Source: an optimization exercise on an open RTL-to-GDS flow (aim: a short achievable clock period and few clock cycles). Production flows keep margins and buffers that such runs may drop. Only simulation tests tie the RTL to the original design; equivalence was not proved. The series may have gaps, and a smaller design here may also do less where the tests do not look. No activity file was given, so power comes from the tool's default toggle rates.

### design/flow/run.sh
#!/bin/bash
# synth_recipe.tcl (not shown) runs the flow's synth.tcl, then flattens the netlist and writes it again
# the make line also repeats each setting of config.mk as NAME=value (left out here)
make -C /OpenROAD-flow-scripts/flow DESIGN_CONFIG=/design/flow/config.mk WORK_HOME=/design/flow/orfs CLKGATE_MAP_FILE= SYNTH_SCRIPT=/design/flow/synth_recipe.tcl finish
### design/flow/config.mk
export PLATFORM = sky130hd
export DESIGN_NAME = SingleCycleMIPS
export DESIGN_NICKNAME = SingleCycleMIPS
export VERILOG_FILES = /design/flow/design.v
export SDC_FILE = /design/flow/constraint.sdc
export NUM_CORES = 4
export LEC_CHECK = 0
export CAP_MARGIN = 20
export CORE_MARGIN = 2
export CORE_UTILIZATION = 30
export SLEW_MARGIN = 20
### design/flow/constraint.sdc
create_clock -name core_clock -period 11.0 [get_ports {clk}]
set_input_delay 2.2000 -clock core_clock [delete_from_list [all_inputs] [get_ports {clk}]]
set_output_delay 2.2000 -clock core_clock [all_outputs]
set_load 0.01 [all_outputs]
### design/flow/design.v
module SingleCycleMIPS( 
    clk,
    rst_n,
    IR_addr,
    IR,
    ReadDataMem,
    CEN,
    WEN,
    A,
    Data2Mem,
    OEN
);
    input         clk, rst_n;
    input  [31:0] IR;
    output [31:0] IR_addr;
    input  [31:0] ReadDataMem;  
    output        CEN;  
    output        WEN;  
    output  [6:0] A;  
    output [31:0] Data2Mem;
    output        OEN;  
    wire        RegDst;
    wire        Jump;
    wire        Branch;
    wire        MemRead;
    wire        MemtoReg;
    wire  [1:0] ALUOp;
    wire        MemWrite;
    wire        ALUSrc;
    wire        RegWrite;
    wire        Jr;
    wire        Jal;
    wire  [4:0] reg_w;
    wire [31:0] alu_y;
    wire        alu_zero;
    wire [31:0] reg_bus_w;
    wire [31:0] reg_bus_x;
    wire [31:0] reg_bus_y;
    wire [31:0] alu_out;
    wire [31:0] branch_addr;
    wire [31:0] jump_addr;
    wire [31:0] jr_addr;
    wire [31:0] sign_extend;
    wire  [3:0] alu_ctrl;
    wire  [5:0] opcode;
    wire  [5:0] funct;
    wire  [4:0] shamt;
    wire [31:0] pc_w, pc_4, pc_8;
    reg  [31:0] pc_r;
    wire reg_WEN;
    ctrl_unit ctrl_unit_inst(
        .opcode(opcode),
        .funct(funct),
        .RegDst(RegDst),
        .Jump(Jump),
        .Branch(Branch),
        .MemRead(MemRead),
        .MemtoReg(MemtoReg),
        .ALUOp(ALUOp),
        .MemWrite(MemWrite),
        .ALUSrc(ALUSrc),
        .RegWrite(RegWrite),
        .Jr(Jr),
        .Jal(Jal)
    );
    register_file register_file_inst(
        .clk(clk),
        .rst_n(rst_n),
        .WEN(reg_WEN),
        .RW(reg_w),
        .busW(reg_bus_w),
        .RX(IR[25:21]),
        .RY(IR[20:16]),
        .busX(reg_bus_x),
        .busY(reg_bus_y)
    );
    alu_ctrl_unit alu_ctrl_unit_inst(
        .funct(funct),
        .ALUOp(ALUOp),
        .alu_ctrl(alu_ctrl)
    );
    alu alu_inst(
        .ctrl(alu_ctrl),
        .x(reg_bus_x),
        .y(alu_y),
        .shamt(shamt),
        .out(alu_out),
        .zero(alu_zero)
    );
    assign reg_WEN = RegWrite;
    assign reg_w = Jal? 5'd31 : RegDst ? IR[15:11] : IR[20:16];
    assign reg_bus_w = Jal? pc_4 : MemtoReg ? ReadDataMem : alu_out;
    assign alu_y = ALUSrc ? sign_extend: reg_bus_y;
    assign sign_extend = {{16{IR[15]}}, IR[15:0]};
    assign shamt = IR[10:6];
    assign opcode = IR[31:26];
    assign funct = IR[5:0];
    assign CEN = ~(MemWrite | MemRead);
    assign WEN = ~MemWrite;
    assign OEN = ~WEN;
    assign A = alu_out[8:2];  
    assign Data2Mem = reg_bus_y;
    assign pc_4 = pc_r + 4;
    assign pc_8 = pc_r + 8;
    assign branch_addr = (Branch & alu_zero)? pc_4 + ({sign_extend[29:0], 2'b0}): pc_4;
    assign jump_addr = Jump ? {pc_4[31:28], {IR[25:0], 2'b0}} : branch_addr;
    assign jr_addr = Jr ? reg_bus_x : jump_addr;
    assign pc_w = jr_addr;
    assign IR_addr = pc_r;
    always @ (posedge clk or negedge rst_n) begin
        if (~rst_n) pc_r <= 32'b0;
        else        pc_r <= pc_w;
    end
endmodule
module ctrl_unit(
    opcode,
    funct,
    RegDst,
    Jump,
    Branch,
    MemRead,
    MemtoReg,
    ALUOp,
    MemWrite,
    ALUSrc,
    RegWrite,
    Jr,
    Jal
);
    input         [5:0] opcode;
    input         [5:0] funct;
    output reg          RegDst;
    output reg          Jump;
    output reg          Branch;
    output reg          MemRead;
    output reg          MemtoReg;
    output reg    [1:0] ALUOp;
    output reg          MemWrite;
    output reg          ALUSrc;
    output reg          RegWrite;
    output reg          Jr;
    output reg          Jal;
    always @ (*) begin
        if (opcode == 6'h0) begin
            if (funct == 6'h8) begin
                RegDst = 0;
                ALUSrc = 0;
                MemtoReg = 0;
                RegWrite = 0;
                MemRead = 0;
                MemWrite = 0;
                Branch = 0;
                ALUOp[1] = 0;
                ALUOp[0] = 0;
                Jr = 1;
                Jump = 0;
                Jal = 0; 
            end
            else begin
                RegDst = 1;
                ALUSrc = 0;
                MemtoReg = 0;
                RegWrite = 1;
                MemRead = 0;
                MemWrite = 0;
                Branch = 0;
                ALUOp[1] = 1;
                ALUOp[0] = 0;
                Jr = 0;
                Jump = 0;
                Jal = 0;                
            end
        end
        else begin
        case (opcode)
            6'h8: begin
                RegDst = 0;
                ALUSrc = 1;
                MemtoReg = 0;
                RegWrite = 1;
                MemRead = 0;
                MemWrite = 0;
                Branch = 0;
                ALUOp[1] = 0;
                ALUOp[0] = 0;
                Jr = 0;
                Jump = 0;
                Jal = 0;
            end
            6'h23: begin
                RegDst = 0;
                ALUSrc = 1;
                MemtoReg = 1;
                RegWrite = 1;
                MemRead = 1;
                MemWrite = 0;
                Branch = 0;
                ALUOp[1] = 0;
                ALUOp[0] = 0;
                Jr = 0;
                Jump = 0;
                Jal = 0;             
            end
            6'h2b: begin
                RegDst = 0;
                ALUSrc = 1;
                MemtoReg = 0;
                RegWrite = 0;
                MemRead = 0;
                MemWrite = 1;
                Branch = 0;
                ALUOp[1] = 0;
                ALUOp[0] = 0;
                Jr = 0;
                Jump = 0;
                Jal = 0;
            end
            6'h4: begin
                RegDst = 0;
                ALUSrc = 0;
                MemtoReg = 0;
                RegWrite = 0;
                MemRead = 0;
                MemWrite = 0;
                Branch = 1;
                ALUOp[1] = 0;
                ALUOp[0] = 1;
                Jr = 0;
                Jump = 0;
                Jal = 0;
            end
            6'h5: begin
                RegDst = 0;
                ALUSrc = 0;
                MemtoReg = 0;
                RegWrite = 0;
                MemRead = 0;
                MemWrite = 0;
                Branch = 1;
                ALUOp[1] = 1;
                ALUOp[0] = 1;
                Jr = 0;
                Jump = 0;
                Jal = 0;
            end
            6'h2: begin
                RegDst = 0;
                ALUSrc = 0;
                MemtoReg = 0;
                RegWrite = 0;
                MemRead = 0;
                MemWrite = 0;
                Branch = 0;
                ALUOp[1] = 0;
                ALUOp[0] = 0;
                Jr = 0;
                Jump = 1;
                Jal = 0;
            end
            6'h3: begin
                RegDst = 0;
                ALUSrc = 0;
                MemtoReg = 0;
                RegWrite = 1;
                MemRead = 0;
                MemWrite = 0;
                Branch = 0;
                ALUOp[1] = 0;
                ALUOp[0] = 0;
                Jr = 0;
                Jump = 1;
                Jal = 1;
            end
            default: begin
                RegDst = 0;
                ALUSrc = 0;
                MemtoReg = 0;
                RegWrite = 0;
                MemRead = 0;
                MemWrite = 0;
                Branch = 0;
                ALUOp[1] = 0;
                ALUOp[0] = 0;
                Jr = 0;
                Jump = 0;
                Jal = 0;
            end
        endcase
        end
    end
endmodule
module register_file(
    clk,
    rst_n,
    WEN,
    RW,
    busW,
    RX,
    RY,
    busX,
    busY
);
    input               clk, WEN, rst_n;
    input [4:0]         RW, RX, RY;
    input [31:0]        busW;
    output reg [31:0]   busX, busY;
    reg [31:0]          r_r [31:0], r_w [31:0];
    integer i;
    always @(*) begin
        busX = r_r[RX];
        busY = r_r[RY];
        for(i = 0; i <= 5'd31; i = i + 1) begin
            if(i == 0) begin
                r_w[0] = 32'b0;
            end
            else begin
                r_w[i] = r_r[i];
            end
        end
        if(WEN && RW != 5'd0) begin
            r_w[RW] = busW;
        end
    end
    always @ (posedge clk or negedge rst_n) begin
        if(~rst_n) begin
            for(i = 0; i <= 5'd31; i = i + 1) begin
                r_r[i] <= 5'd0;
            end
        end
        else begin
            for(i = 0; i <= 5'd31; i = i + 1) begin
                r_r[i] <= r_w[i];
            end
        end
    end
endmodule
module alu_ctrl_unit(
    funct,
    ALUOp,
    alu_ctrl
);
    input [5:0] funct;
    input [1:0] ALUOp;
    output reg [3:0] alu_ctrl;
    always @ (*) begin
        if(ALUOp == 2'b10) begin
            case(funct)
                6'b100000: alu_ctrl = 4'b0010;
                6'b100010: alu_ctrl = 4'b0110;
                6'b100100: alu_ctrl = 4'b0000;
                6'b100101: alu_ctrl = 4'b0001;
                6'b101010: alu_ctrl = 4'b0111;
                6'b000000: alu_ctrl = 4'b1000;
                6'b000010: alu_ctrl = 4'b1001;
                default: alu_ctrl = 4'b0000;
            endcase
        end
        else begin
            case(ALUOp)
                2'b00: begin
                    alu_ctrl = 4'b0010;
                end
                2'b01: begin
                    alu_ctrl = 4'b0110;
                end
                2'b11: begin
                    alu_ctrl = 4'b1010;
                end
                default: begin
                    alu_ctrl = 4'b0000;
                end
            endcase
        end
    end
endmodule
module alu(
    ctrl,
    x,
    y,
    shamt,
    out,
    zero
);
    input [3:0] ctrl;
    input [31:0] x;
    input [31:0] y;
    input [4:0] shamt;
    output reg [31:0] out;
    output reg zero;
    always @ (*) begin
        zero = 1'b0;
        case(ctrl)
            4'b0000: begin
                out = x & y;
            end
            4'b0001: begin
                out = x | y;
            end
            4'b0010: begin
                out = x + y;
            end
            4'b0110: begin
                out = x - y;
                zero = (out == 32'b0) ? 1'b1: 1'b0;
            end
            4'b0111: begin
                out = ($signed(x) < $signed(y)) ? 1'b1: 1'b0;
            end
            4'b1000: begin
                out = y << shamt;
            end
            4'b1001: begin
                out = y >> shamt;
            end
            4'b1010: begin
                out = x - y;
                zero = (out != 32'b0) ? 1'b1: 1'b0;
            end
            default: out = 1'b0;
        endcase
    end
endmodule
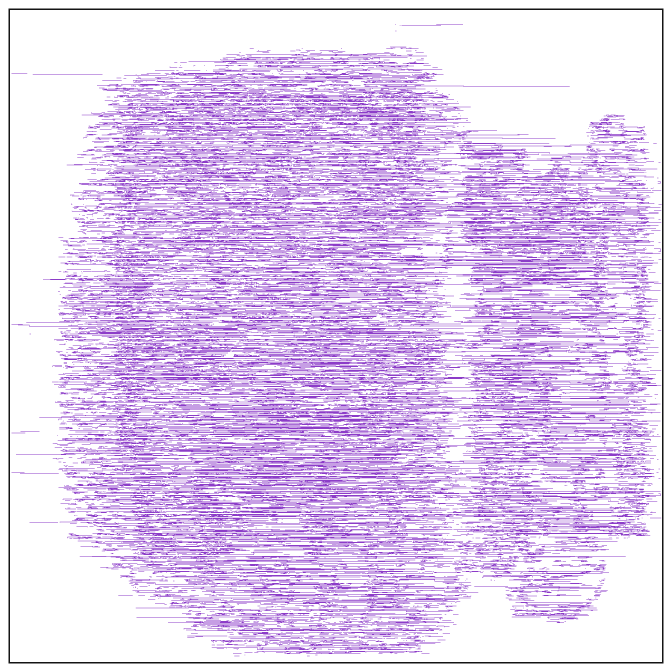
*Signal wires on met1, run 1*
nets with wire on the layer: 7306
longest straight run: 120 um
wire length on this layer: 155 mm
main direction: horizontal
share of all routed wire: 37%
met1 GRT Util: 0.460
vias: 71100

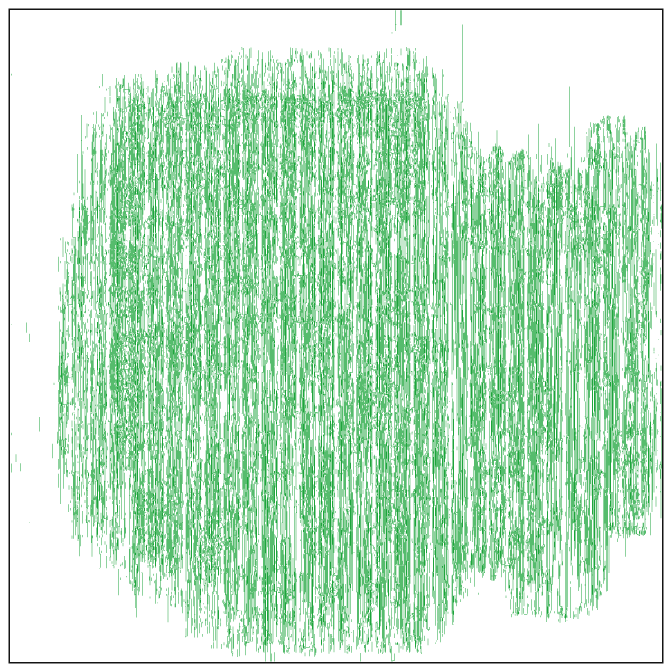
*The metal 2 layer, run 1*
main direction: vertical
wire length on this layer: 171 mm
longest straight run: 142 um
share of all routed wire: 41%
nets with wire on the layer: 6233
met2 Resource Use GR: 0.536
final WL: 419 mm

==> out/metrics.yaml, run 1 <==
logic_synthesis:
  synth_cell_type_count: 114
  ys_ff_latch: 1056
  ys_async_sr_fraction: 1.00
  synth-edff-count: 0
  synth_top_cell_by_area: "dfrtp_1"
  synthFlopType: "dfrtp_1"
  syn_inst: 7532
power_and_ir_drop:
  vdd_ir_drop_max_mv: 0.137
  p_comb_frac: 0.223
  p_sw_frac: 0.340
  p_sw_mw: 3.80
  p_seq_frac: 0.386
  p_leak_nw: 31.6
  clkPwrFrac: 0.391
  internal_power_mw: 7.36
global_routing:
  gr-max-usage-layer: "met2"
  grt_max_degree: 160
  overflow: 0
  antenna_found_initial: 24
  grt_pass1_wl_mm: 567
  grtUsageTotal: 0.374
sta:
  slew_headroom: 0.0634
  fin_skew_ns: 0.126
  setup_viol: 0
  period_minus_slack_ns: 10.97
  tns_ns: 0
  max_freq_ghz: 0.0912
  worst_pin_slew_ns: 1.40
  drv_slew: 0
critical_path:
  critPathMaxFanout: 22
  worst-r2r-setup-slack_ns: 3.14
  crit_slowest_cell: "nor3b_1"
  rr_startpoint: "register_file_inst.r_r[21][16]$_DFFE_PN0P_"
  worstPathArrival_ns: 8.77
place:
  dp.final_hpwl_mm: 283
  gp_congestion: 1.06
job:
  cap_viol_max_count: 0
hold_path:
  holdPathStages: 2
  hp-start: "register_file_inst.r_r[23][27]$_DFFE_PN0P_"
  hp-class: "reg2reg"
  whs_endpoint: "register_file_inst.r_r[23][27]$_DFFE_PN0P_"
routing:
  vias_per_cell: 6.73
  wire_per_inst_um: 39.6
  antenna_left: 0
floorplanning:
  die_h_um: 466
  die_w_um: 466
  dieArea_um2: 217000
  rows: 169
  io_pins: 140
final_layout:
  area_delta_synth_final_pct: 17.8
cts:
  ctsLongestPathBuffers: 3
  clk_pin_slew_ns: 0.06
outcome:
  run_status: "finished clean"
Testbench counts for the RTL of run 1, summed over its fixed seeds: cycles 21,072.
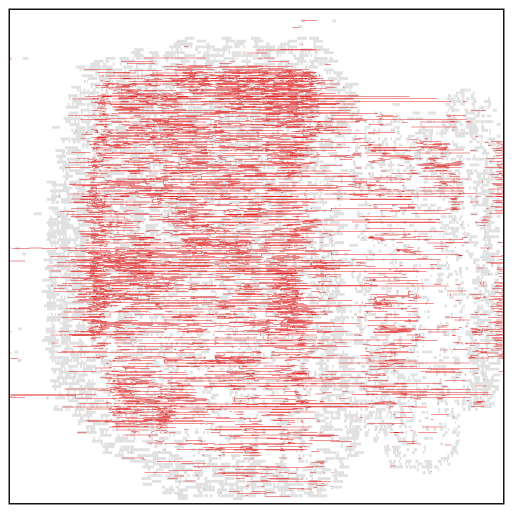
*The metal 3 layer, run 1*
longest straight run: 257 um
wire length on this layer: 56.4 mm
main direction: horizontal
grt met3 use: 0.143

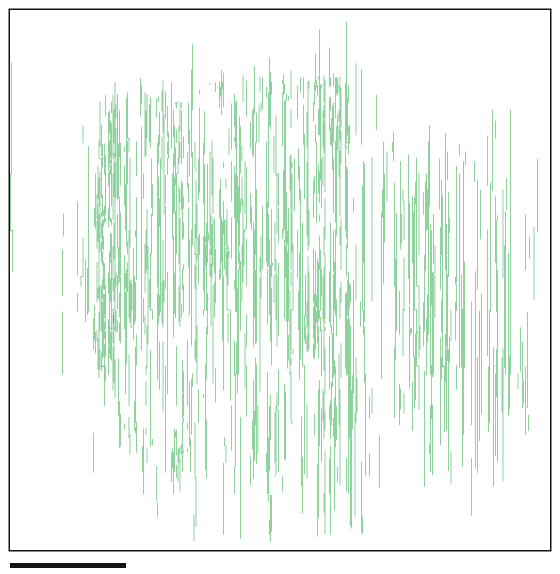
*Metal 4, run 1*
The bar under the picture is 100 um long.
longest straight run: 236 um
share of all routed wire: 8.7%
nets with wire on the layer: 424
wire length on this layer: 36.6 mm

-- run 1: synth_stat cells, types with 59 or more instances --
cell / n
a21oi_1: 231
nor2_1: 343
nand4_1: 271
ha_1: 126
dfrtp_1: 1056
nor4_1: 65
inv_1: 118
nand3_1: 810
mux2i_1: 59
a22oi_1: 240
o21ai_1: 76
a221oi_1: 189
o21ai_0: 866
buf_2: 140
nand2_1: 1068
a22o_1: 176
nor3_1: 74
mux2_2: 137
clkbuf_1: 497
-- run 1: what timing repair did --
item	CTS	global route
setup buffers	0	3
resized for setup	0	2
endpoints found under the setup margin	0	1
-- run 1: power by group through the flow --
stage	Sequential (mW)	Clock (mW)	Combinational, mW
finish	4.31	4.36	2.49
global route	4.32	4.52	2.60
CTS	4.29	4.36	2.41
detailed placement	4.36	0	2.39
global placement	4.36	0	2.39
floorplan	4.29	0	1.23
-- run 1: how the worst max path moves through the flow --
stage                     slack (ns)  startpoint  cells after the start    to
after floorplan                 2.30      IR[20]                     18  A[4]
after global placement          0.16      IR[20]                     22  A[5]
after detailed placement        0.25      IR[18]                     23  A[5]
after CTS                       0.23      IR[18]                     23  A[5]
after global routing           0.007      IR[18]                     23  A[5]
final                           0.03      IR[18]                     21  A[5]
-- run 1: stage by stage --
step                      hold slack, ns   util  worst slack (ns)  power (mW)  instances
after detailed placement           0.494  0.335             0.250        6.76      10300
final                              0.509  0.355            0.0327        11.2      10600
after CTS                          0.510  0.355             0.231        11.1      10600
after floorplan                    0.463      -              2.30        5.52       7563
after global placement             0.480  0.335             0.157        6.75      10300
after global routing               0.522  0.355           0.00702        11.4      10600
-- run 1: cell type report --
cell class	instances	area [um^2]
Antenna cell	19	47.5
Clock buffer	154	3290
Clock inverter	66	911
Fill cell	21700	137000
Inverter	124	465
Multi-Input combinational cell	5672	35000
Sequential cell	1056	26400
Tap cell	2821	3530
Timing Repair Buffer	667	5720
-- run 1: worst register-to-register path, stage by stage, from the launching register on --
cell and delay, ns:
dfrtp_1 0.54, nand4_1 0.21, a21boi_0 0.31, buf_4 0.28
a221o_1 0.33, nor4_4 0.81, a211oi_1 0.27, nor2_1 0.71
ha_1 0.45, buf_4 0.20, nor4_1 0.64, nor4b_1 0.38
inv_1 0.11, o211ai_1 0.15, o21ba_2 0.26, o31ai_1 0.30
a31oi_1 0.28, mux2_2 0.37, o22ai_1 0.34, a211o_1 0.19
o221ai_2 0.14, buf_12 0.22, o21ai_0 0.22
-- run 1: cell families after synthesis --
kind of cell / Yosys count / synth area share
simple gates: 2888 / 0.214
compound gates: 2315 / 0.240
flops: 1056 / 0.413
buf+inv: 835 / 0.0548
mux: 219 / 0.0410
fa+ha+maj: 129 / 0.0256
xor+xnor: 89 / 0.0122
other cells: 1 / 0.0000586
-- run 1: metal layers --
metal | vias to the layer above | wire length (um)
li1 | 28100 | -
met4 | 12 | 36600
met3 | 1828 | 56400
met2 | 6077 | 171000
met1 | 35100 | 155000
met5 | - | 77
-- run 1: sequential cells by signal, summed over array words and instances, names as in the netlist --
name	flops
register_file_inst.r_r	1024
pc_r	32
--- run 2 (changed files replaced; the others as in run 1) ---
==> design/flow/design.v <==
module SingleCycleMIPS(
    clk,
    rst_n,
    IR_addr,
    IR,
    ReadDataMem,
    CEN,
    WEN,
    A,
    Data2Mem,
    OEN
);
    input         clk, rst_n;
    input  [31:0] IR;
    output [31:0] IR_addr;
    input  [31:0] ReadDataMem;
    output        CEN;
    output        WEN;
    output  [6:0] A;
    output [31:0] Data2Mem;
    output        OEN;
    integer i;
    reg  [31:0] pc_f;
    reg         btb_v;
    reg  [29:0] btb_pc;
    reg  [29:0] btb_tgt;
    reg  [31:0] ras;
    reg         valid_d;
    reg  [31:0] ir_d;
    reg  [31:0] pc_d;
    reg  [31:0] pc4_d;
    reg  [31:0] pred_d;
    reg         btbu_d;
    reg         valid_x;
    reg         we_x;
    reg  [4:0]  rd_x;
    reg         load_x, store_x, br_x, bne_x, jr_x, jmp_x;
    reg         alusrc_x;
    reg         add_x, sub_x, and_x, or_x, slt_x, sll_x, srl_x;
    reg  [31:0] a_x, t_x, imm_x;
    reg  [4:0]  sh_x;
    reg         fwd_a_x, fwd_t_x;
    reg  [31:0] pc_x, pc4_x, tgt_x, pred_x;
    reg         pt_x;
    reg         we_m, load_m;
    reg  [4:0]  rd_m;
    reg  [31:0] res_m;
    reg         cen_r, wen_r, oen_r;
    reg  [6:0]  a_r;
    reg  [31:0] d_r;
    reg         we_w;
    reg  [4:0]  rd_w;
    reg  [31:0] res_w;
    reg  [31:0] rf [1:31];
    assign IR_addr  = pc_f;
    assign CEN      = cen_r;
    assign WEN      = wen_r;
    assign OEN      = oen_r;
    assign A        = a_r;
    assign Data2Mem = d_r;
    wire [31:0] pc4_f   = pc_f + 32'd4;
    wire        if_j    = (IR[31:27] == 5'b00001);
    wire        if_jr   = (IR[31:26] == 6'd0) && (IR[5:0] == 6'h08);
    wire [31:0] jtgt_f  = {pc4_f[31:28], IR[25:0], 2'b00};
    wire        btb_hit = btb_v && (btb_pc == pc_f[31:2]);
    wire [31:0] seq_f   = btb_hit ? {btb_tgt, 2'b00} : pc4_f;
    wire [31:0] pred_f  = if_j ? jtgt_f : (if_jr ? ras : seq_f);
    wire        btbu_f  = btb_hit & ~if_j & ~if_jr;
    wire [5:0]  op_d  = ir_d[31:26];
    wire [5:0]  fn_d  = ir_d[5:0];
    wire [4:0]  rs_d  = ir_d[25:21];
    wire [4:0]  rt_d  = ir_d[20:16];
    wire [4:0]  rdf_d = ir_d[15:11];
    wire [15:0] imm_d = ir_d[15:0];
    wire rtype_d = (op_d == 6'h00);
    wire jr_d    = rtype_d & (fn_d == 6'h08);
    wire add_d   = rtype_d & (fn_d == 6'h20);
    wire sub_d   = rtype_d & (fn_d == 6'h22);
    wire or_d    = rtype_d & (fn_d == 6'h25);
    wire slt_d   = rtype_d & (fn_d == 6'h2a);
    wire sll_d   = rtype_d & (fn_d == 6'h00);
    wire srl_d   = rtype_d & (fn_d == 6'h02);
    wire and_d   = rtype_d & ~(jr_d | add_d | sub_d | or_d | slt_d | sll_d | srl_d);
    wire addi_d  = (op_d == 6'h08);
    wire lw_d    = (op_d == 6'h23);
    wire sw_d    = (op_d == 6'h2b);
    wire beq_d   = (op_d == 6'h04);
    wire bne_d   = (op_d == 6'h05);
    wire j_d     = (op_d == 6'h02);
    wire jal_d   = (op_d == 6'h03);
    wire br_d    = beq_d | bne_d;
    wire       wr_d  = (rtype_d & ~jr_d) | addi_d | lw_d | jal_d;
    wire [4:0] dst_d = jal_d ? 5'd31 : (rtype_d ? rdf_d : rt_d);
    wire       we_d  = valid_d & wr_d & (dst_d != 5'd0);
    wire       urs_d = rtype_d | addi_d | lw_d | sw_d | br_d;
    wire       urt_d = rtype_d | sw_d | br_d;
    wire [31:0] val_m = load_m ? ReadDataMem : res_m;
    reg  [31:0] rsv_d, rtv_d;
    always @(*) begin
        if (rs_d == 5'd0)                rsv_d = 32'd0;
        else if (we_m && rd_m == rs_d)   rsv_d = val_m;
        else if (we_w && rd_w == rs_d)   rsv_d = res_w;
        else                             rsv_d = rf[rs_d];
        if (rt_d == 5'd0)                rtv_d = 32'd0;
        else if (we_m && rd_m == rt_d)   rtv_d = val_m;
        else if (we_w && rd_w == rt_d)   rtv_d = res_w;
        else                             rtv_d = rf[rt_d];
    end
    wire fwd_a_d = we_x & ~load_x & (rd_x == rs_d);
    wire fwd_t_d = we_x & ~load_x & (rd_x == rt_d);
    wire stall   = valid_d & we_x & load_x &
                   ((urs_d & (rs_d == rd_x)) | (urt_d & (rt_d == rd_x)));
    wire [31:0] sext_d = {{16{imm_d[15]}}, imm_d};
    wire [31:0] btgt_d = pc4_d + {sext_d[29:0], 2'b00};
    wire        ex_redir;
    wire [31:0] ex_tgt;
    wire id_redir = valid_d & ~stall & ~ex_redir & br_d & imm_d[15] & ~btbu_d;
    wire pt_d     = br_d & (imm_d[15] | btbu_d);
    wire [31:0] a_e = fwd_a_x ? res_m : a_x;
    wire [31:0] t_e = fwd_t_x ? res_m : t_x;
    wire [31:0] b_e = alusrc_x ? imm_x : t_e;
    wire [31:0] sum_e  = a_e + b_e;
    wire [31:0] diff_e = a_e - b_e;
    wire        lt_e   = (a_e[31] != b_e[31]) ? a_e[31] : diff_e[31];
    wire [31:0] res_e  = ({32{add_x}} & sum_e)
                       | ({32{sub_x}} & diff_e)
                       | ({32{and_x}} & (a_e & b_e))
                       | ({32{or_x}}  & (a_e | b_e))
                       | ({32{slt_x}} & {31'd0, lt_e})
                       | ({32{sll_x}} & (b_e << sh_x))
                       | ({32{srl_x}} & (b_e >> sh_x));
    wire [8:0]  addr_e = a_e[8:0] + imm_x[8:0];
    wire eq_e    = (a_e == t_e);
    wire taken_e = bne_x ? ~eq_e : eq_e;
    wire ne_tgt  = (pred_x != tgt_x);
    wire ne_pc4  = (pred_x != pc4_x);
    wire ne_jr   = (pred_x != a_e);
    assign ex_redir = valid_x & (br_x ? (taken_e ? ne_tgt : ne_pc4)
                                      : (jr_x ? ne_jr : (~jmp_x & ne_pc4)));
    assign ex_tgt   = br_x ? (taken_e ? tgt_x : pc4_x) : (jr_x ? a_e : pc4_x);
    wire        hold    = ex_redir | id_redir | stall;
    wire [31:0] pc_base = ex_redir ? ex_tgt : (id_redir ? btgt_d : (stall ? pc_f : seq_f));
    wire [31:0] pc_n    = (~hold & if_j) ? jtgt_f : ((~hold & if_jr) ? ras : pc_base);
    always @(posedge clk or negedge rst_n) begin
        if (~rst_n) begin
            pc_f    <= 32'd0;
            btb_v   <= 1'b0;
            btb_pc  <= 30'd0;
            btb_tgt <= 30'd0;
            ras     <= 32'd0;
            valid_d <= 1'b0;
            ir_d    <= 32'd0;
            pc_d    <= 32'd0;
            pc4_d   <= 32'd0;
            pred_d  <= 32'd0;
            btbu_d  <= 1'b0;
            valid_x <= 1'b0;
            we_x    <= 1'b0;
            rd_x    <= 5'd0;
            load_x  <= 1'b0;
            store_x <= 1'b0;
            br_x    <= 1'b0;
            bne_x   <= 1'b0;
            jr_x    <= 1'b0;
            jmp_x   <= 1'b0;
            alusrc_x <= 1'b0;
            add_x   <= 1'b0;
            sub_x   <= 1'b0;
            and_x   <= 1'b0;
            or_x    <= 1'b0;
            slt_x   <= 1'b0;
            sll_x   <= 1'b0;
            srl_x   <= 1'b0;
            a_x     <= 32'd0;
            t_x     <= 32'd0;
            imm_x   <= 32'd0;
            sh_x    <= 5'd0;
            fwd_a_x <= 1'b0;
            fwd_t_x <= 1'b0;
            pc_x    <= 32'd0;
            pc4_x   <= 32'd0;
            tgt_x   <= 32'd0;
            pred_x  <= 32'd0;
            pt_x    <= 1'b0;
            we_m    <= 1'b0;
            load_m  <= 1'b0;
            rd_m    <= 5'd0;
            res_m   <= 32'd0;
            cen_r   <= 1'b1;
            wen_r   <= 1'b1;
            oen_r   <= 1'b0;
            a_r     <= 7'd0;
            d_r     <= 32'd0;
            we_w    <= 1'b0;
            rd_w    <= 5'd0;
            res_w   <= 32'd0;
            for (i = 1; i < 32; i = i + 1) rf[i] <= 32'd0;
        end else begin
            pc_f <= pc_n;
            if (ex_redir | id_redir) valid_d <= 1'b0;
            else if (~stall)         valid_d <= 1'b1;
            if (~stall) begin
                ir_d   <= IR;
                pc_d   <= pc_f;
                pc4_d  <= pc4_f;
                pred_d <= pred_f;
                btbu_d <= btbu_f;
            end
            if (valid_d & jal_d & ~ex_redir) ras <= pc4_d;
            valid_x  <= valid_d & ~stall & ~ex_redir;
            we_x     <= we_d & ~stall & ~ex_redir;
            rd_x     <= dst_d;
            load_x   <= lw_d;
            store_x  <= sw_d;
            br_x     <= br_d;
            bne_x    <= bne_d;
            jr_x     <= jr_d;
            jmp_x    <= j_d | jal_d;
            alusrc_x <= addi_d | lw_d | sw_d | jal_d;
            add_x    <= add_d | addi_d | jal_d;
            sub_x    <= sub_d;
            and_x    <= and_d;
            or_x     <= or_d;
            slt_x    <= slt_d;
            sll_x    <= sll_d;
            srl_x    <= srl_d;
            a_x      <= jal_d ? 32'd0 : rsv_d;
            t_x      <= rtv_d;
            imm_x    <= jal_d ? pc4_d : sext_d;
            sh_x     <= ir_d[10:6];
            fwd_a_x  <= fwd_a_d & ~jal_d;
            fwd_t_x  <= fwd_t_d;
            pc_x     <= pc_d;
            pc4_x    <= pc4_d;
            tgt_x    <= btgt_d;
            pred_x   <= id_redir ? btgt_d : pred_d;
            pt_x     <= pt_d;
            if (valid_x & br_x & taken_e) begin
                btb_v   <= 1'b1;
                btb_pc  <= pc_x[31:2];
                btb_tgt <= tgt_x[31:2];
            end
            we_m   <= we_x;
            load_m <= load_x;
            rd_m   <= rd_x;
            res_m  <= res_e;
            cen_r  <= ~(valid_x & (load_x | store_x));
            wen_r  <= ~(valid_x & store_x);
            oen_r  <= valid_x & store_x;
            a_r    <= addr_e[8:2];
            d_r    <= t_e;
            we_w  <= we_m;
            rd_w  <= rd_m;
            res_w <= val_m;
            if (we_w) rf[rd_w] <= res_w;
        end
    end
endmodule
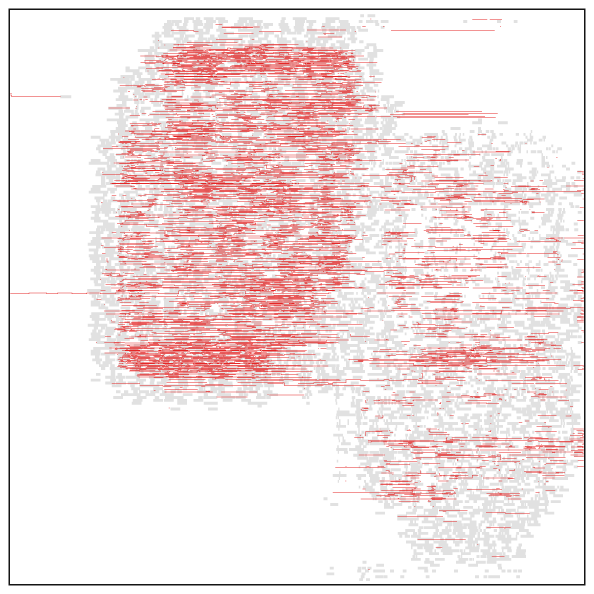
*The metal 3 layer, run 2*
share of all routed wire: 13%
longest straight run: 181 um
nets with wire on the layer: 1399
wire length on this layer: 55.6 mm
main direction: horizontal
grt met3 use: 0.102
final WL: 424 mm
vias: 76500

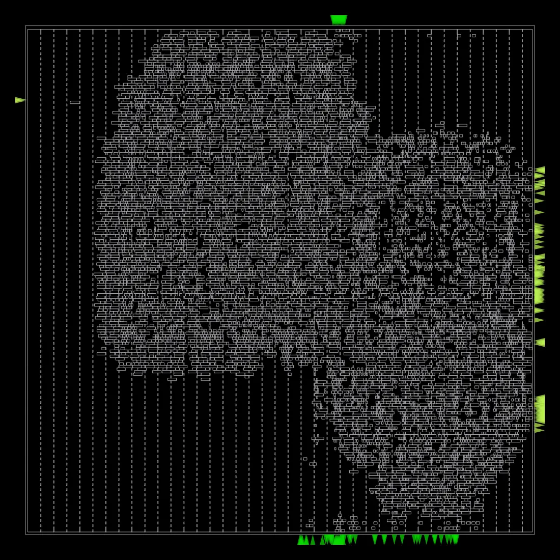
*Cell placement, run 2*
Seq area share: 0.410
number of placement rows: 196

==> out/metrics.yaml, run 2 <==
sta:
  worst_pin_slew_ns: 1.23  # was 1.40 ns
  slew_headroom: 0.156  # was 0.0634
  tns_ns: 0  # unchanged
  fin_skew_ns: 0.144  # was 0.126 ns
  max_freq_ghz: 0.129  # was 0.0912 GHz
  period_minus_slack_ns: 7.73  # was 10.97 ns
  finalCritPeriodShare: 0.703  # was 0.997
  drv_slew: 0  # unchanged
  setup_slack_ns: 3.27  # was 0.0327 ns
  finalHoldViolations: 0  # unchanged
  rsz0062_at_grt: "false"  # unchanged
  setup_viol: 0  # unchanged
critical_path:
  path_common_cell: "o21ai_0"
  slowest_delay_ns: 0.87  # was 1.15 ns
  critPathCaptureType: "register"  # was output pin
  crit_path_end: "res_m[31]$_DFF_PN0_"  # was A[5]
  worstSetupStartpointType: "register"  # was input port
  r2r_end: "res_m[31]$_DFF_PN0_"  # was register_file_inst.r_r[24][29]$_DFFE_PN0P_
  cp_cell_sequence: "inv_2, buf_4, mux2i_1, ha_1, nor3_1, nor4b_1, o31ai_1, o31ai_1, a221oi_1, o21ai_0, a211oi_1, o21bai_1, a21oi_1, fa_1, o22ai_1, a221oi_1, o21ai_0, a21oi_1, o21ai_0"  # was clkbuf_4, buf_4, nor3b_1, o21ai_0, nand4_1, or4_1, o32a_1, nand2_1, nand2_1, ha_1, inv_1, o311ai_1, nor4b_1, or2_2, xnor2_1, o22ai_1, a221oi_1, buf_4, o21ai_0, or4_1, clkdlybuf4s50_1
  rr_worst_depth: 19  # was 22
  crit_start: "alusrc_x$_DFF_PN0_"  # was IR[18]
  worst-r2r-setup-slack_ns: 3.27  # was 3.14 ns
  crit_slowest_cell: "nor4b_1"  # was nor3b_1
  criticalPathCategory: "reg2reg"  # was in2out
  rr_startpoint: "alusrc_x$_DFF_PN0_"  # was register_file_inst.r_r[21][16]$_DFFE_PN0P_
  cp.required_ns: 11.68  # was 8.80 ns
  worstPathArrival_ns: 8.41  # was 8.77 ns
  critPathMaxFanout: 23  # was 22
power_and_ir_drop:
  clkPwrFrac: 0.384  # was 0.391
  p_seq_frac: 0.439  # was 0.386
  p_leak_nw: 43.8  # was 31.6 nW
  powerDensity_nw_per_um2: 169  # was 148 nW/um^2
  internal_power_mw: 11.3  # was 7.36 mW
  p_sw_frac: 0.321  # was 0.340
  p_comb_frac: 0.177  # was 0.223
  vdd_ir_drop_max_mv: 0.124  # was 0.137 mV
  p_sw_mw: 5.33  # was 3.80 mW
outcome:
  run_status: "finished clean"  # unchanged
final_layout:
  final_cell_mix: "dfrtp_1, mux2_2, a22oi_1"  # was dfrtp_1, nand2_1, o21ai_0
  nFillCells: 28300  # was 21700
  largest_reg_flops: 992  # was 1024
  drive_gt1_frac: 0.236  # was 0.145
  area_delta_synth_final_pct: 14.1  # was 17.8%
  design_area_um2: 98300  # was 75400 um^2
  regMostFlops: "rf"  # was register_file_inst.r_r
routing:
  vias_per_cell: 6.49  # was 6.73
  drc: 0  # unchanged
  wire_per_inst_um: 36.0  # was 39.6 um
  dr.pass1.iters: 11  # was 12
  drtIter0Drc: 13400  # was 12200
  antenna_left: 0  # unchanged
floorplanning:
  core_region_area_um2: 285000  # was 212000 um^2
  initial_utilization: 0.302  # about the same
  die_h_um: 540  # was 466 um
  die_w_um: 540  # was 466 um
  dieArea_um2: 292000  # was 217000 um^2
  io_pins: 140  # unchanged
global_routing:
  antenna_found_initial: 27  # was 24
  grt_pass1_wl_mm: 586  # was 567 mm
  grt_pass1_vias: 73700  # was 66400
  grtUsageTotal: 0.280  # was 0.374
  grt_max_degree: 179  # was 160
  overflow: 0  # unchanged
place:
  place_area_um2: 92200  # was 71100 um^2
  dp.final_hpwl_mm: 263  # was 283 mm
  numPortBuffers: 139  # unchanged
  gp_congestion: 1.01  # was 1.06
  preCtsSetupSlack_ns: 3.62  # was 0.250 ns
logic_synthesis:
  synthFlopType: "dfrtp_1"  # unchanged
  syn_inst: 7997  # was 7532
  seq_area_frac_synth: 0.468  # was 0.413
  synth_top_area_frac: 0.468  # was 0.413
  ys_ff_latch: 1612  # was 1056
  netlist_top_cells_count: "dfrtp_1, mux2_2, a22oi_1"  # was nand2_1, dfrtp_1, o21ai_0
  ys_async_sr_fraction: 1.00  # unchanged
  synth_top_cell_by_area: "dfrtp_1"  # unchanged
  synth_cell_type_count: 87  # was 114
  syn-cell-area_um2: 86200  # was 64000 um^2
  synth_area_leaders: "dfrtp_1, mux2_2, a22oi_1"  # was dfrtp_1, o21ai_0, nand3_1
  yosysMostFrequentCell: "dfrtp_1"  # was nand2_1
  synth-edff-count: 0  # unchanged
  avgSynthCellArea_um2: 10.8  # was 8.50 um^2
  ys_warn_count: 2  # was 7
job:
  cap_viol_max_count: 0  # unchanged
cts:
  cts_resized: 0  # unchanged
  ctsLongestPathBuffers: 4  # was 3
  cts_tree: "built"  # unchanged
  htreeDepth: 4  # was 3
  cts_root_buf: "clkbuf_16"  # unchanged
  clkLatencyLatePin_ns: 0.93  # was 0.86 ns
  postCtsSetupBuffers: 0  # unchanged
  ctsHoldBuffers: 0  # unchanged
  clk_pin_slew_ns: 0.06  # about the same
  clock_sinks: 1612  # was 1056
  numCtsBuffers: 182  # was 117
hold_path:
  hp-class: "reg2reg"  # unchanged
Testbench counts for the RTL of run 2, summed over its fixed seeds: cycles 22,441.
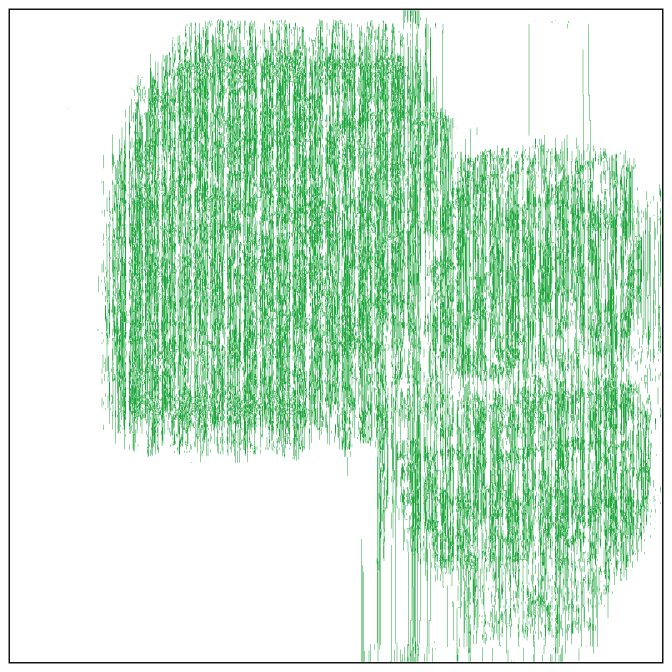
*The metal 2 layer, run 2*
nets with wire on the layer: 7000
main direction: vertical
met2 Resource Use GR: 0.406

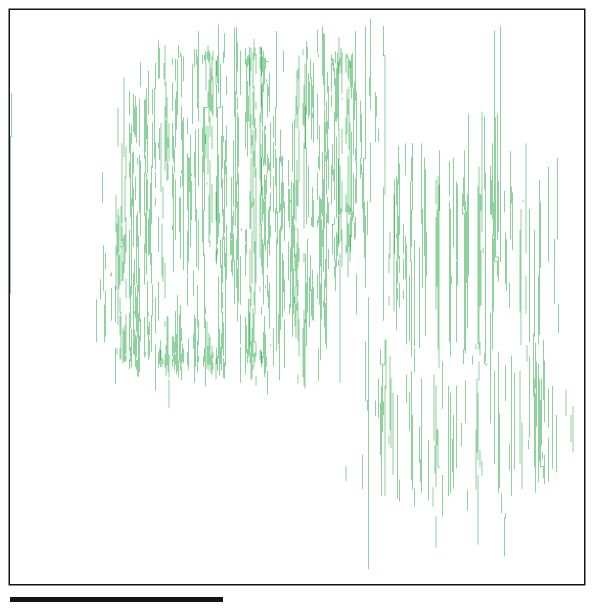
*Metal 4, run 2*
The bar under the picture is 200 um long.
main direction: vertical
nets with wire on the layer: 390
longest straight run: 256 um
wire length on this layer: 35.9 mm

[run 2: cell types whose count changed in the layout (fill, tap and decap cells not counted), sizes merged, moves of 310 or more]
cell and delta:
o21ai -773, nand3 -698, a22oi +573, dfrtp +554, nand2 -469, buf -310, mux2 +1067
[run 2: logic make-up after synthesis]
logic type                 Yosys count  share of synthesized area
AOI/OAI and AO/OA                 2025                      0.167
xor gates and xnor gates           289                     0.0294
adders and majority gates          136                     0.0201
buffers and inverters              832                     0.0380
DFF                               1612                      0.468
muxes                             1392                      0.184
and+or+nand+nor                   1711                     0.0930
[run 2: worst min path at each step]
| stage | from | to | slack, ns | cells past startpoint |
|---|---|---|---|---|
| after floorplan | pc_d[10]$_DFFE_PN0N_ | pc_x[10]$_DFF_PN0_ | 0.35 | 0 |
| after global placement | pc_d[19]$_DFFE_PN0N_ | pc_x[19]$_DFF_PN0_ | 0.36 | 0 |
| after detailed placement | pc_d[13]$_DFFE_PN0N_ | pc_x[13]$_DFF_PN0_ | 0.36 | 0 |
| after CTS | pc_d[22]$_DFFE_PN0N_ | pc_x[22]$_DFF_PN0_ | 0.37 | 0 |
| after global routing | pc_d[29]$_DFFE_PN0N_ | pc_x[29]$_DFF_PN0_ | 0.38 | 0 |
| final | pc_d[22]$_DFFE_PN0N_ | pc_x[22]$_DFF_PN0_ | 0.37 | 0 |
[run 2: cell type report]
| cell class | instances | area (um^2) | area share |
|---|---|---|---|
| Clock inverter | 73 | 877 | 0.00892 |
| Inverter | 162 | 608 | 0.00618 |
| Multi-Input combinational cell | 5553 | 43300 | 0.440 |
| Antenna cell | 15 | 37.5 | 0.000382 |
| Timing Repair Buffer | 364 | 3260 | 0.0331 |
| Tap cell | 3762 | 4710 | 0.0479 |
| Sequential cell | 1612 | 40400 | 0.410 |
| Clock buffer | 250 | 5200 | 0.0529 |
[run 2: routing by layer]
layer,GRT usage,part of all wire,up-vias
met4,0.192,0.085,18
met1,0.346,0.37,38400
met2,0.406,0.42,6569
met3,0.102,0.13,1941
met5,0.00115,0.00034,-
li1,-,-,29600
[run 2: critical path, delay by kind of cell (launching register included)]
family / cells / cell delay, ns
buf+inv: 2 / 0.94
mux: 1 / 0.72
fa+ha+maj: 2 / 1.00
compound gates: 12 / 3.19
simple gates: 2 / 1.24
flops: 1 / 0.43
[run 2: power by group through the flow]
stage | Combinational (mW) | Clock, mW | Sequential, mW
2_1_floorplan | 1.77 | 0 | 6.92
3_5_place_dp | 2.85 | 0 | 7.36
4_1_cts | 2.87 | 6.40 | 7.26
5_1_grt | 3.11 | 6.63 | 7.31
3_3_place_gp | 2.81 | 0 | 7.35
6_report | 2.94 | 6.37 | 7.28
[run 2: metrics by stage]
step                 util  power, mW  hold slack [ns]  std cells
global placement    0.323       10.2            0.358      11500
detailed placement  0.323       10.2            0.360      11500
floorplan               -       8.69            0.354       7997
global route        0.344       17.1            0.383      11800
CTS                 0.344       16.5            0.373      11800
finish              0.344       16.6            0.372      11800
==> run 3: a larger rewrite; changed files in full <==
removed: design/flow/run.sh
==> design/flow/design.v <==
module SingleCycleMIPS(
    clk,
    rst_n,
    IR_addr,
    IR,
    ReadDataMem,
    CEN,
    WEN,
    A,
    Data2Mem,
    OEN
);
    input         clk, rst_n;
    input  [31:0] IR;
    output [31:0] IR_addr;
    input  [31:0] ReadDataMem;
    output        CEN;
    output        WEN;
    output  [6:0] A;
    output [31:0] Data2Mem;
    output        OEN;
    integer i, k;
    reg  [31:0] pc_f;
    reg  [31:0] ras;
    reg         valid_d;
    reg  [31:0] ir_d;
    reg  [31:0] pc4_d;
    reg  [31:0] pred_d;
    reg  [31:0] ohs_d, oht_d;
    reg         valid_x;
    reg         we_x;
    reg  [4:0]  rd_x;
    reg         load_x, store_x, br_x, bne_x, jr_x, chk4_x;
    reg         add_x, sub_x, and_x, or_x, slt_x, sll_x, srl_x;
    reg  [31:0] a_x, b_x, t_x;
    reg  [8:0]  off_x;
    reg  [4:0]  sh_x;
    reg  [31:0] pc4_x, tgt_x, pred_x;
    reg         ne_tgt_x, ne_pc4_x;
    reg         we_m, load_m;
    reg  [4:0]  rd_m;
    reg  [31:0] res_m;
    reg         cen_r, wen_r, oen_r;
    reg  [6:0]  a_r;
    reg  [31:0] d_r;
    reg         we_w;
    reg  [4:0]  rd_w;
    reg  [31:0] res_w;
    reg  [31:0] rf [1:31];
    reg  [31:1] rv;
    assign IR_addr  = pc_f;
    assign CEN      = cen_r;
    assign WEN      = wen_r;
    assign OEN      = oen_r;
    assign A        = a_r;
    assign Data2Mem = d_r;
    function [31:0] ks_add;
        input [31:0] x, y;
        input        ci;
        reg   [31:0] g, p, p0, c;
        integer      l, n, d;
        begin
            p0 = x ^ y;
            g  = x & y;
            p  = p0;
            g[0] = g[0] | (p0[0] & ci);
            for (l = 0; l < 5; l = l + 1) begin
                d = 1 << l;
                for (n = 31; n >= 0; n = n - 1) begin
                    if (n >= d) begin
                        g[n] = g[n] | (p[n] & g[n - d]);
                        p[n] = p[n] & p[n - d];
                    end
                end
            end
            c = {g[30:0], ci};
            ks_add = p0 ^ c;
        end
    endfunction
    wire [31:0] pc4_f   = pc_f + 32'd4;
    wire        if_j    = (IR[31:27] == 5'b00001);
    wire        if_jr   = (IR[31:26] == 6'd0) && (IR[5:0] == 6'h08);
    wire [31:0] jtgt_f  = {pc4_f[31:28], IR[25:0], 2'b00};
    wire        if_bb   = (IR[31:27] == 5'b00010) & IR[15];
    wire [9:0]  btlo_f  = pc4_f[11:2] + IR[9:0];
    wire [31:0] btgt_f  = {pc4_f[31:12], btlo_f, 2'b00};
    wire [31:0] pred_f  = if_j ? jtgt_f : (if_jr ? ras : (if_bb ? btgt_f : pc4_f));
    reg  [31:0] ohs_f, oht_f;
    always @(*) begin
        for (k = 0; k < 32; k = k + 1) begin
            ohs_f[k] = (IR[25:21] == k);
            oht_f[k] = (IR[20:16] == k);
        end
    end
    wire [5:0]  op_d  = ir_d[31:26];
    wire [5:0]  fn_d  = ir_d[5:0];
    wire [4:0]  rs_d  = ir_d[25:21];
    wire [4:0]  rt_d  = ir_d[20:16];
    wire [4:0]  rdf_d = ir_d[15:11];
    wire [15:0] imm_d = ir_d[15:0];
    wire rtype_d = (op_d == 6'h00);
    wire jr_d    = rtype_d & (fn_d == 6'h08);
    wire add_d   = rtype_d & (fn_d == 6'h20);
    wire sub_d   = rtype_d & (fn_d == 6'h22);
    wire or_d    = rtype_d & (fn_d == 6'h25);
    wire slt_d   = rtype_d & (fn_d == 6'h2a);
    wire sll_d   = rtype_d & (fn_d == 6'h00);
    wire srl_d   = rtype_d & (fn_d == 6'h02);
    wire and_d   = rtype_d & ~(jr_d | add_d | sub_d | or_d | slt_d | sll_d | srl_d);
    wire addi_d  = (op_d == 6'h08);
    wire lw_d    = (op_d == 6'h23);
    wire sw_d    = (op_d == 6'h2b);
    wire beq_d   = (op_d == 6'h04);
    wire bne_d   = (op_d == 6'h05);
    wire j_d     = (op_d == 6'h02);
    wire jal_d   = (op_d == 6'h03);
    wire br_d    = beq_d | bne_d;
    wire isrc_d  = addi_d | lw_d | sw_d;
    wire       wr_d  = (rtype_d & ~jr_d) | addi_d | lw_d | jal_d;
    wire [4:0] dst_d = jal_d ? 5'd31 : (rtype_d ? rdf_d : rt_d);
    wire       we_d  = valid_d & wr_d & (dst_d != 5'd0);
    wire       urs_d = rtype_d | addi_d | lw_d | sw_d | br_d;
    wire       urt_d = rtype_d | sw_d | br_d;
    wire [31:0] val_m = load_m ? ReadDataMem : res_m;
    wire [31:0] vs_d = ohs_d & {rv, 1'b0};
    wire [31:0] vt_d = oht_d & {rv, 1'b0};
    reg  [31:0] rfs_d, rft_d;
    always @(*) begin
        rfs_d = 32'd0;
        rft_d = 32'd0;
        for (k = 1; k < 32; k = k + 1) begin
            rfs_d = rfs_d | (rf[k] & {32{vs_d[k]}});
            rft_d = rft_d | (rf[k] & {32{vt_d[k]}});
        end
    end
    wire ms_d = we_m & (rd_m == rs_d);
    wire ws_d = we_w & (rd_w == rs_d) & ~ms_d;
    wire fs_d = ~ms_d & ~ws_d;
    wire mt_d = we_m & (rd_m == rt_d);
    wire wt_d = we_w & (rd_w == rt_d) & ~mt_d;
    wire ft_d = ~mt_d & ~wt_d;
    wire [31:0] rsv_d = ({32{ms_d}} & val_m) | ({32{ws_d}} & res_w) | ({32{fs_d}} & rfs_d);
    wire [31:0] rtv_d = ({32{mt_d}} & val_m) | ({32{wt_d}} & res_w) | ({32{ft_d}} & rft_d);
    wire fwd_a_d = we_x & ~load_x & (rd_x == rs_d);
    wire fwd_t_d = we_x & ~load_x & (rd_x == rt_d);
    wire stall   = valid_d & we_x & load_x &
                   ((urs_d & (rs_d == rd_x)) | (urt_d & (rt_d == rd_x)));
    wire [31:0] sext_d = {{16{imm_d[15]}}, imm_d};
    wire [31:0] tgt_d  = ks_add(pc4_d, {sext_d[29:0], 2'b00}, 1'b0);
    wire ex_redir;
    wire ne_tgt_d = (pred_d != tgt_d);
    wire ne_pc4_d = (pred_d != pc4_d);
    wire [31:0] a_e = a_x;
    wire [31:0] b_e = b_x;
    wire [31:0] t_e = t_x;
    wire [31:0] sum_e  = ks_add(a_e, b_e, 1'b0);
    wire [31:0] diff_e = ks_add(a_e, ~b_e, 1'b1);
    wire        lt_e   = (a_e[31] != b_e[31]) ? a_e[31] : diff_e[31];
    wire [31:0] res_e  = ({32{add_x}} & sum_e)
                       | ({32{sub_x}} & diff_e)
                       | ({32{and_x}} & (a_e & b_e))
                       | ({32{or_x}}  & (a_e | b_e))
                       | ({32{slt_x}} & {31'd0, lt_e})
                       | ({32{sll_x}} & (b_e << sh_x))
                       | ({32{srl_x}} & (b_e >> sh_x));
    wire [8:0]  addr_e = a_e[8:0] + off_x;
    wire live_x  = valid_x;
    wire eq_e    = (a_e == t_e);
    wire taken_e = bne_x ? ~eq_e : eq_e;
    wire ne_jr   = (pred_x != a_e);
    assign ex_redir = live_x & (br_x ? (taken_e ? ne_tgt_x : ne_pc4_x)
                                  : (jr_x ? ne_jr : (chk4_x & ne_pc4_x)));
    wire [31:0] ex_tgt = br_x ? (taken_e ? tgt_x : pc4_x) : (jr_x ? a_e : pc4_x);
    wire        hold    = ex_redir | stall;
    wire [31:0] pc_base = ex_redir ? ex_tgt : (stall ? pc_f : pc4_f);
    wire [31:0] pc_n    = (~hold & if_j) ? jtgt_f : ((~hold & if_jr) ? ras :
                          ((~hold & if_bb) ? btgt_f : pc_base));
    always @(posedge clk or negedge rst_n) begin
        if (~rst_n) begin
            pc_f    <= 32'd0;
            ras     <= 32'd0;
            valid_d <= 1'b0;
            valid_x <= 1'b0;
            we_x    <= 1'b0;
            we_m    <= 1'b0;
            cen_r   <= 1'b1;
            wen_r   <= 1'b1;
            oen_r   <= 1'b0;
            we_w    <= 1'b0;
            rv      <= 31'd0;
        end else begin
            pc_f <= pc_n;
            if (valid_d & jal_d) ras <= pc4_d;
            if (ex_redir) valid_d <= 1'b0;
            else if (~stall)        valid_d <= 1'b1;
            valid_x <= valid_d & ~stall & ~ex_redir;
            we_x    <= we_d & ~stall & ~ex_redir;
            we_m    <= we_x;
            cen_r   <= ~(live_x & (load_x | store_x));
            wen_r   <= ~(live_x & store_x);
            oen_r   <= live_x & store_x;
            we_w    <= we_m;
            if (we_w) rv[rd_w] <= 1'b1;
        end
    end
    always @(posedge clk) begin
        if (~stall) begin
            ir_d   <= IR;
            pc4_d  <= pc4_f;
            pred_d <= pred_f;
            ohs_d  <= ohs_f;
            oht_d  <= oht_f;
        end
        rd_x     <= dst_d;
        load_x   <= lw_d;
        store_x  <= sw_d;
        br_x     <= br_d;
        bne_x    <= bne_d;
        jr_x     <= jr_d;
        chk4_x   <= ~(j_d | jal_d);
        add_x    <= add_d | addi_d | jal_d;
        sub_x    <= sub_d;
        and_x    <= and_d;
        or_x     <= or_d;
        slt_x    <= slt_d;
        sll_x    <= sll_d;
        srl_x    <= srl_d;
        a_x      <= (fwd_a_d & ~jal_d) ? res_e : (jal_d ? 32'd0 : rsv_d);
        b_x      <= (fwd_t_d & ~(jal_d | isrc_d)) ? res_e : (jal_d ? pc4_d : (isrc_d ? sext_d : rtv_d));
        t_x      <= fwd_t_d ? res_e : rtv_d;
        off_x    <= imm_d[8:0];
        sh_x     <= ir_d[10:6];
        pc4_x    <= pc4_d;
        tgt_x    <= tgt_d;
        pred_x   <= pred_d;
        ne_tgt_x <= ne_tgt_d;
        ne_pc4_x <= ne_pc4_d;
        rd_m   <= rd_x;
        load_m <= load_x;
        res_m  <= res_e;
        a_r    <= addr_e[8:2];
        d_r    <= t_e;
        rd_w  <= rd_m;
        res_w <= val_m;
        if (we_w) rf[rd_w] <= res_w;
    end
endmodule
==> design/flow/flow/run.sh <==
#!/bin/bash
set -euo pipefail
bash standard.sh SETUP_SLACK_MARGIN=8 TNS_END_PERCENT=100 finish > standard_flow.log 2>&1
==> design/flow/standard.sh <==
#!/bin/bash
# synth_recipe.tcl (not shown) runs the flow's synth.tcl, then flattens the netlist and writes it again
# the make line also repeats each setting of config.mk as NAME=value (left out here)
make -C /OpenROAD-flow-scripts/flow DESIGN_CONFIG=/design/flow/config.mk WORK_HOME=/design/flow/orfs CLKGATE_MAP_FILE= SYNTH_SCRIPT=/design/flow/synth_recipe.tcl "${@:-finish}"
==> design/flow/config.mk <==
export PLATFORM = sky130hd
export DESIGN_NAME = SingleCycleMIPS
export DESIGN_NICKNAME = SingleCycleMIPS
export VERILOG_FILES = /design/flow/design.v
export SDC_FILE = /design/flow/constraint.sdc
export NUM_CORES = 4
export LEC_CHECK = 0
export CAP_MARGIN = 20
export CORE_MARGIN = 2
export CORE_UTILIZATION = 45
export SLEW_MARGIN = 20
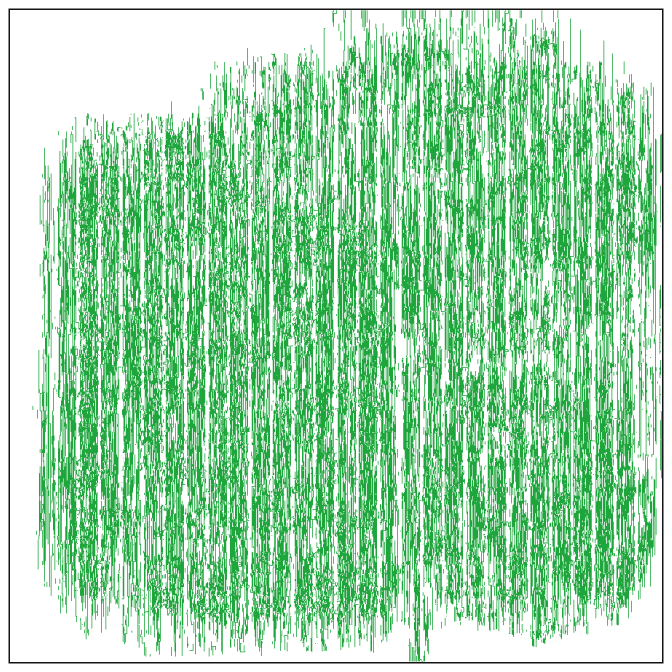
*The metal 2 layer, run 3*
main direction: vertical
longest straight run: 124 um
wire length on this layer: 152 mm
vias: 65600
final WL: 368 mm

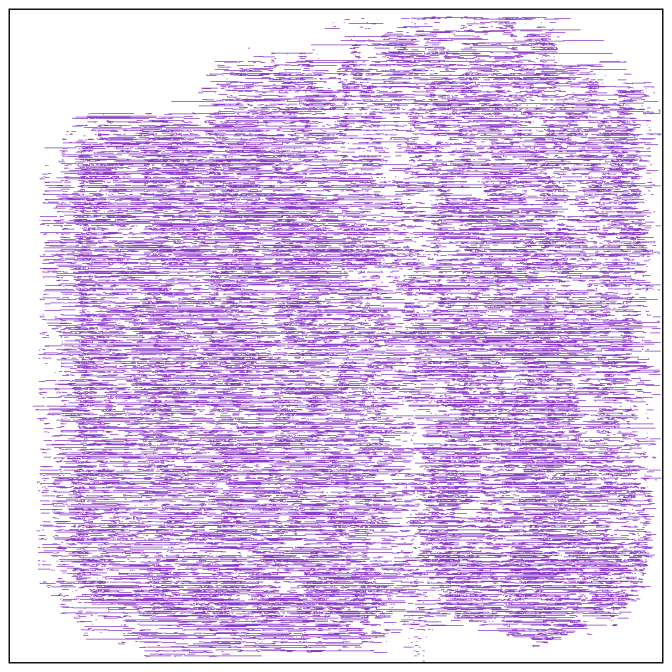
*Signal wires on met1, run 3*
nets with wire on the layer: 6350
wire length on this layer: 122 mm
met1 GRT Util: 0.495

==> out/metrics.yaml, run 3 <==
outcome:
  run_status: "finished clean"  # unchanged
logic_synthesis:
  yosysMostFrequentCell: "edfxtp_1"  # was dfrtp_1
  ys_ff_latch: 1588  # was 1612
  netlist_top_cells_count: "edfxtp_1, a22oi_1, clkbuf_1, nor2_1, dfxtp_1"  # was dfrtp_1, mux2_2, a22oi_1
  synth_cell_type_count: 98  # was 87
  synthFlopType: "edfxtp_1"  # was dfrtp_1
  synth_area_leaders: "edfxtp_1, dfxtp_1, a22oi_1"  # was dfrtp_1, mux2_2, a22oi_1
  seq_area_frac_synth: 0.585  # was 0.468
routing:
  dr.pass1.iters: 14  # was 11
  vias_per_cell: 7.37  # was 6.49
final_layout:
  area_delta_synth_final_pct: 23.5  # was 14.1%
  regMostFlops: "rf"  # unchanged
  nFillCells: 13600  # was 28300
  largest_reg_flops: 992  # unchanged
  drive_gt1_frac: 0.257  # was 0.236
  finalNonFillerCells: 8898  # was 11800
cts:
  numCtsBuffers: 169  # was 182
  htreeDepth: 4  # unchanged
  clk_pin_slew_ns: 0.07  # was 0.06 ns
  cts_tree: "built"  # unchanged
  cts_root_buf: "clkbuf_16"  # unchanged
sta:
  setup_slack_ns: 6.85  # was 3.27 ns
  fin_skew_ns: 0.0818  # was 0.144 ns
  finalHoldViolations: 0  # unchanged
  tns_ns: 0  # unchanged
  fin_hold_ws_ns: 0.361  # was 0.372 ns
critical_path:
  critPathCaptureType: "register"  # unchanged
  slowest_delay_ns: 0.52  # was 0.87 ns
  cp_cell_sequence: "inv_4, ha_4, nor4_4, nand2b_1, or2_4, a31oi_4, o21ai_4, nand2_4, a31oi_4, o211ai_1, a21oi_1, o21ba_2, fa_2, o22ai_1, nand3b_1, a2111oi_4, o21ai_1, a211oi_2, buf_4, a21oi_1"  # was inv_2, buf_4, mux2i_1, ha_1, nor3_1, nor4b_1, o31ai_1, o31ai_1, a221oi_1, o21ai_0, a211oi_1, o21bai_1, a21oi_1, fa_1, o22ai_1, a221oi_1, o21ai_0, a21oi_1, o21ai_0
  criticalPathCategory: "reg2reg"  # unchanged
  worstSetupStartpointType: "register"  # unchanged
  worstPathArrival_ns: 4.85  # was 8.41 ns
  critPathTopFamily: "compound AO/OA/AOI/OAI gates"  # unchanged
  cp_num_buf_inv: 2  # unchanged
  critPathMaxFanout: 4  # was 23
  rr_worst_depth: 20  # was 19
floorplanning:
  die_h_um: 412  # was 540 um
  core_region_area_um2: 165000  # was 285000 um^2
  die_w_um: 412  # was 540 um
  dieArea_um2: 170000  # was 292000 um^2
power_and_ir_drop:
  vdd_ir_drop_max_mv: 0.153  # was 0.124 mV
  powerDensity_nw_per_um2: 178  # was 169 nW/um^2
hold_path:
  holdPathStages: 0  # unchanged
global_routing:
  grt_pass1_vias: 61400  # was 73700
  grt_pass1_wl_mm: 491  # was 586 mm
job:
  cap_viol_max_count: 0  # unchanged
place:
  gp_congestion: 1.02  # was 1.01
  dp_cells: 8259  # was 11500
  place_area_um2: 79400  # was 92200 um^2
  dp.final_hpwl_mm: 212  # was 263 mm
Testbench counts for the RTL of run 3, summed over its fixed seeds: cycles 22,205.
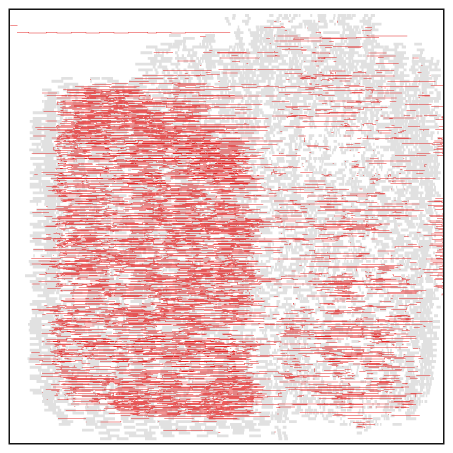
*The metal 3 layer, run 3*
nets with wire on the layer: 1301
longest straight run: 193 um
grt met3 use: 0.174

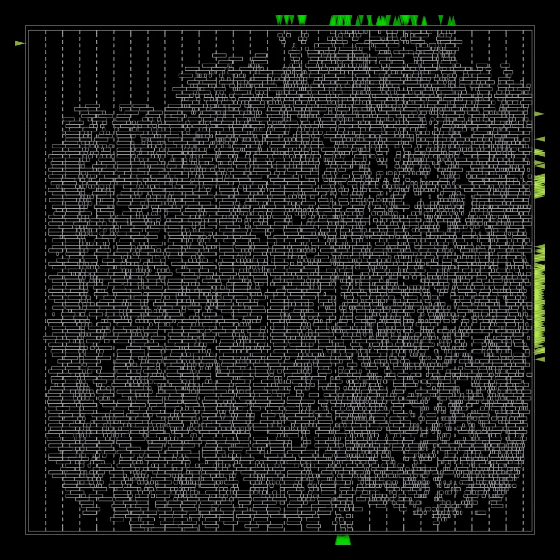
*Cell placement, run 3*
fin util: 0.560
Seq area share: 0.476
number of placement rows: 149

run 3: cell count changes after synthesis, sizes merged, moves of 141 or more:
cell,previous run,this run
a22o,22,229
dfrtp,1610,101
clkbuf,518,377
a221oi,30,232
mux2,1204,64
a22oi,813,485
nand2,599,271
edfxtp,0,1150
dfxtp,0,335
run 3: worst paths after layout:
check | start | endpoint | slack [ns]
min reg2reg | t_x[30]$_DFF_P_ | d_r[30]$_DFF_P_ | 0.36
max in group asynchronous | rst_n | pc_f[20]$_DFFE_PN0P_ | 8.51
max reg2reg | b_x[5]$_DFF_P_ | t_x[31]$_DFF_P_ | 6.85
min | t_x[30]$_DFF_P_ | d_r[30]$_DFF_P_ | 0.36
max | b_x[5]$_DFF_P_ | t_x[31]$_DFF_P_ | 6.85
min in group asynchronous | rst_n | ras[3]$_DFFE_PN0P_ | 1.35
run 3: repair_timing:
| action | in CTS | in global routing |
|---|---|---|
| endpoints found under the setup margin | 563 | 670 |
| gates resized for setup | 1061 | 445 |
| cloned | 9 | 10 |
| buffers inserted | 195 | 107 |
| pin swaps | 143 | 188 |
run 3: worst register-to-register path, delay by kind of cell (launching register included):
family / cells / cell delay, ns
buffers and inverters: 2 / 0.21
AOI/OAI and AO/OA: 11 / 1.68
and+or+nand+nor: 5 / 1.00
adders and majority gates: 2 / 0.76
DFF: 1 / 0.37
run 3: final cells by class:
cell class              count  area, um^2  area share
clock inverters            92        1090      0.0118
inverters                 159         609     0.00659
flip-flops and latches   1588       44000       0.476
diodes                      6        15.0    0.000162
well taps                2189        2740      0.0296
multi-input cells        4010       32900       0.355
clock buffers             220        4610      0.0499
repair buffers            634        6470      0.0700
run 3: stage by stage:
stage                util  total power [mW]
finish              0.560              16.5
global route        0.560              16.9
CTS                 0.541              16.2
detailed placement  0.481              9.89
global placement    0.480              9.88
floorplan               -              8.87
run 3: per-layer routing:
layer	wire length, um	GRT usage
met1	122000	0.495
met2	152000	0.600
met4	35300	0.308
met5	282	0.00283
met3	58300	0.174
run 3: cell families after synthesis:
group / after synthesis / synth area share
AND/OR/NAND/NOR: 1428 / 0.0938
XOR/XNOR: 248 / 0.0293
adder cells (fa/ha/maj): 160 / 0.0272
flip-flops: 1588 / 0.585
multiplexers: 269 / 0.0448
buffers and inverters: 634 / 0.0329
AO/OA/AOI/OAI: 1902 / 0.187
run 3: power by group:
group	internal, mW	total, mW	switching [mW]
sequential	6.81	7.26	0.455
combinational	1.45	3.30	1.85
clock	3.36	5.94	2.57
--- run 4 (diff from run 3) ---
--- a/design/flow/design.v
+++ b/design/flow/design.v
@@ -22,10 +22,21 @@
     integer i, k;
     reg  [31:0] pc_f;
     reg  [31:0] ras;
+    reg         lb_v;
+    reg  [31:0] lb_pc, lb_tgt;
+    reg         lb_bne;
+    reg  [4:0]  lb_rx;
+    reg  [31:0] lb_fall;     
+    reg         lb_nx;       
     reg         valid_d;
     reg  [31:0] ir_d;
     reg  [31:0] pc4_d;
     reg  [31:0] pred_d;
+    reg         ptk_d;       
+    reg         fz_d, fbne_d;  
+    reg         fpt_d;         
+    reg  [31:0] ftgt_d;        
+    reg  [4:0]  frx_d;         
     reg  [31:0] ohs_d, oht_d;
     reg         valid_x;
     reg         we_x;
@@ -36,7 +47,9 @@
     reg  [8:0]  off_x;
     reg  [4:0]  sh_x;
     reg  [31:0] pc4_x, tgt_x, pred_x;
-    reg         ne_tgt_x, ne_pc4_x;
+    reg         zk_x, z_x;
+    reg         addi_x, fz_x, fbne_x, fpt_x, nx_x;
+    reg  [31:0] fall_x, ftgt_x;
     reg         we_m, load_m;
     reg  [4:0]  rd_m;
     reg  [31:0] res_m;
@@ -77,6 +90,27 @@
             ks_add = p0 ^ c;
         end
     endfunction
+    function ks_c31;
+        input [31:0] x, y;
+        input        ci;
+        reg   [31:0] g, p;
+        integer      l, n, d;
+        begin
+            p = x ^ y;
+            g = x & y;
+            g[0] = g[0] | (p[0] & ci);
+            for (l = 0; l < 5; l = l + 1) begin
+                d = 1 << l;
+                for (n = 31; n >= 0; n = n - 1) begin
+                    if (n >= d) begin
+                        g[n] = g[n] | (p[n] & g[n - d]);
+                        p[n] = p[n] & p[n - d];
+                    end
+                end
+            end
+            ks_c31 = g[30];
+        end
+    endfunction
     wire [31:0] pc4_f   = pc_f + 32'd4;
     wire        if_j    = (IR[31:27] == 5'b00001);
     wire        if_jr   = (IR[31:26] == 6'd0) && (IR[5:0] == 6'h08);
@@ -84,7 +118,11 @@
     wire        if_bb   = (IR[31:27] == 5'b00010) & IR[15];
     wire [9:0]  btlo_f  = pc4_f[11:2] + IR[9:0];
     wire [31:0] btgt_f  = {pc4_f[31:12], btlo_f, 2'b00};
-    wire [31:0] pred_f  = if_j ? jtgt_f : (if_jr ? ras : (if_bb ? btgt_f : pc4_f));
+    wire        fuse_f  = lb_v & (pc_f == lb_pc);
+    wire [31:0] lb_next = lb_nx ? lb_fall : lb_tgt;
+    wire [31:0] seq_f   = fuse_f ? lb_next : pc4_f;
+    wire        ifc_f   = if_j | if_jr | if_bb;
+    wire [31:0] pred_f  = if_j ? jtgt_f : (if_jr ? ras : (if_bb ? btgt_f : seq_f));
     reg  [31:0] ohs_f, oht_f;
     always @(*) begin
         for (k = 0; k < 32; k = k + 1) begin
@@ -148,14 +186,27 @@
     wire [31:0] sext_d = {{16{imm_d[15]}}, imm_d};
     wire [31:0] tgt_d  = ks_add(pc4_d, {sext_d[29:0], 2'b00}, 1'b0);
     wire ex_redir;
-    wire ne_tgt_d = (pred_d != tgt_d);
-    wire ne_pc4_d = (pred_d != pc4_d);
+    wire [31:0] nimm_d = ~sext_d + 32'd1;
+    wire zk_d    = addi_d & ~fwd_a_d;
+    wire z_d     = (rsv_d == nimm_d);
+    wire [31:0] n2imm_d = {nimm_d[30:0], 1'b0};
+    wire nx_d    = (rsv_d == n2imm_d);
+    wire known_d = br_d & (rt_d == 5'd0) & we_x & zk_x & (rd_x == rs_d);
+    wire tk_d    = bne_d ? ~z_x : z_x;
+    wire unfold_d = fz_d & (fwd_a_d | ~addi_d | (rt_d != frx_d));
+    wire id_redir = valid_d & ~stall & ~ex_redir & ((known_d & (tk_d != ptk_d)) | unfold_d);
+    wire [31:0] id_tgt = (tk_d & ~fz_d) ? tgt_d : pc4_d;
+    wire learn_d = valid_d & ~stall & ~ex_redir & br_d & imm_d[15] & (rt_d == 5'd0) &
+                   we_x & addi_x & (rd_x == rs_d) & (fall_x == pc4_d);
     wire [31:0] a_e = a_x;
     wire [31:0] b_e = b_x;
     wire [31:0] t_e = t_x;
     wire [31:0] sum_e  = ks_add(a_e, b_e, 1'b0);
-    wire [31:0] diff_e = ks_add(a_e, ~b_e, 1'b1);
-    wire        lt_e   = (a_e[31] != b_e[31]) ? a_e[31] : diff_e[31];
+    wire [31:0] difl_e = ks_add(a_e, ~b_e, 1'b1);
+    wire        dc31_e = ks_c31(a_e, ~b_e, 1'b1);
+    wire        x31_e  = a_e[31] ^ b_e[31];
+    wire [31:0] diff_e = {~x31_e ^ dc31_e, difl_e[30:0]};
+    wire        lt_e   = x31_e ? a_e[31] : ~dc31_e;
     wire [31:0] res_e  = ({32{add_x}} & sum_e)
                        | ({32{sub_x}} & diff_e)
                        | ({32{and_x}} & (a_e & b_e))
@@ -167,18 +218,23 @@
     wire live_x  = valid_x;
     wire eq_e    = (a_e == t_e);
     wire taken_e = bne_x ? ~eq_e : eq_e;
-    wire ne_jr   = (pred_x != a_e);
-    assign ex_redir = live_x & (br_x ? (taken_e ? ne_tgt_x : ne_pc4_x)
-                                  : (jr_x ? ne_jr : (chk4_x & ne_pc4_x)));
-    wire [31:0] ex_tgt = br_x ? (taken_e ? tgt_x : pc4_x) : (jr_x ? a_e : pc4_x);
-    wire        hold    = ex_redir | stall;
-    wire [31:0] pc_base = ex_redir ? ex_tgt : (stall ? pc_f : pc4_f);
+    wire ne_jr    = (pred_x != a_e);
+    wire ne_tgt_x = (pred_x != tgt_x);
+    wire ne_pc4_x = (pred_x != pc4_x);
+    wire taken_f = fbne_x ? ~z_x : z_x;
+    assign ex_redir = live_x & (fz_x ? (taken_f != fpt_x) :
+                                br_x ? (taken_e ? ne_tgt_x : ne_pc4_x)
+                                     : (jr_x ? ne_jr : (chk4_x & ne_pc4_x)));
+    wire [31:0] ex_tgt = fz_x ? (taken_f ? ftgt_x : fall_x) : (br_x ? (taken_e ? tgt_x : pc4_x) : (jr_x ? a_e : pc4_x));
+    wire        hold    = ex_redir | id_redir | stall;
+    wire [31:0] pc_base = ex_redir ? ex_tgt : (id_redir ? id_tgt : (stall ? pc_f : seq_f));
     wire [31:0] pc_n    = (~hold & if_j) ? jtgt_f : ((~hold & if_jr) ? ras :
                           ((~hold & if_bb) ? btgt_f : pc_base));
     always @(posedge clk or negedge rst_n) begin
         if (~rst_n) begin
             pc_f    <= 32'd0;
             ras     <= 32'd0;
+            lb_v    <= 1'b0;
             valid_d <= 1'b0;
             valid_x <= 1'b0;
             we_x    <= 1'b0;
@@ -191,7 +247,8 @@
         end else begin
             pc_f <= pc_n;
             if (valid_d & jal_d) ras <= pc4_d;
-            if (ex_redir) valid_d <= 1'b0;
+            if (learn_d) lb_v <= 1'b1;
+            if (ex_redir | id_redir) valid_d <= 1'b0;
             else if (~stall)        valid_d <= 1'b1;
             valid_x <= valid_d & ~stall & ~ex_redir;
             we_x    <= we_d & ~stall & ~ex_redir;
@@ -208,9 +265,30 @@
             ir_d   <= IR;
             pc4_d  <= pc4_f;
             pred_d <= pred_f;
+            ptk_d  <= if_bb;
+            fz_d   <= fuse_f & ~ifc_f;
+            frx_d  <= lb_rx;
+            fbne_d <= lb_bne;
+            fpt_d  <= ~lb_nx;
+            ftgt_d <= lb_tgt;
             ohs_d  <= ohs_f;
             oht_d  <= oht_f;
         end
+        if (learn_d) begin
+            lb_pc   <= pc4_x - 32'd4;
+            lb_fall <= fall_x;
+            lb_tgt  <= tgt_d;
+            lb_bne  <= bne_d;
+            lb_rx   <= rs_d;
+        end
+        if (learn_d | (live_x & fz_x)) lb_nx <= nx_x;
+        nx_x     <= nx_d & ~fwd_a_d;
+        fpt_x    <= fpt_d;
+        ftgt_x   <= ftgt_d;
+        addi_x   <= addi_d;
+        fz_x     <= fz_d & ~unfold_d;
+        fbne_x   <= fbne_d;
+        fall_x   <= pc4_d + 32'd4;
         rd_x     <= dst_d;
         load_x   <= lw_d;
         store_x  <= sw_d;
@@ -232,9 +310,9 @@
         sh_x     <= ir_d[10:6];
         pc4_x    <= pc4_d;
         tgt_x    <= tgt_d;
-        pred_x   <= pred_d;
-        ne_tgt_x <= ne_tgt_d;
-        ne_pc4_x <= ne_pc4_d;
+        pred_x   <= id_redir ? id_tgt : pred_d;
+        zk_x     <= zk_d;
+        z_x      <= z_d;
         rd_m   <= rd_x;
         load_m <= load_x;
         res_m  <= res_e;
==> design/flow/flow/run.sh (replaced) <==
#!/bin/bash
set -euo pipefail
bash standard.sh SETUP_SLACK_MARGIN=8 TNS_END_PERCENT=100 \
  "BUFFER_PORTS_ARGS=-buffer_cell sky130_fd_sc_hd__buf_4" finish > standard_flow.log 2>&1
--- a/design/flow/config.mk
+++ b/design/flow/config.mk
@@ -9,3 +9,4 @@
 export CORE_MARGIN = 2
 export CORE_UTILIZATION = 45
 export SLEW_MARGIN = 20
+export TNS_END_PERCENT = 100
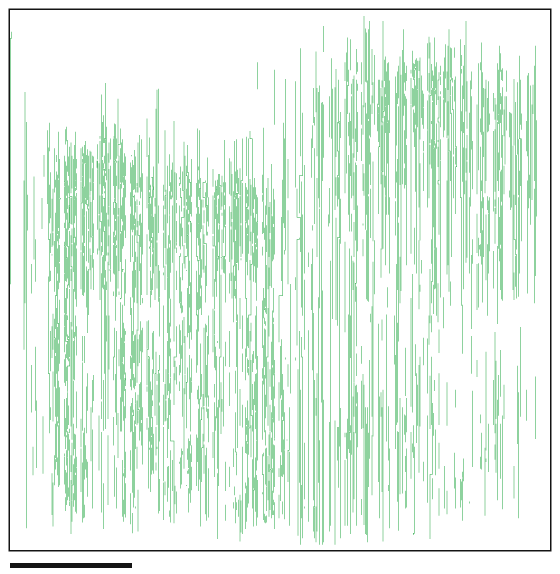
*Metal 4, run 4*
The bar under the picture is 100 um long.
nets with wire on the layer: 765
share of all routed wire: 12%
wire length on this layer: 56.9 mm
final WL: 487 mm
vias: 84000

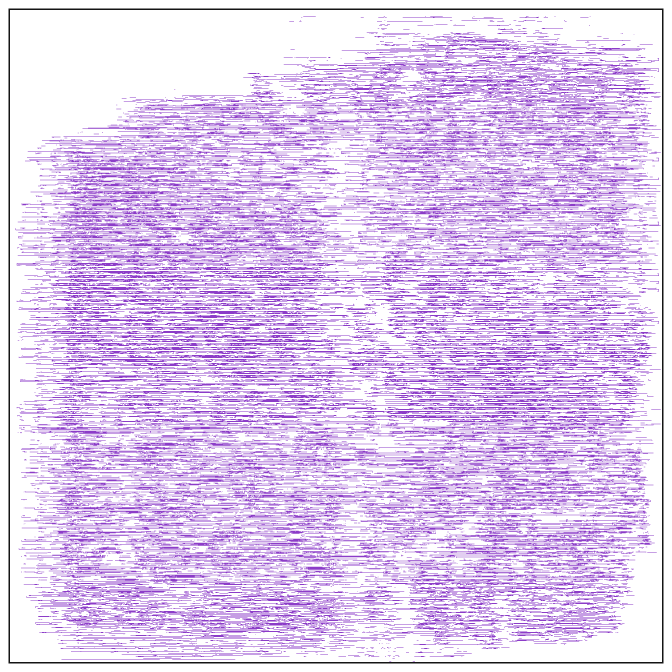
*Signal wires on met1, run 4*
main direction: horizontal
nets with wire on the layer: 8136
met1 GRT Util: 0.541

==> out/metrics.yaml, run 4 <==
global_routing:
  grt_max_degree: 77  # was 64
  antenna_found_initial: 35  # was 14
  grt_pass1_vias: 77100  # was 61400
  grt_pass1_wl_mm: 642  # was 491 mm
  grtUsageTotal: 0.471  # was 0.416
  overflow: 0  # unchanged
cts:
  cts_tree: "built"  # unchanged
  clkLatencyLatePin_ns: 0.90  # was 0.88 ns
  numCtsBuffers: 188  # was 169
  ctsHoldBuffers: 0  # unchanged
  cts_root_buf: "clkbuf_16"  # unchanged
  ctsLongestPathBuffers: 3  # unchanged
  htreeDepth: 4  # unchanged
  clk_pin_slew_ns: 0.06  # was 0.07 ns
  clock_sinks: 1798  # was 1588
critical_path:
  path_common_cell: "nand4_1"
  worstSetupStartpointType: "register"  # unchanged
  criticalPathCategory: "reg2reg"  # unchanged
  critPathTopFamily: "compound AO/OA/AOI/OAI gates"  # unchanged
  worstPathArrival_ns: 4.65  # was 4.85 ns
  crit_slowest_cell: "and3_1"  # was fa_2
  rr_worst_depth: 11  # was 20
  rr_startpoint: "rv[25]$_DFFE_PN0P_"  # was b_x[5]$_DFF_P_
  worst-r2r-setup-slack_ns: 7.09  # was 6.85 ns
  cp_num_buf_inv: 2  # unchanged
  r2r_end: "z_x$_DFF_P_"  # was t_x[31]$_DFF_P_
  cp.required_ns: 11.75  # was 11.70 ns
  critPathCaptureType: "register"  # unchanged
  critPathMaxFanout: 11  # was 4
  slowest_delay_ns: 0.59  # was 0.52 ns
  cp_cell_sequence: "buf_6, and2_4, clkbuf_16, a221o_1, nor4_1, and3_1, o31a_1, nand4_1, o21ai_0, nand4_1, a211oi_4"  # was inv_4, ha_4, nor4_4, nand2b_1, or2_4, a31oi_4, o21ai_4, nand2_4, a31oi_4, o211ai_1, a21oi_1, o21ba_2, fa_2, o22ai_1, nand3b_1, a2111oi_4, o21ai_1, a211oi_2, buf_4, a21oi_1
hold_path:
  hp-class: "reg2reg"  # unchanged
  hp-start: "ftgt_d[31]$_DFFE_PN_"  # was t_x[30]$_DFF_P_
  holdPathStages: 0  # unchanged
  whs_endpoint: "ftgt_x[31]$_DFF_P_"  # was d_r[30]$_DFF_P_
logic_synthesis:
  synth_area_leaders: "edfxtp_1, dfxtp_1, a22oi_1"  # unchanged
  synth_top_area_frac: 0.445  # was 0.461
  ys_async_sr_fraction: 0.0578  # was 0.0649
  ys_warn_count: 1  # unchanged
  avgSynthCellArea_um2: 11.4  # was 12.0 um^2
  synth-edff-count: 1292  # was 1150
  netlist_top_cells_count: "edfxtp_1, nor2_1, nand2_1"  # was edfxtp_1, a22oi_1, clkbuf_1, nor2_1, dfxtp_1
  yosysMostFrequentCell: "edfxtp_1"  # unchanged
  synth_top_cell_by_area: "edfxtp_1"  # unchanged
  synth_compound_area_frac: 0.160  # was 0.187
  ys_ff_latch: 1798  # was 1588
  syn-cell-area_um2: 87100  # was 74900 um^2
  yosys.area_share.xor_xnor: 0.0421  # was 0.0293
  synth_fa_ha_area_frac: 0.0237  # was 0.0272
  synth_top_family_by_area: "compound AO/OA/AOI/OAI gates"  # unchanged
  seq_area_frac_synth: 0.567  # was 0.585
  synth_cell_type_count: 112  # was 98
  syn_inst: 7613  # was 6229
  synth.area.mux_share: 0.0435  # was 0.0448
  synthFlopType: "edfxtp_1"  # unchanged
  synth_simple_gate_area_frac: 0.131  # was 0.0938
final_layout:
  nFillCells: 15200  # was 13600
  drive_gt1_frac: 0.324  # was 0.257
  final_cell_mix: "edfxtp_1, buf_4, nand3_1"  # was edfxtp_1, a22oi_1, buf_4
  final_nets: 8638  # was 6788
  largest_reg_flops: 992  # unchanged
  mostFrequentLayoutCell: "edfxtp_1"  # unchanged
  final_util: 0.597  # was 0.560
  regMostFlops: "rf"  # unchanged
  area_delta_synth_final_pct: 31.7  # was 23.5%
routing:
  antenna_left: 0  # unchanged
  drc: 0  # unchanged
  vias_per_cell: 7.55  # was 7.37
  wire_per_inst_um: 43.7  # was 41.3 um
  drtIter0Drc: 18000  # was 13600
  dr.pass1.iters: 17  # was 14
sta:
  tns_ns: 0  # unchanged
  setup_slack_ns: 7.09  # was 6.85 ns
  rsz0062_at_grt: "true"  # unchanged
  finalCritPeriodShare: 0.355  # was 0.377
  drv_slew: 0  # unchanged
  max_freq_ghz: 0.256  # was 0.241 GHz
  setup_viol: 0  # unchanged
  finalHoldViolations: 0  # unchanged
  slew_headroom: 0.173  # was 0.171
  worst_pin_slew_ns: 1.24  # about the same
  period_minus_slack_ns: 3.91  # was 4.15 ns
  fin_skew_ns: 0.0579  # was 0.0818 ns
place:
  numPortBuffers: 139  # unchanged
  dp.final_hpwl_mm: 274  # was 212 mm
  gp_congestion: 1.02  # about the same
  preCtsSetupSlack_ns: 5.52  # was 5.80 ns
floorplanning:
  rows: 161  # was 149
  die_w_um: 444  # was 412 um
  dieArea_um2: 197000  # was 170000 um^2
  core_region_area_um2: 192000  # was 165000 um^2
  io_pins: 140  # unchanged
  die_h_um: 444  # was 412 um
  initial_utilization: 0.453  # about the same
power_and_ir_drop:
  vdd_ir_drop_max_mv: 0.182  # was 0.153 mV
  powerDensity_nw_per_um2: 185  # was 178 nW/um^2
  p_leak_nw: 41.5  # was 32.8 nW
outcome:
  run_status: "finished clean"  # unchanged
job:
  cap_viol_max_count: 0  # unchanged
Testbench counts for the RTL of run 4, summed over its fixed seeds: cycles 20,271.
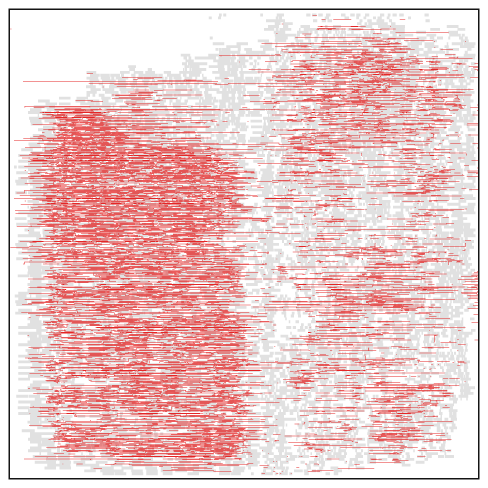
*The metal 3 layer, run 4*
nets with wire on the layer: 1961
wire length on this layer: 79.5 mm
longest straight run: 194 um
share of all routed wire: 16%
grt met3 use: 0.213

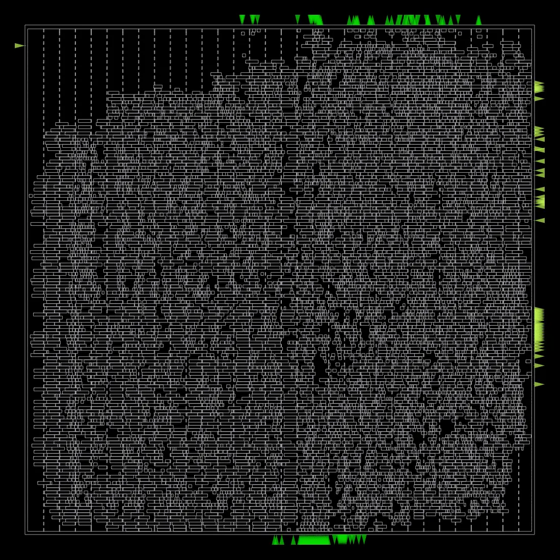
*Cell placement, run 4*
num sequential: 1798
Seq area share: 0.434
final std cells w/o fill: 11100

-- run 4: area by class of cell --
type / instances / area [um^2] / share of cell area
diodes: 35 / 87.6 / 0.000763
clock buffers: 254 / 5240 / 0.0456
clock inverters: 97 / 1220 / 0.0107
inverters: 182 / 753 / 0.00656
multi-input cells: 5106 / 42000 / 0.366
flip-flops and latches: 1798 / 49800 / 0.434
well taps: 2526 / 3160 / 0.0275
repair buffers: 1127 / 12500 / 0.109
repair inverters: 6 / 70.1 / 0.000611
-- run 4: metrics by stage --
step           hold slack, ns  area, um^2  instances  power, mW
6_report                0.334      115000      11100       21.3
3_3_place_gp            0.325       92900      10000       12.5
4_1_cts                 0.334      111000      10900       20.5
3_5_place_dp            0.327       92900      10000       12.5
5_1_grt                 0.346      115000      11100       21.6
2_1_floorplan           0.323       88400       7613       10.6
-- run 4: worst reg2reg max path, delay by kind of cell (launching register included) --
family          cells  cell delay [ns]
buf+inv             2             0.40
simple gates        5             1.45
compound gates      4             1.49
flops               1             0.40
-- run 4: cells by family after synthesis --
family	count (synthesis)
AND/OR/NAND/NOR	2311
AO/OA/AOI/OAI	1904
flip-flops	1798
buffers and inverters	727
XOR/XNOR	417
multiplexers	293
adder cells (fa/ha/maj)	163
-- run 4: timing repair --
| item | CTS | global route |
|---|---|---|
| pin swaps | 373 | 285 |
| gates cloned | 55 | 11 |
| resized for setup | 1423 | 551 |
| buffers inserted | 499 | 154 |
| setup endpoints to repair | 571 | 755 |
-- run 4: per-layer routing --
| metal | GRT usage | vias up | wire [um] |
|---|---|---|---|
| met5 | 0.0222 | - | 964 |
| met4 | 0.397 | 38 | 56900 |
| met3 | 0.213 | 3271 | 79500 |
| met2 | 0.667 | 9349 | 195000 |
| met1 | 0.541 | 40200 | 154000 |
| li1 | - | 31200 | - |
-- run 4: how the worst max path moves through the flow --
stage / start / endpoint / slack (ns) / cells after the start
6_report: rv[25]$_DFFE_PN0P_ / z_x$_DFF_P_ / 7.09 / 11
3_5_place_dp: rd_w[2]$_DFF_P_ / z_x$_DFF_P_ / 5.52 / 11
2_1_floorplan: IR[1] / pc_f[11]$_DFFE_PN0P_ / 6.82 / 11
3_3_place_gp: rd_w[2]$_DFF_P_ / z_x$_DFF_P_ / 5.60 / 11
5_1_grt: rv[25]$_DFFE_PN0P_ / z_x$_DFF_P_ / 7.23 / 13
4_1_cts: ohs_d[4]$_DFFE_PN_ / z_x$_DFF_P_ / 7.23 / 12
-- run 4: power breakdown --
part	internal [mW]	leakage, nW	switching, mW
sequential	7.85	16.4	0.711
combinational	2.47	21.9	3.49
clock	3.87	3.15	2.89
total	14.2	41.5	7.10
--- run 5 (diff from run 4) ---
--- a/design/flow/design.v
+++ b/design/flow/design.v
@@ -196,7 +196,7 @@
     wire unfold_d = fz_d & (fwd_a_d | ~addi_d | (rt_d != frx_d));
     wire id_redir = valid_d & ~stall & ~ex_redir & ((known_d & (tk_d != ptk_d)) | unfold_d);
     wire [31:0] id_tgt = (tk_d & ~fz_d) ? tgt_d : pc4_d;
-    wire learn_d = valid_d & ~stall & ~ex_redir & br_d & imm_d[15] & (rt_d == 5'd0) &
+    wire learn_d = valid_d & br_d & imm_d[15] & (rt_d == 5'd0) &
                    we_x & addi_x & (rd_x == rs_d) & (fall_x == pc4_d);
     wire [31:0] a_e = a_x;
     wire [31:0] b_e = b_x;
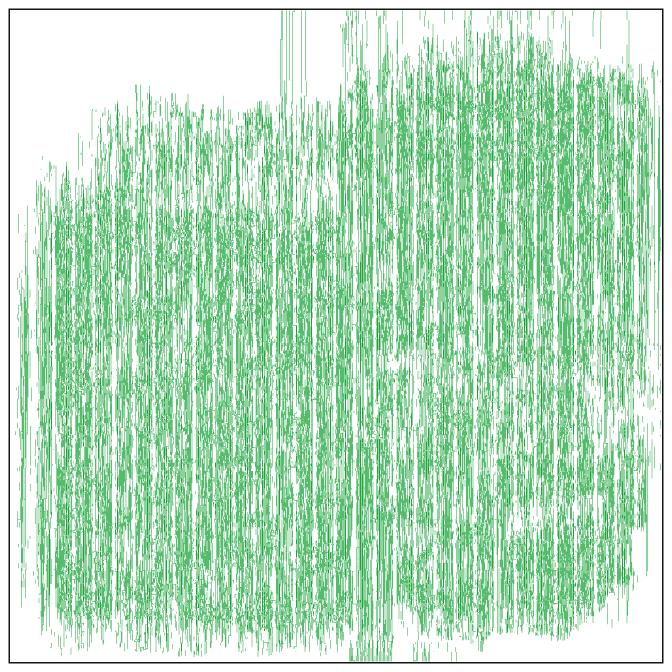
*The metal 2 layer, run 5*
share of all routed wire: 41%
wire length on this layer: 185 mm
longest straight run: 185 um
vias: 78500
met2 Resource Use GR: 0.637

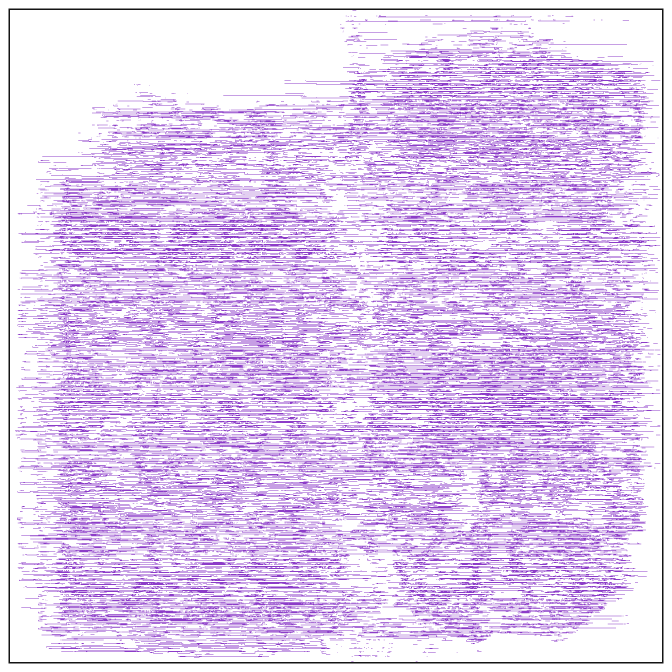
*Signal wires on met1, run 5*
share of all routed wire: 32%
wire length on this layer: 144 mm
final WL: 446 mm
met1 GRT Util: 0.513

==> out/metrics.yaml, run 5 <==
cts:
  htreeDepth: 4  # unchanged
  ctsHoldBuffers: 0  # unchanged
  clkLatencyLatePin_ns: 0.91  # was 0.90 ns
  cts_root_buf: "clkbuf_16"  # unchanged
  ctsLongestPathBuffers: 3  # unchanged
  clk_pin_slew_ns: 0.07  # was 0.06 ns
  numCtsBuffers: 187  # was 188
  clock_sinks: 1798  # unchanged
  cts_tree: "built"  # unchanged
routing:
  vias_per_cell: 7.39  # was 7.55
  drc: 0  # unchanged
  drtIter0Drc: 16400  # was 18000
  dr.pass1.iters: 12  # was 17
  wire_per_inst_um: 42.0  # was 43.7 um
  antenna_left: 0  # unchanged
logic_synthesis:
  ys_async_sr_fraction: 0.0578  # unchanged
  yosysMostFrequentCell: "edfxtp_1"  # unchanged
  ys_ff_latch: 1798  # unchanged
  seq_area_frac_synth: 0.576  # was 0.567
  synth_cell_type_count: 105  # was 112
  syn-cell-area_um2: 85800  # was 87100 um^2
  synth_top_cell_by_area: "edfxtp_1"  # unchanged
  ys_warn_count: 1  # unchanged
  avgSynthCellArea_um2: 11.8  # was 11.4 um^2
  synth_area_leaders: "edfxtp_1, dfxtp_1, a22oi_1"  # unchanged
  synthFlopType: "edfxtp_1"  # unchanged
  synth-edff-count: 1292  # unchanged
  netlist_top_cells_count: "edfxtp_1, nor2_1, a22oi_1"  # was edfxtp_1, nor2_1, nand2_1
  synth_top_area_frac: 0.452  # was 0.445
  syn_inst: 7298  # was 7613
hold_path:
  hp-class: "reg2reg"  # unchanged
  hp-start: "ftgt_d[20]$_DFFE_PN_"  # was ftgt_d[31]$_DFFE_PN_
final_layout:
  multiInputGateArea_um2: 40200  # was 42000 um^2
  area_delta_synth_final_pct: 29.3  # was 31.7%
  regMostFlops: "rf"  # unchanged
  final_nets: 8167  # was 8638
  largest_reg_flops: 992  # unchanged
  drive_gt1_frac: 0.322  # was 0.324
  finalNonFillerCells: 10600  # was 11100
  mostFrequentLayoutCell: "edfxtp_1"  # unchanged
  seq_area_um2: 49800  # about the same
  nFillCells: 15000  # was 15200
  final_cell_mix: "edfxtp_1, buf_4, nor2_1"  # was edfxtp_1, buf_4, nand3_1
  design_area_um2: 111000  # was 115000 um^2
sta:
  setup_viol: 0  # unchanged
  tns_ns: 0  # unchanged
  max_freq_ghz: 0.249  # was 0.256 GHz
  fin_skew_ns: 0.0776  # was 0.0579 ns
  slew_headroom: 0.0861  # was 0.173
  worst_pin_slew_ns: 1.37  # was 1.24 ns
  finalCritPeriodShare: 0.366  # was 0.355
  period_minus_slack_ns: 4.02  # was 3.91 ns
  drv_slew: 0  # unchanged
  rsz0062_at_grt: "true"  # unchanged
  finalHoldViolations: 0  # unchanged
power_and_ir_drop:
  p_sw_mw: 6.93  # was 7.10 mW
  clkPwrFrac: 0.323  # was 0.318
  p_seq_frac: 0.405  # was 0.402
  vdd_ir_drop_max_mv: 0.190  # was 0.182 mV
  powerDensity_nw_per_um2: 189  # was 185 nW/um^2
  p_comb_frac: 0.273  # was 0.280
  internal_power_mw: 14.0  # was 14.2 mW
  p_sw_frac: 0.330  # was 0.333
  power.total_mw: 21.0  # was 21.3 mW
  p_leak_nw: 40.1  # was 41.5 nW
job:
  cap_viol_max_count: 0  # unchanged
floorplanning:
  die_w_um: 441  # was 444 um
  rows: 160  # was 161
  dieArea_um2: 194000  # was 197000 um^2
  initial_utilization: 0.452  # was 0.453
  die_h_um: 441  # was 444 um
  core_region_area_um2: 190000  # was 192000 um^2
critical_path:
  worstPathArrival_ns: 4.72  # was 4.65 ns
  crit_start: "a_x[3]$_DFF_P_"  # was rv[25]$_DFFE_PN0P_
  worstSetupStartpointType: "register"  # unchanged
  cp.required_ns: 11.70  # was 11.75 ns
  rr_startpoint: "a_x[3]$_DFF_P_"  # was rv[25]$_DFFE_PN0P_
  critPathMaxFanout: 16  # was 11
global_routing:
  grtUsageTotal: 0.440  # was 0.471
  grt_pass1_wl_mm: 593  # was 642 mm
  grt_pass1_vias: 73400  # was 77100
  overflow: 0  # unchanged
  grt_max_degree: 75  # was 77
  antenna_found_initial: 19  # was 35
place:
  dp.final_hpwl_mm: 252  # was 274 mm
  place_area_um2: 90500  # was 92900 um^2
  gp_congestion: 1.03  # was 1.02
  numPortBuffers: 139  # unchanged
  dp_cells: 9622  # was 10000
outcome:
  run_status: "finished clean"  # unchanged
Testbench counts for the RTL of run 5, summed over its fixed seeds: cycles 20,271.
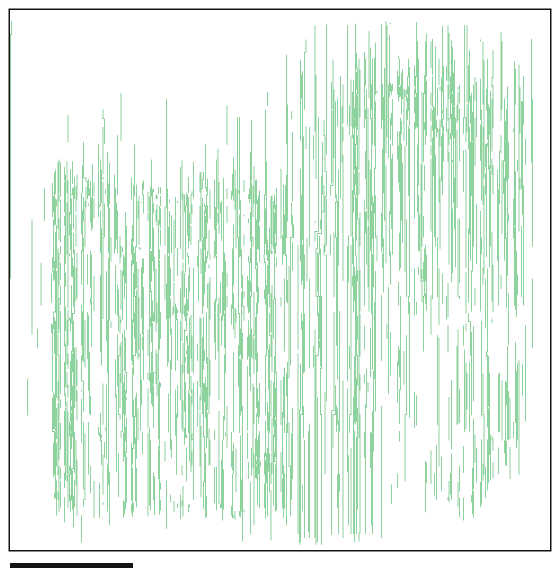
*Metal 4, run 5*
The bar under the picture is 100 um long.
main direction: vertical
nets with wire on the layer: 615
longest straight run: 199 um
wire length on this layer: 49.2 mm
share of all routed wire: 11%

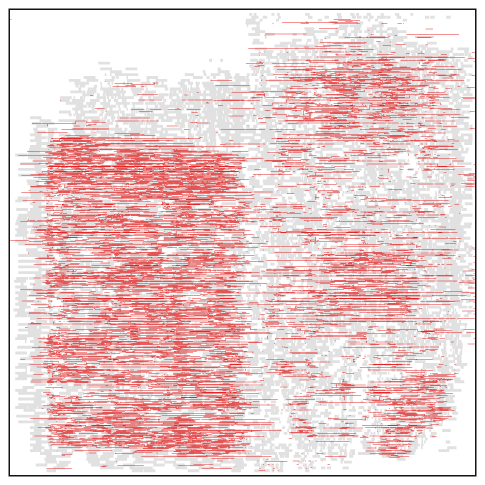
*The metal 3 layer, run 5*
wire length on this layer: 67.7 mm
nets with wire on the layer: 1771
share of all routed wire: 15%
main direction: horizontal
longest straight run: 185 um
grt met3 use: 0.171

## run 5: area by class of cell
type                       instances  share of cell area
timing repair buffer             988              0.0950
clock buffer                     243              0.0458
sequential                      1798               0.449
multi-input combinational       4771               0.362
antenna                           13            0.000293
clock inverter                   109              0.0121
inverter                         191             0.00706
tap                             2511              0.0283
timing repair inverter             1            0.000147
## run 5: repair_timing
| item | in CTS | in global routing |
|---|---|---|
| setup buffers | 424 | 177 |
| setup endpoints to repair | 669 | 826 |
| pin swaps | 338 | 305 |
| gates cloned | 29 | 8 |
| gates resized for setup | 1381 | 560 |
## run 5: worst paths after layout
path | endpoint | slack, ns | cells after the start
setup / recovery | pc_f[15]$_DFFE_PN0P_ | 6.98 | 10
hold / removal | ftgt_x[20]$_DFF_P_ | 0.34 | 0
setup reg to reg | pc_f[15]$_DFFE_PN0P_ | 6.98 | 10
hold reg to reg | ftgt_x[20]$_DFF_P_ | 0.34 | 0
max in group asynchronous | rv[11]$_DFFE_PN0P_ | 8.36 | 2
min in group asynchronous | ras[8]$_DFFE_PN0P_ | 1.32 | 1
## run 5: power by group through the flow
stage / clock (mW) / combinational (mW) / sequential [mW]
final: 6.76 / 5.72 / 8.49
after global placement: 0 / 3.49 / 8.65
after CTS: 6.72 / 4.91 / 8.43
after floorplan: 0 / 2.09 / 8.34
after detailed placement: 0 / 3.48 / 8.65
after global routing: 6.99 / 5.80 / 8.50
## run 5: cell families after synthesis
family          after synthesis  share of synthesized area
mux                         250                     0.0395
xor+xnor                    426                     0.0436
fa+ha+maj                   163                     0.0241
flops                      1798                      0.576
buf+inv                     737                     0.0336
compound gates             2086                      0.179
simple gates               1838                      0.104
## run 5: layer usage
| layer | track usage | part of all wire | up-vias |
|---|---|---|---|
| li1 | - | - | 29700 |
| met1 | 0.513 | 0.32 | 37800 |
| met2 | 0.637 | 0.41 | 8245 |
| met3 | 0.171 | 0.15 | 2742 |
| met4 | 0.370 | 0.11 | 26 |
| met5 | 0.00695 | 0.00068 | - |
## run 5: worst max-delay path, stage by stage (launching register included)
cell	delay, ns
dfxtp_4	0.37
buf_4	0.15
xor2_1	0.21
nor4_1	0.29
nand2_1	0.15
or4_4	0.57
a21bo_2	0.38
o22ai_1	0.34
nor3_1	0.13
a21oi_1	1.06
a21oi_1	0.20
## run 5: per-stage QoR
step	hold WS (ns)	setup WS, ns	util
final	0.339	6.98	0.585
after global routing	0.349	7.16	0.585
after CTS	0.341	7.22	0.563
after detailed placement	0.327	5.97	0.477
after global placement	0.323	6.01	0.477
after floorplan	0.323	5.90	-
--- run 6 (diff from run 5) ---
--- a/design/flow/config.mk
+++ b/design/flow/config.mk
@@ -7,6 +7,6 @@
 export LEC_CHECK = 0
 export CAP_MARGIN = 20
 export CORE_MARGIN = 2
-export CORE_UTILIZATION = 45
+export CORE_UTILIZATION = 40
 export SLEW_MARGIN = 20
 export TNS_END_PERCENT = 100
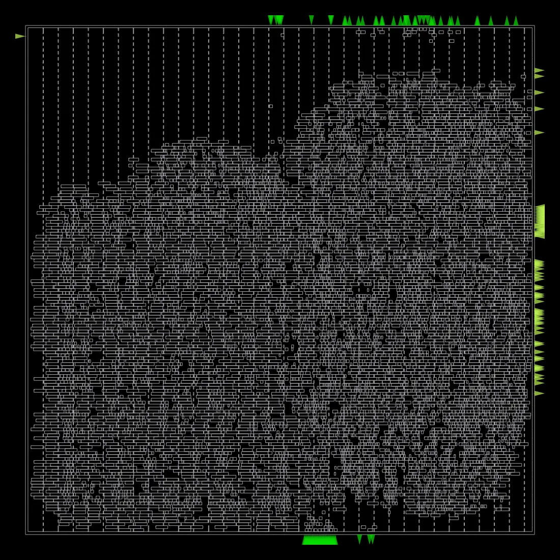
*Cell placement, run 6*
final std cells w/o fill: 11200
number of placement rows: 170

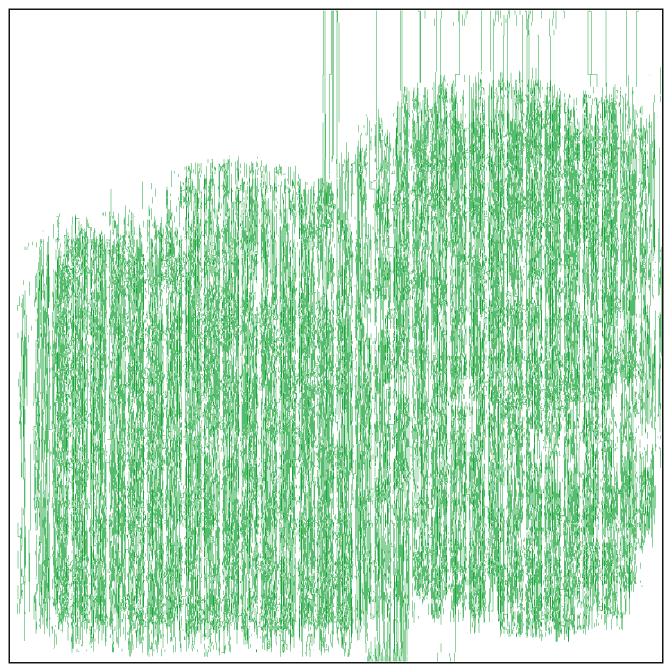
*The metal 2 layer, run 6*
main direction: vertical
wire length on this layer: 188 mm
share of all routed wire: 41%
longest straight run: 120 um
nets with wire on the layer: 7462
met2 Resource Use GR: 0.574
vias: 80600
final WL: 462 mm

==> out/metrics.yaml, run 6 <==
outcome:
  run_status: "finished clean"  # unchanged
floorplanning:
  dieArea_um2: 218000  # was 194000 um^2
  die_h_um: 467  # was 441 um
  core_region_area_um2: 214000  # was 190000 um^2
  die_w_um: 467  # was 441 um
  initial_utilization: 0.401  # was 0.452
  io_pins: 140  # unchanged
place:
  numPortBuffers: 139  # unchanged
  place_area_um2: 90900  # was 90500 um^2
  dp.final_hpwl_mm: 260  # was 252 mm
  gp_congestion: 1.03  # about the same
routing:
  wl_met3_mm: 73.6  # was 67.7 mm
  drc: 0  # unchanged
  wire_per_inst_um: 41.3  # was 42.0 um
  topRoutingLayerUsed: "met5"  # unchanged
  vias_per_cell: 7.21  # was 7.39
  dr_wl_met2_mm: 188  # was 185 mm
  drtIter0Drc: 17900  # was 16400
  dr.pass1.iters: 13  # was 12
  antenna_left: 0  # unchanged
final_layout:
  largest_reg_flops: 992  # unchanged
  mostFrequentLayoutCell: "edfxtp_1"  # unchanged
  final_nets: 8382  # was 8167
  regMostFlops: "rf"  # unchanged
  area_delta_synth_final_pct: 32.8  # was 29.3%
  final_cell_mix: "edfxtp_1, buf_4, nor2_1"  # unchanged
  design_area_um2: 114000  # was 111000 um^2
  drive_gt1_frac: 0.343  # was 0.322
power_and_ir_drop:
  vdd_ir_drop_max_mv: 0.194  # was 0.190 mV
  p_leak_nw: 41.5  # was 40.1 nW
global_routing:
  grtUsageTotal: 0.397  # was 0.440
  grt_pass1_vias: 73500  # was 73400
  grt_pass1_wl_mm: 602  # was 593 mm
  overflow: 0  # unchanged
  grt_max_degree: 135  # was 75
logic_synthesis:
  synth_area_leaders: "edfxtp_1, dfxtp_1, a22oi_1"  # unchanged
  ys_async_sr_fraction: 0.0578  # unchanged
  netlist_top_cells_count: "edfxtp_1, nor2_1, a22oi_1"  # unchanged
  synth_top_area_frac: 0.452  # unchanged
  synth-edff-count: 1292  # unchanged
  syn_inst: 7298  # unchanged
  ys_ff_latch: 1798  # unchanged
  ys_warn_count: 1  # unchanged
  yosysMostFrequentCell: "edfxtp_1"  # unchanged
  synthFlopType: "edfxtp_1"  # unchanged
  seq_area_frac_synth: 0.576  # unchanged
  synth_cell_type_count: 105  # unchanged
  synth_top_cell_by_area: "edfxtp_1"  # unchanged
sta:
  worst_pin_slew_ns: 1.40  # was 1.37 ns
  fin_hold_ws_ns: 0.329  # was 0.339 ns
  finalCritPeriodShare: 0.371  # was 0.366
  period_minus_slack_ns: 4.08  # was 4.02 ns
  tns_ns: 0  # unchanged
  slew_headroom: 0.0629  # was 0.0861
  rsz0062_at_grt: "true"  # unchanged
  setup_viol: 0  # unchanged
  drv_slew: 0  # unchanged
  max_freq_ghz: 0.245  # was 0.249 GHz
  fin_skew_ns: 0.0763  # was 0.0776 ns
  finalHoldViolations: 0  # unchanged
cts:
  ctsLongestPathBuffers: 3  # unchanged
  htreeDepth: 4  # unchanged
  numCtsBuffers: 185  # was 187
  clkLatencyLatePin_ns: 0.92  # was 0.91 ns
  clk_pin_slew_ns: 0.06  # was 0.07 ns
  clock_sinks: 1798  # unchanged
  cts_root_buf: "clkbuf_16"  # unchanged
  cts_tree: "built"  # unchanged
critical_path:
  worstSetupStartpointType: "register"  # unchanged
  cp.required_ns: 11.76  # was 11.70 ns
  worst-r2r-setup-slack_ns: 6.92  # was 6.98 ns
  critPathCaptureType: "register"  # unchanged
  crit_start: "a_x[24]$_DFF_P_"  # was a_x[3]$_DFF_P_
  worstPathArrival_ns: 4.84  # was 4.72 ns
  rr_startpoint: "a_x[24]$_DFF_P_"  # was a_x[3]$_DFF_P_
  critPathMaxFanout: 11  # was 16
  criticalPathCategory: "reg2reg"  # unchanged
job:
  cap_viol_max_count: 0  # unchanged
hold_path:
  hp-start: "ftgt_d[16]$_DFFE_PN_"  # was ftgt_d[20]$_DFFE_PN_
  hp-class: "reg2reg"  # unchanged
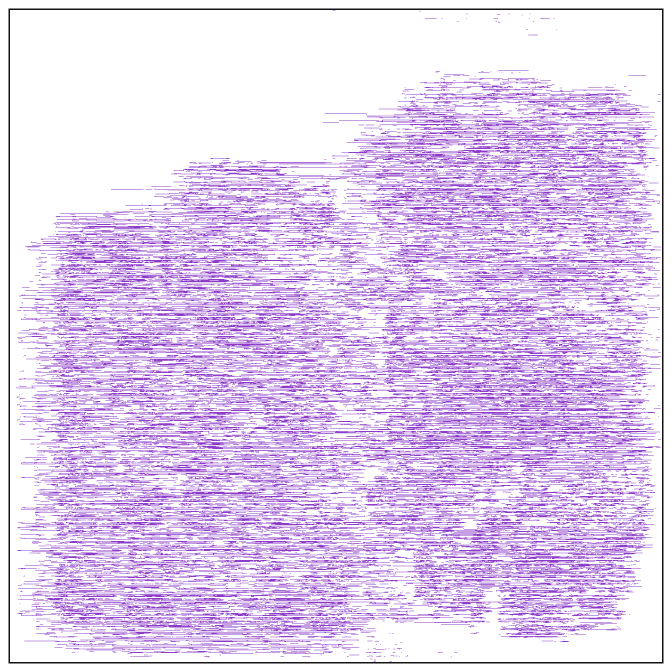
*Signal wires on met1, run 6*
share of all routed wire: 32%
nets with wire on the layer: 7896
wire length on this layer: 148 mm
main direction: horizontal
met1 GRT Util: 0.465

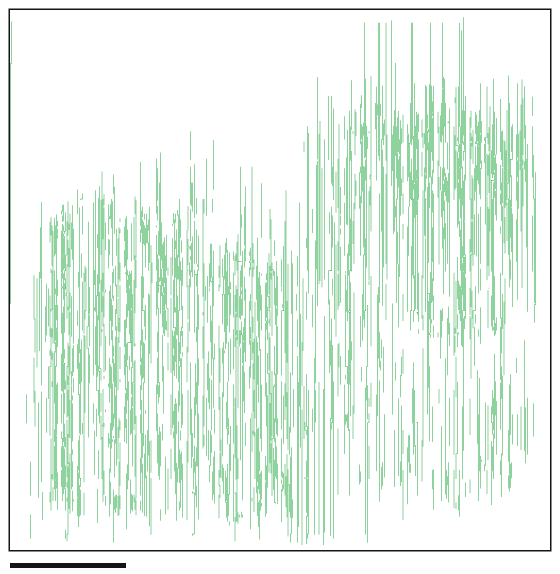
*Metal 4, run 6*
The bar under the picture is 100 um long.
nets with wire on the layer: 688
main direction: vertical
wire length on this layer: 51.9 mm
share of all routed wire: 11%

run 6: cell type report:
cell class                 count  area, um^2
antenna                       26        65.1
clock buffer                 242        5100
clock inverter               103        1390
fill                       17700      100000
inverter                     191         782
multi-input combinational   4777       40300
sequential                  1798       49800
tap                         2838        3550
timing repair buffer        1199       12900
timing repair inverter         1        8.76
run 6: worst max-delay path: stages, from the launching register on:
cell and delay [ns]:
dfxtp_4 0.35, xor2_1 0.19, nor4_2 0.35, nand4_1 0.17, buf_4 0.18, o31ai_4 0.27
buf_4 0.15, buf_6 0.10, a21bo_4 0.16, buf_6 0.15, nand2_8 0.10, o211ai_1 1.11
o21ai_1 0.20, o22ai_1 0.24, nand3_1 0.09, o221a_2 0.13
run 6: power breakdown:
| part | switching [mW] | internal [mW] |
|---|---|---|
| clock network | 2.93 | 3.90 |
| registers | 0.662 | 7.81 |
| logic | 3.48 | 2.39 |
run 6: worst paths after layout:
check                                        to  cells after the start
min reg2reg                  ftgt_x[16]$_DFF_P_                      0
min                          ftgt_x[16]$_DFF_P_                      0
min in group asynchronous       oen_r$_DFF_PN0_                      1
max in group asynchronous    rv[16]$_DFFE_PN0P_                      2
max reg2reg                pc_f[17]$_DFFE_PN0P_                     15
max                        pc_f[17]$_DFFE_PN0P_                     15
run 6: through the flow:
| step | setup slack, ns | power [mW] | instances | utilization |
|---|---|---|---|---|
| 6_report | 6.92 | 21.2 | 11200 | 0.533 |
| 5_1_grt | 7.08 | 21.4 | 11200 | 0.532 |
| 4_1_cts | 7.20 | 20.1 | 10800 | 0.506 |
| 2_1_floorplan | 5.90 | 10.4 | 7298 | - |
| 3_3_place_gp | 5.72 | 12.3 | 9959 | 0.425 |
| 3_5_place_dp | 5.67 | 12.3 | 9959 | 0.425 |
run 6: kinds of logic after synthesis:
group | synth area share
AOI/OAI and AO/OA | 0.179
xor gates and xnor gates | 0.0436
adders and majority gates | 0.0241
buffers and inverters | 0.0336
DFF | 0.576
muxes | 0.0395
and+or+nand+nor | 0.104
run 6: metal layers:
metal | GRT usage | vias to the layer above
li1 | - | 30200
met1 | 0.465 | 38900
met2 | 0.574 | 8587
met3 | 0.154 | 2923
met4 | 0.327 | 28
met5 | 0.000439 | -
run 6: what timing repair did:
item,in CTS,in global routing
pin swaps,304,366
hold buffers,0,0
endpoints found under the setup margin,575,643
buffers inserted,489,289
cloned,37,30
gates resized for setup,1424,594

separate check: timing with driven ports:
Ports are ideal in the flow. The routed layouts listed here were re-timed in OpenROAD. Step 1: set_driving_cell puts a clkbuf_16 on clk and a buf_2 on each other input, an assumption about the parent block. Step 2 adds t to the input delays and takes it off the output delays; t is the mean of the earliest and latest rising clock arrival at the registers after step 1. Input paths then give back, and output paths get back, about the clock's delay inside the block. Slacks: ideal ports / drivers / drivers and shift; pairs: ideal ports / drivers.
| run | t (ns) | setup WS [ns] | worst setup path at the end | clock arrival spread, ns |
|---|---|---|---|---|
| run 1 | 0.894 | 0.033 / -0.064 / -0.064 | input to output | 0.126 / 0.126 |
| run 2 | 0.955 | 3.272 / 3.272 / 3.272 | register to register | 0.146 / 0.146 |
| run 3 | 0.941 | 6.851 / 6.851 / 6.483 | input to register | 0.088 / 0.089 |
| run 4 | 0.963 | 7.094 / 7.094 / 6.492 | input to register | 0.060 / 0.060 |
| run 5 | 0.960 | 6.977 / 6.977 / 6.306 | input to register | 0.079 / 0.078 |
| run 6 | 0.969 | 6.918 / 6.918 / 6.325 | input to register | 0.080 / 0.080 |
Met with ideal ports but missed after step 2: setup timing in run 1. For run 5, which loses most, drivers alone change the setup slack by 0.000 ns; drivers and shift together by -0.671 ns.
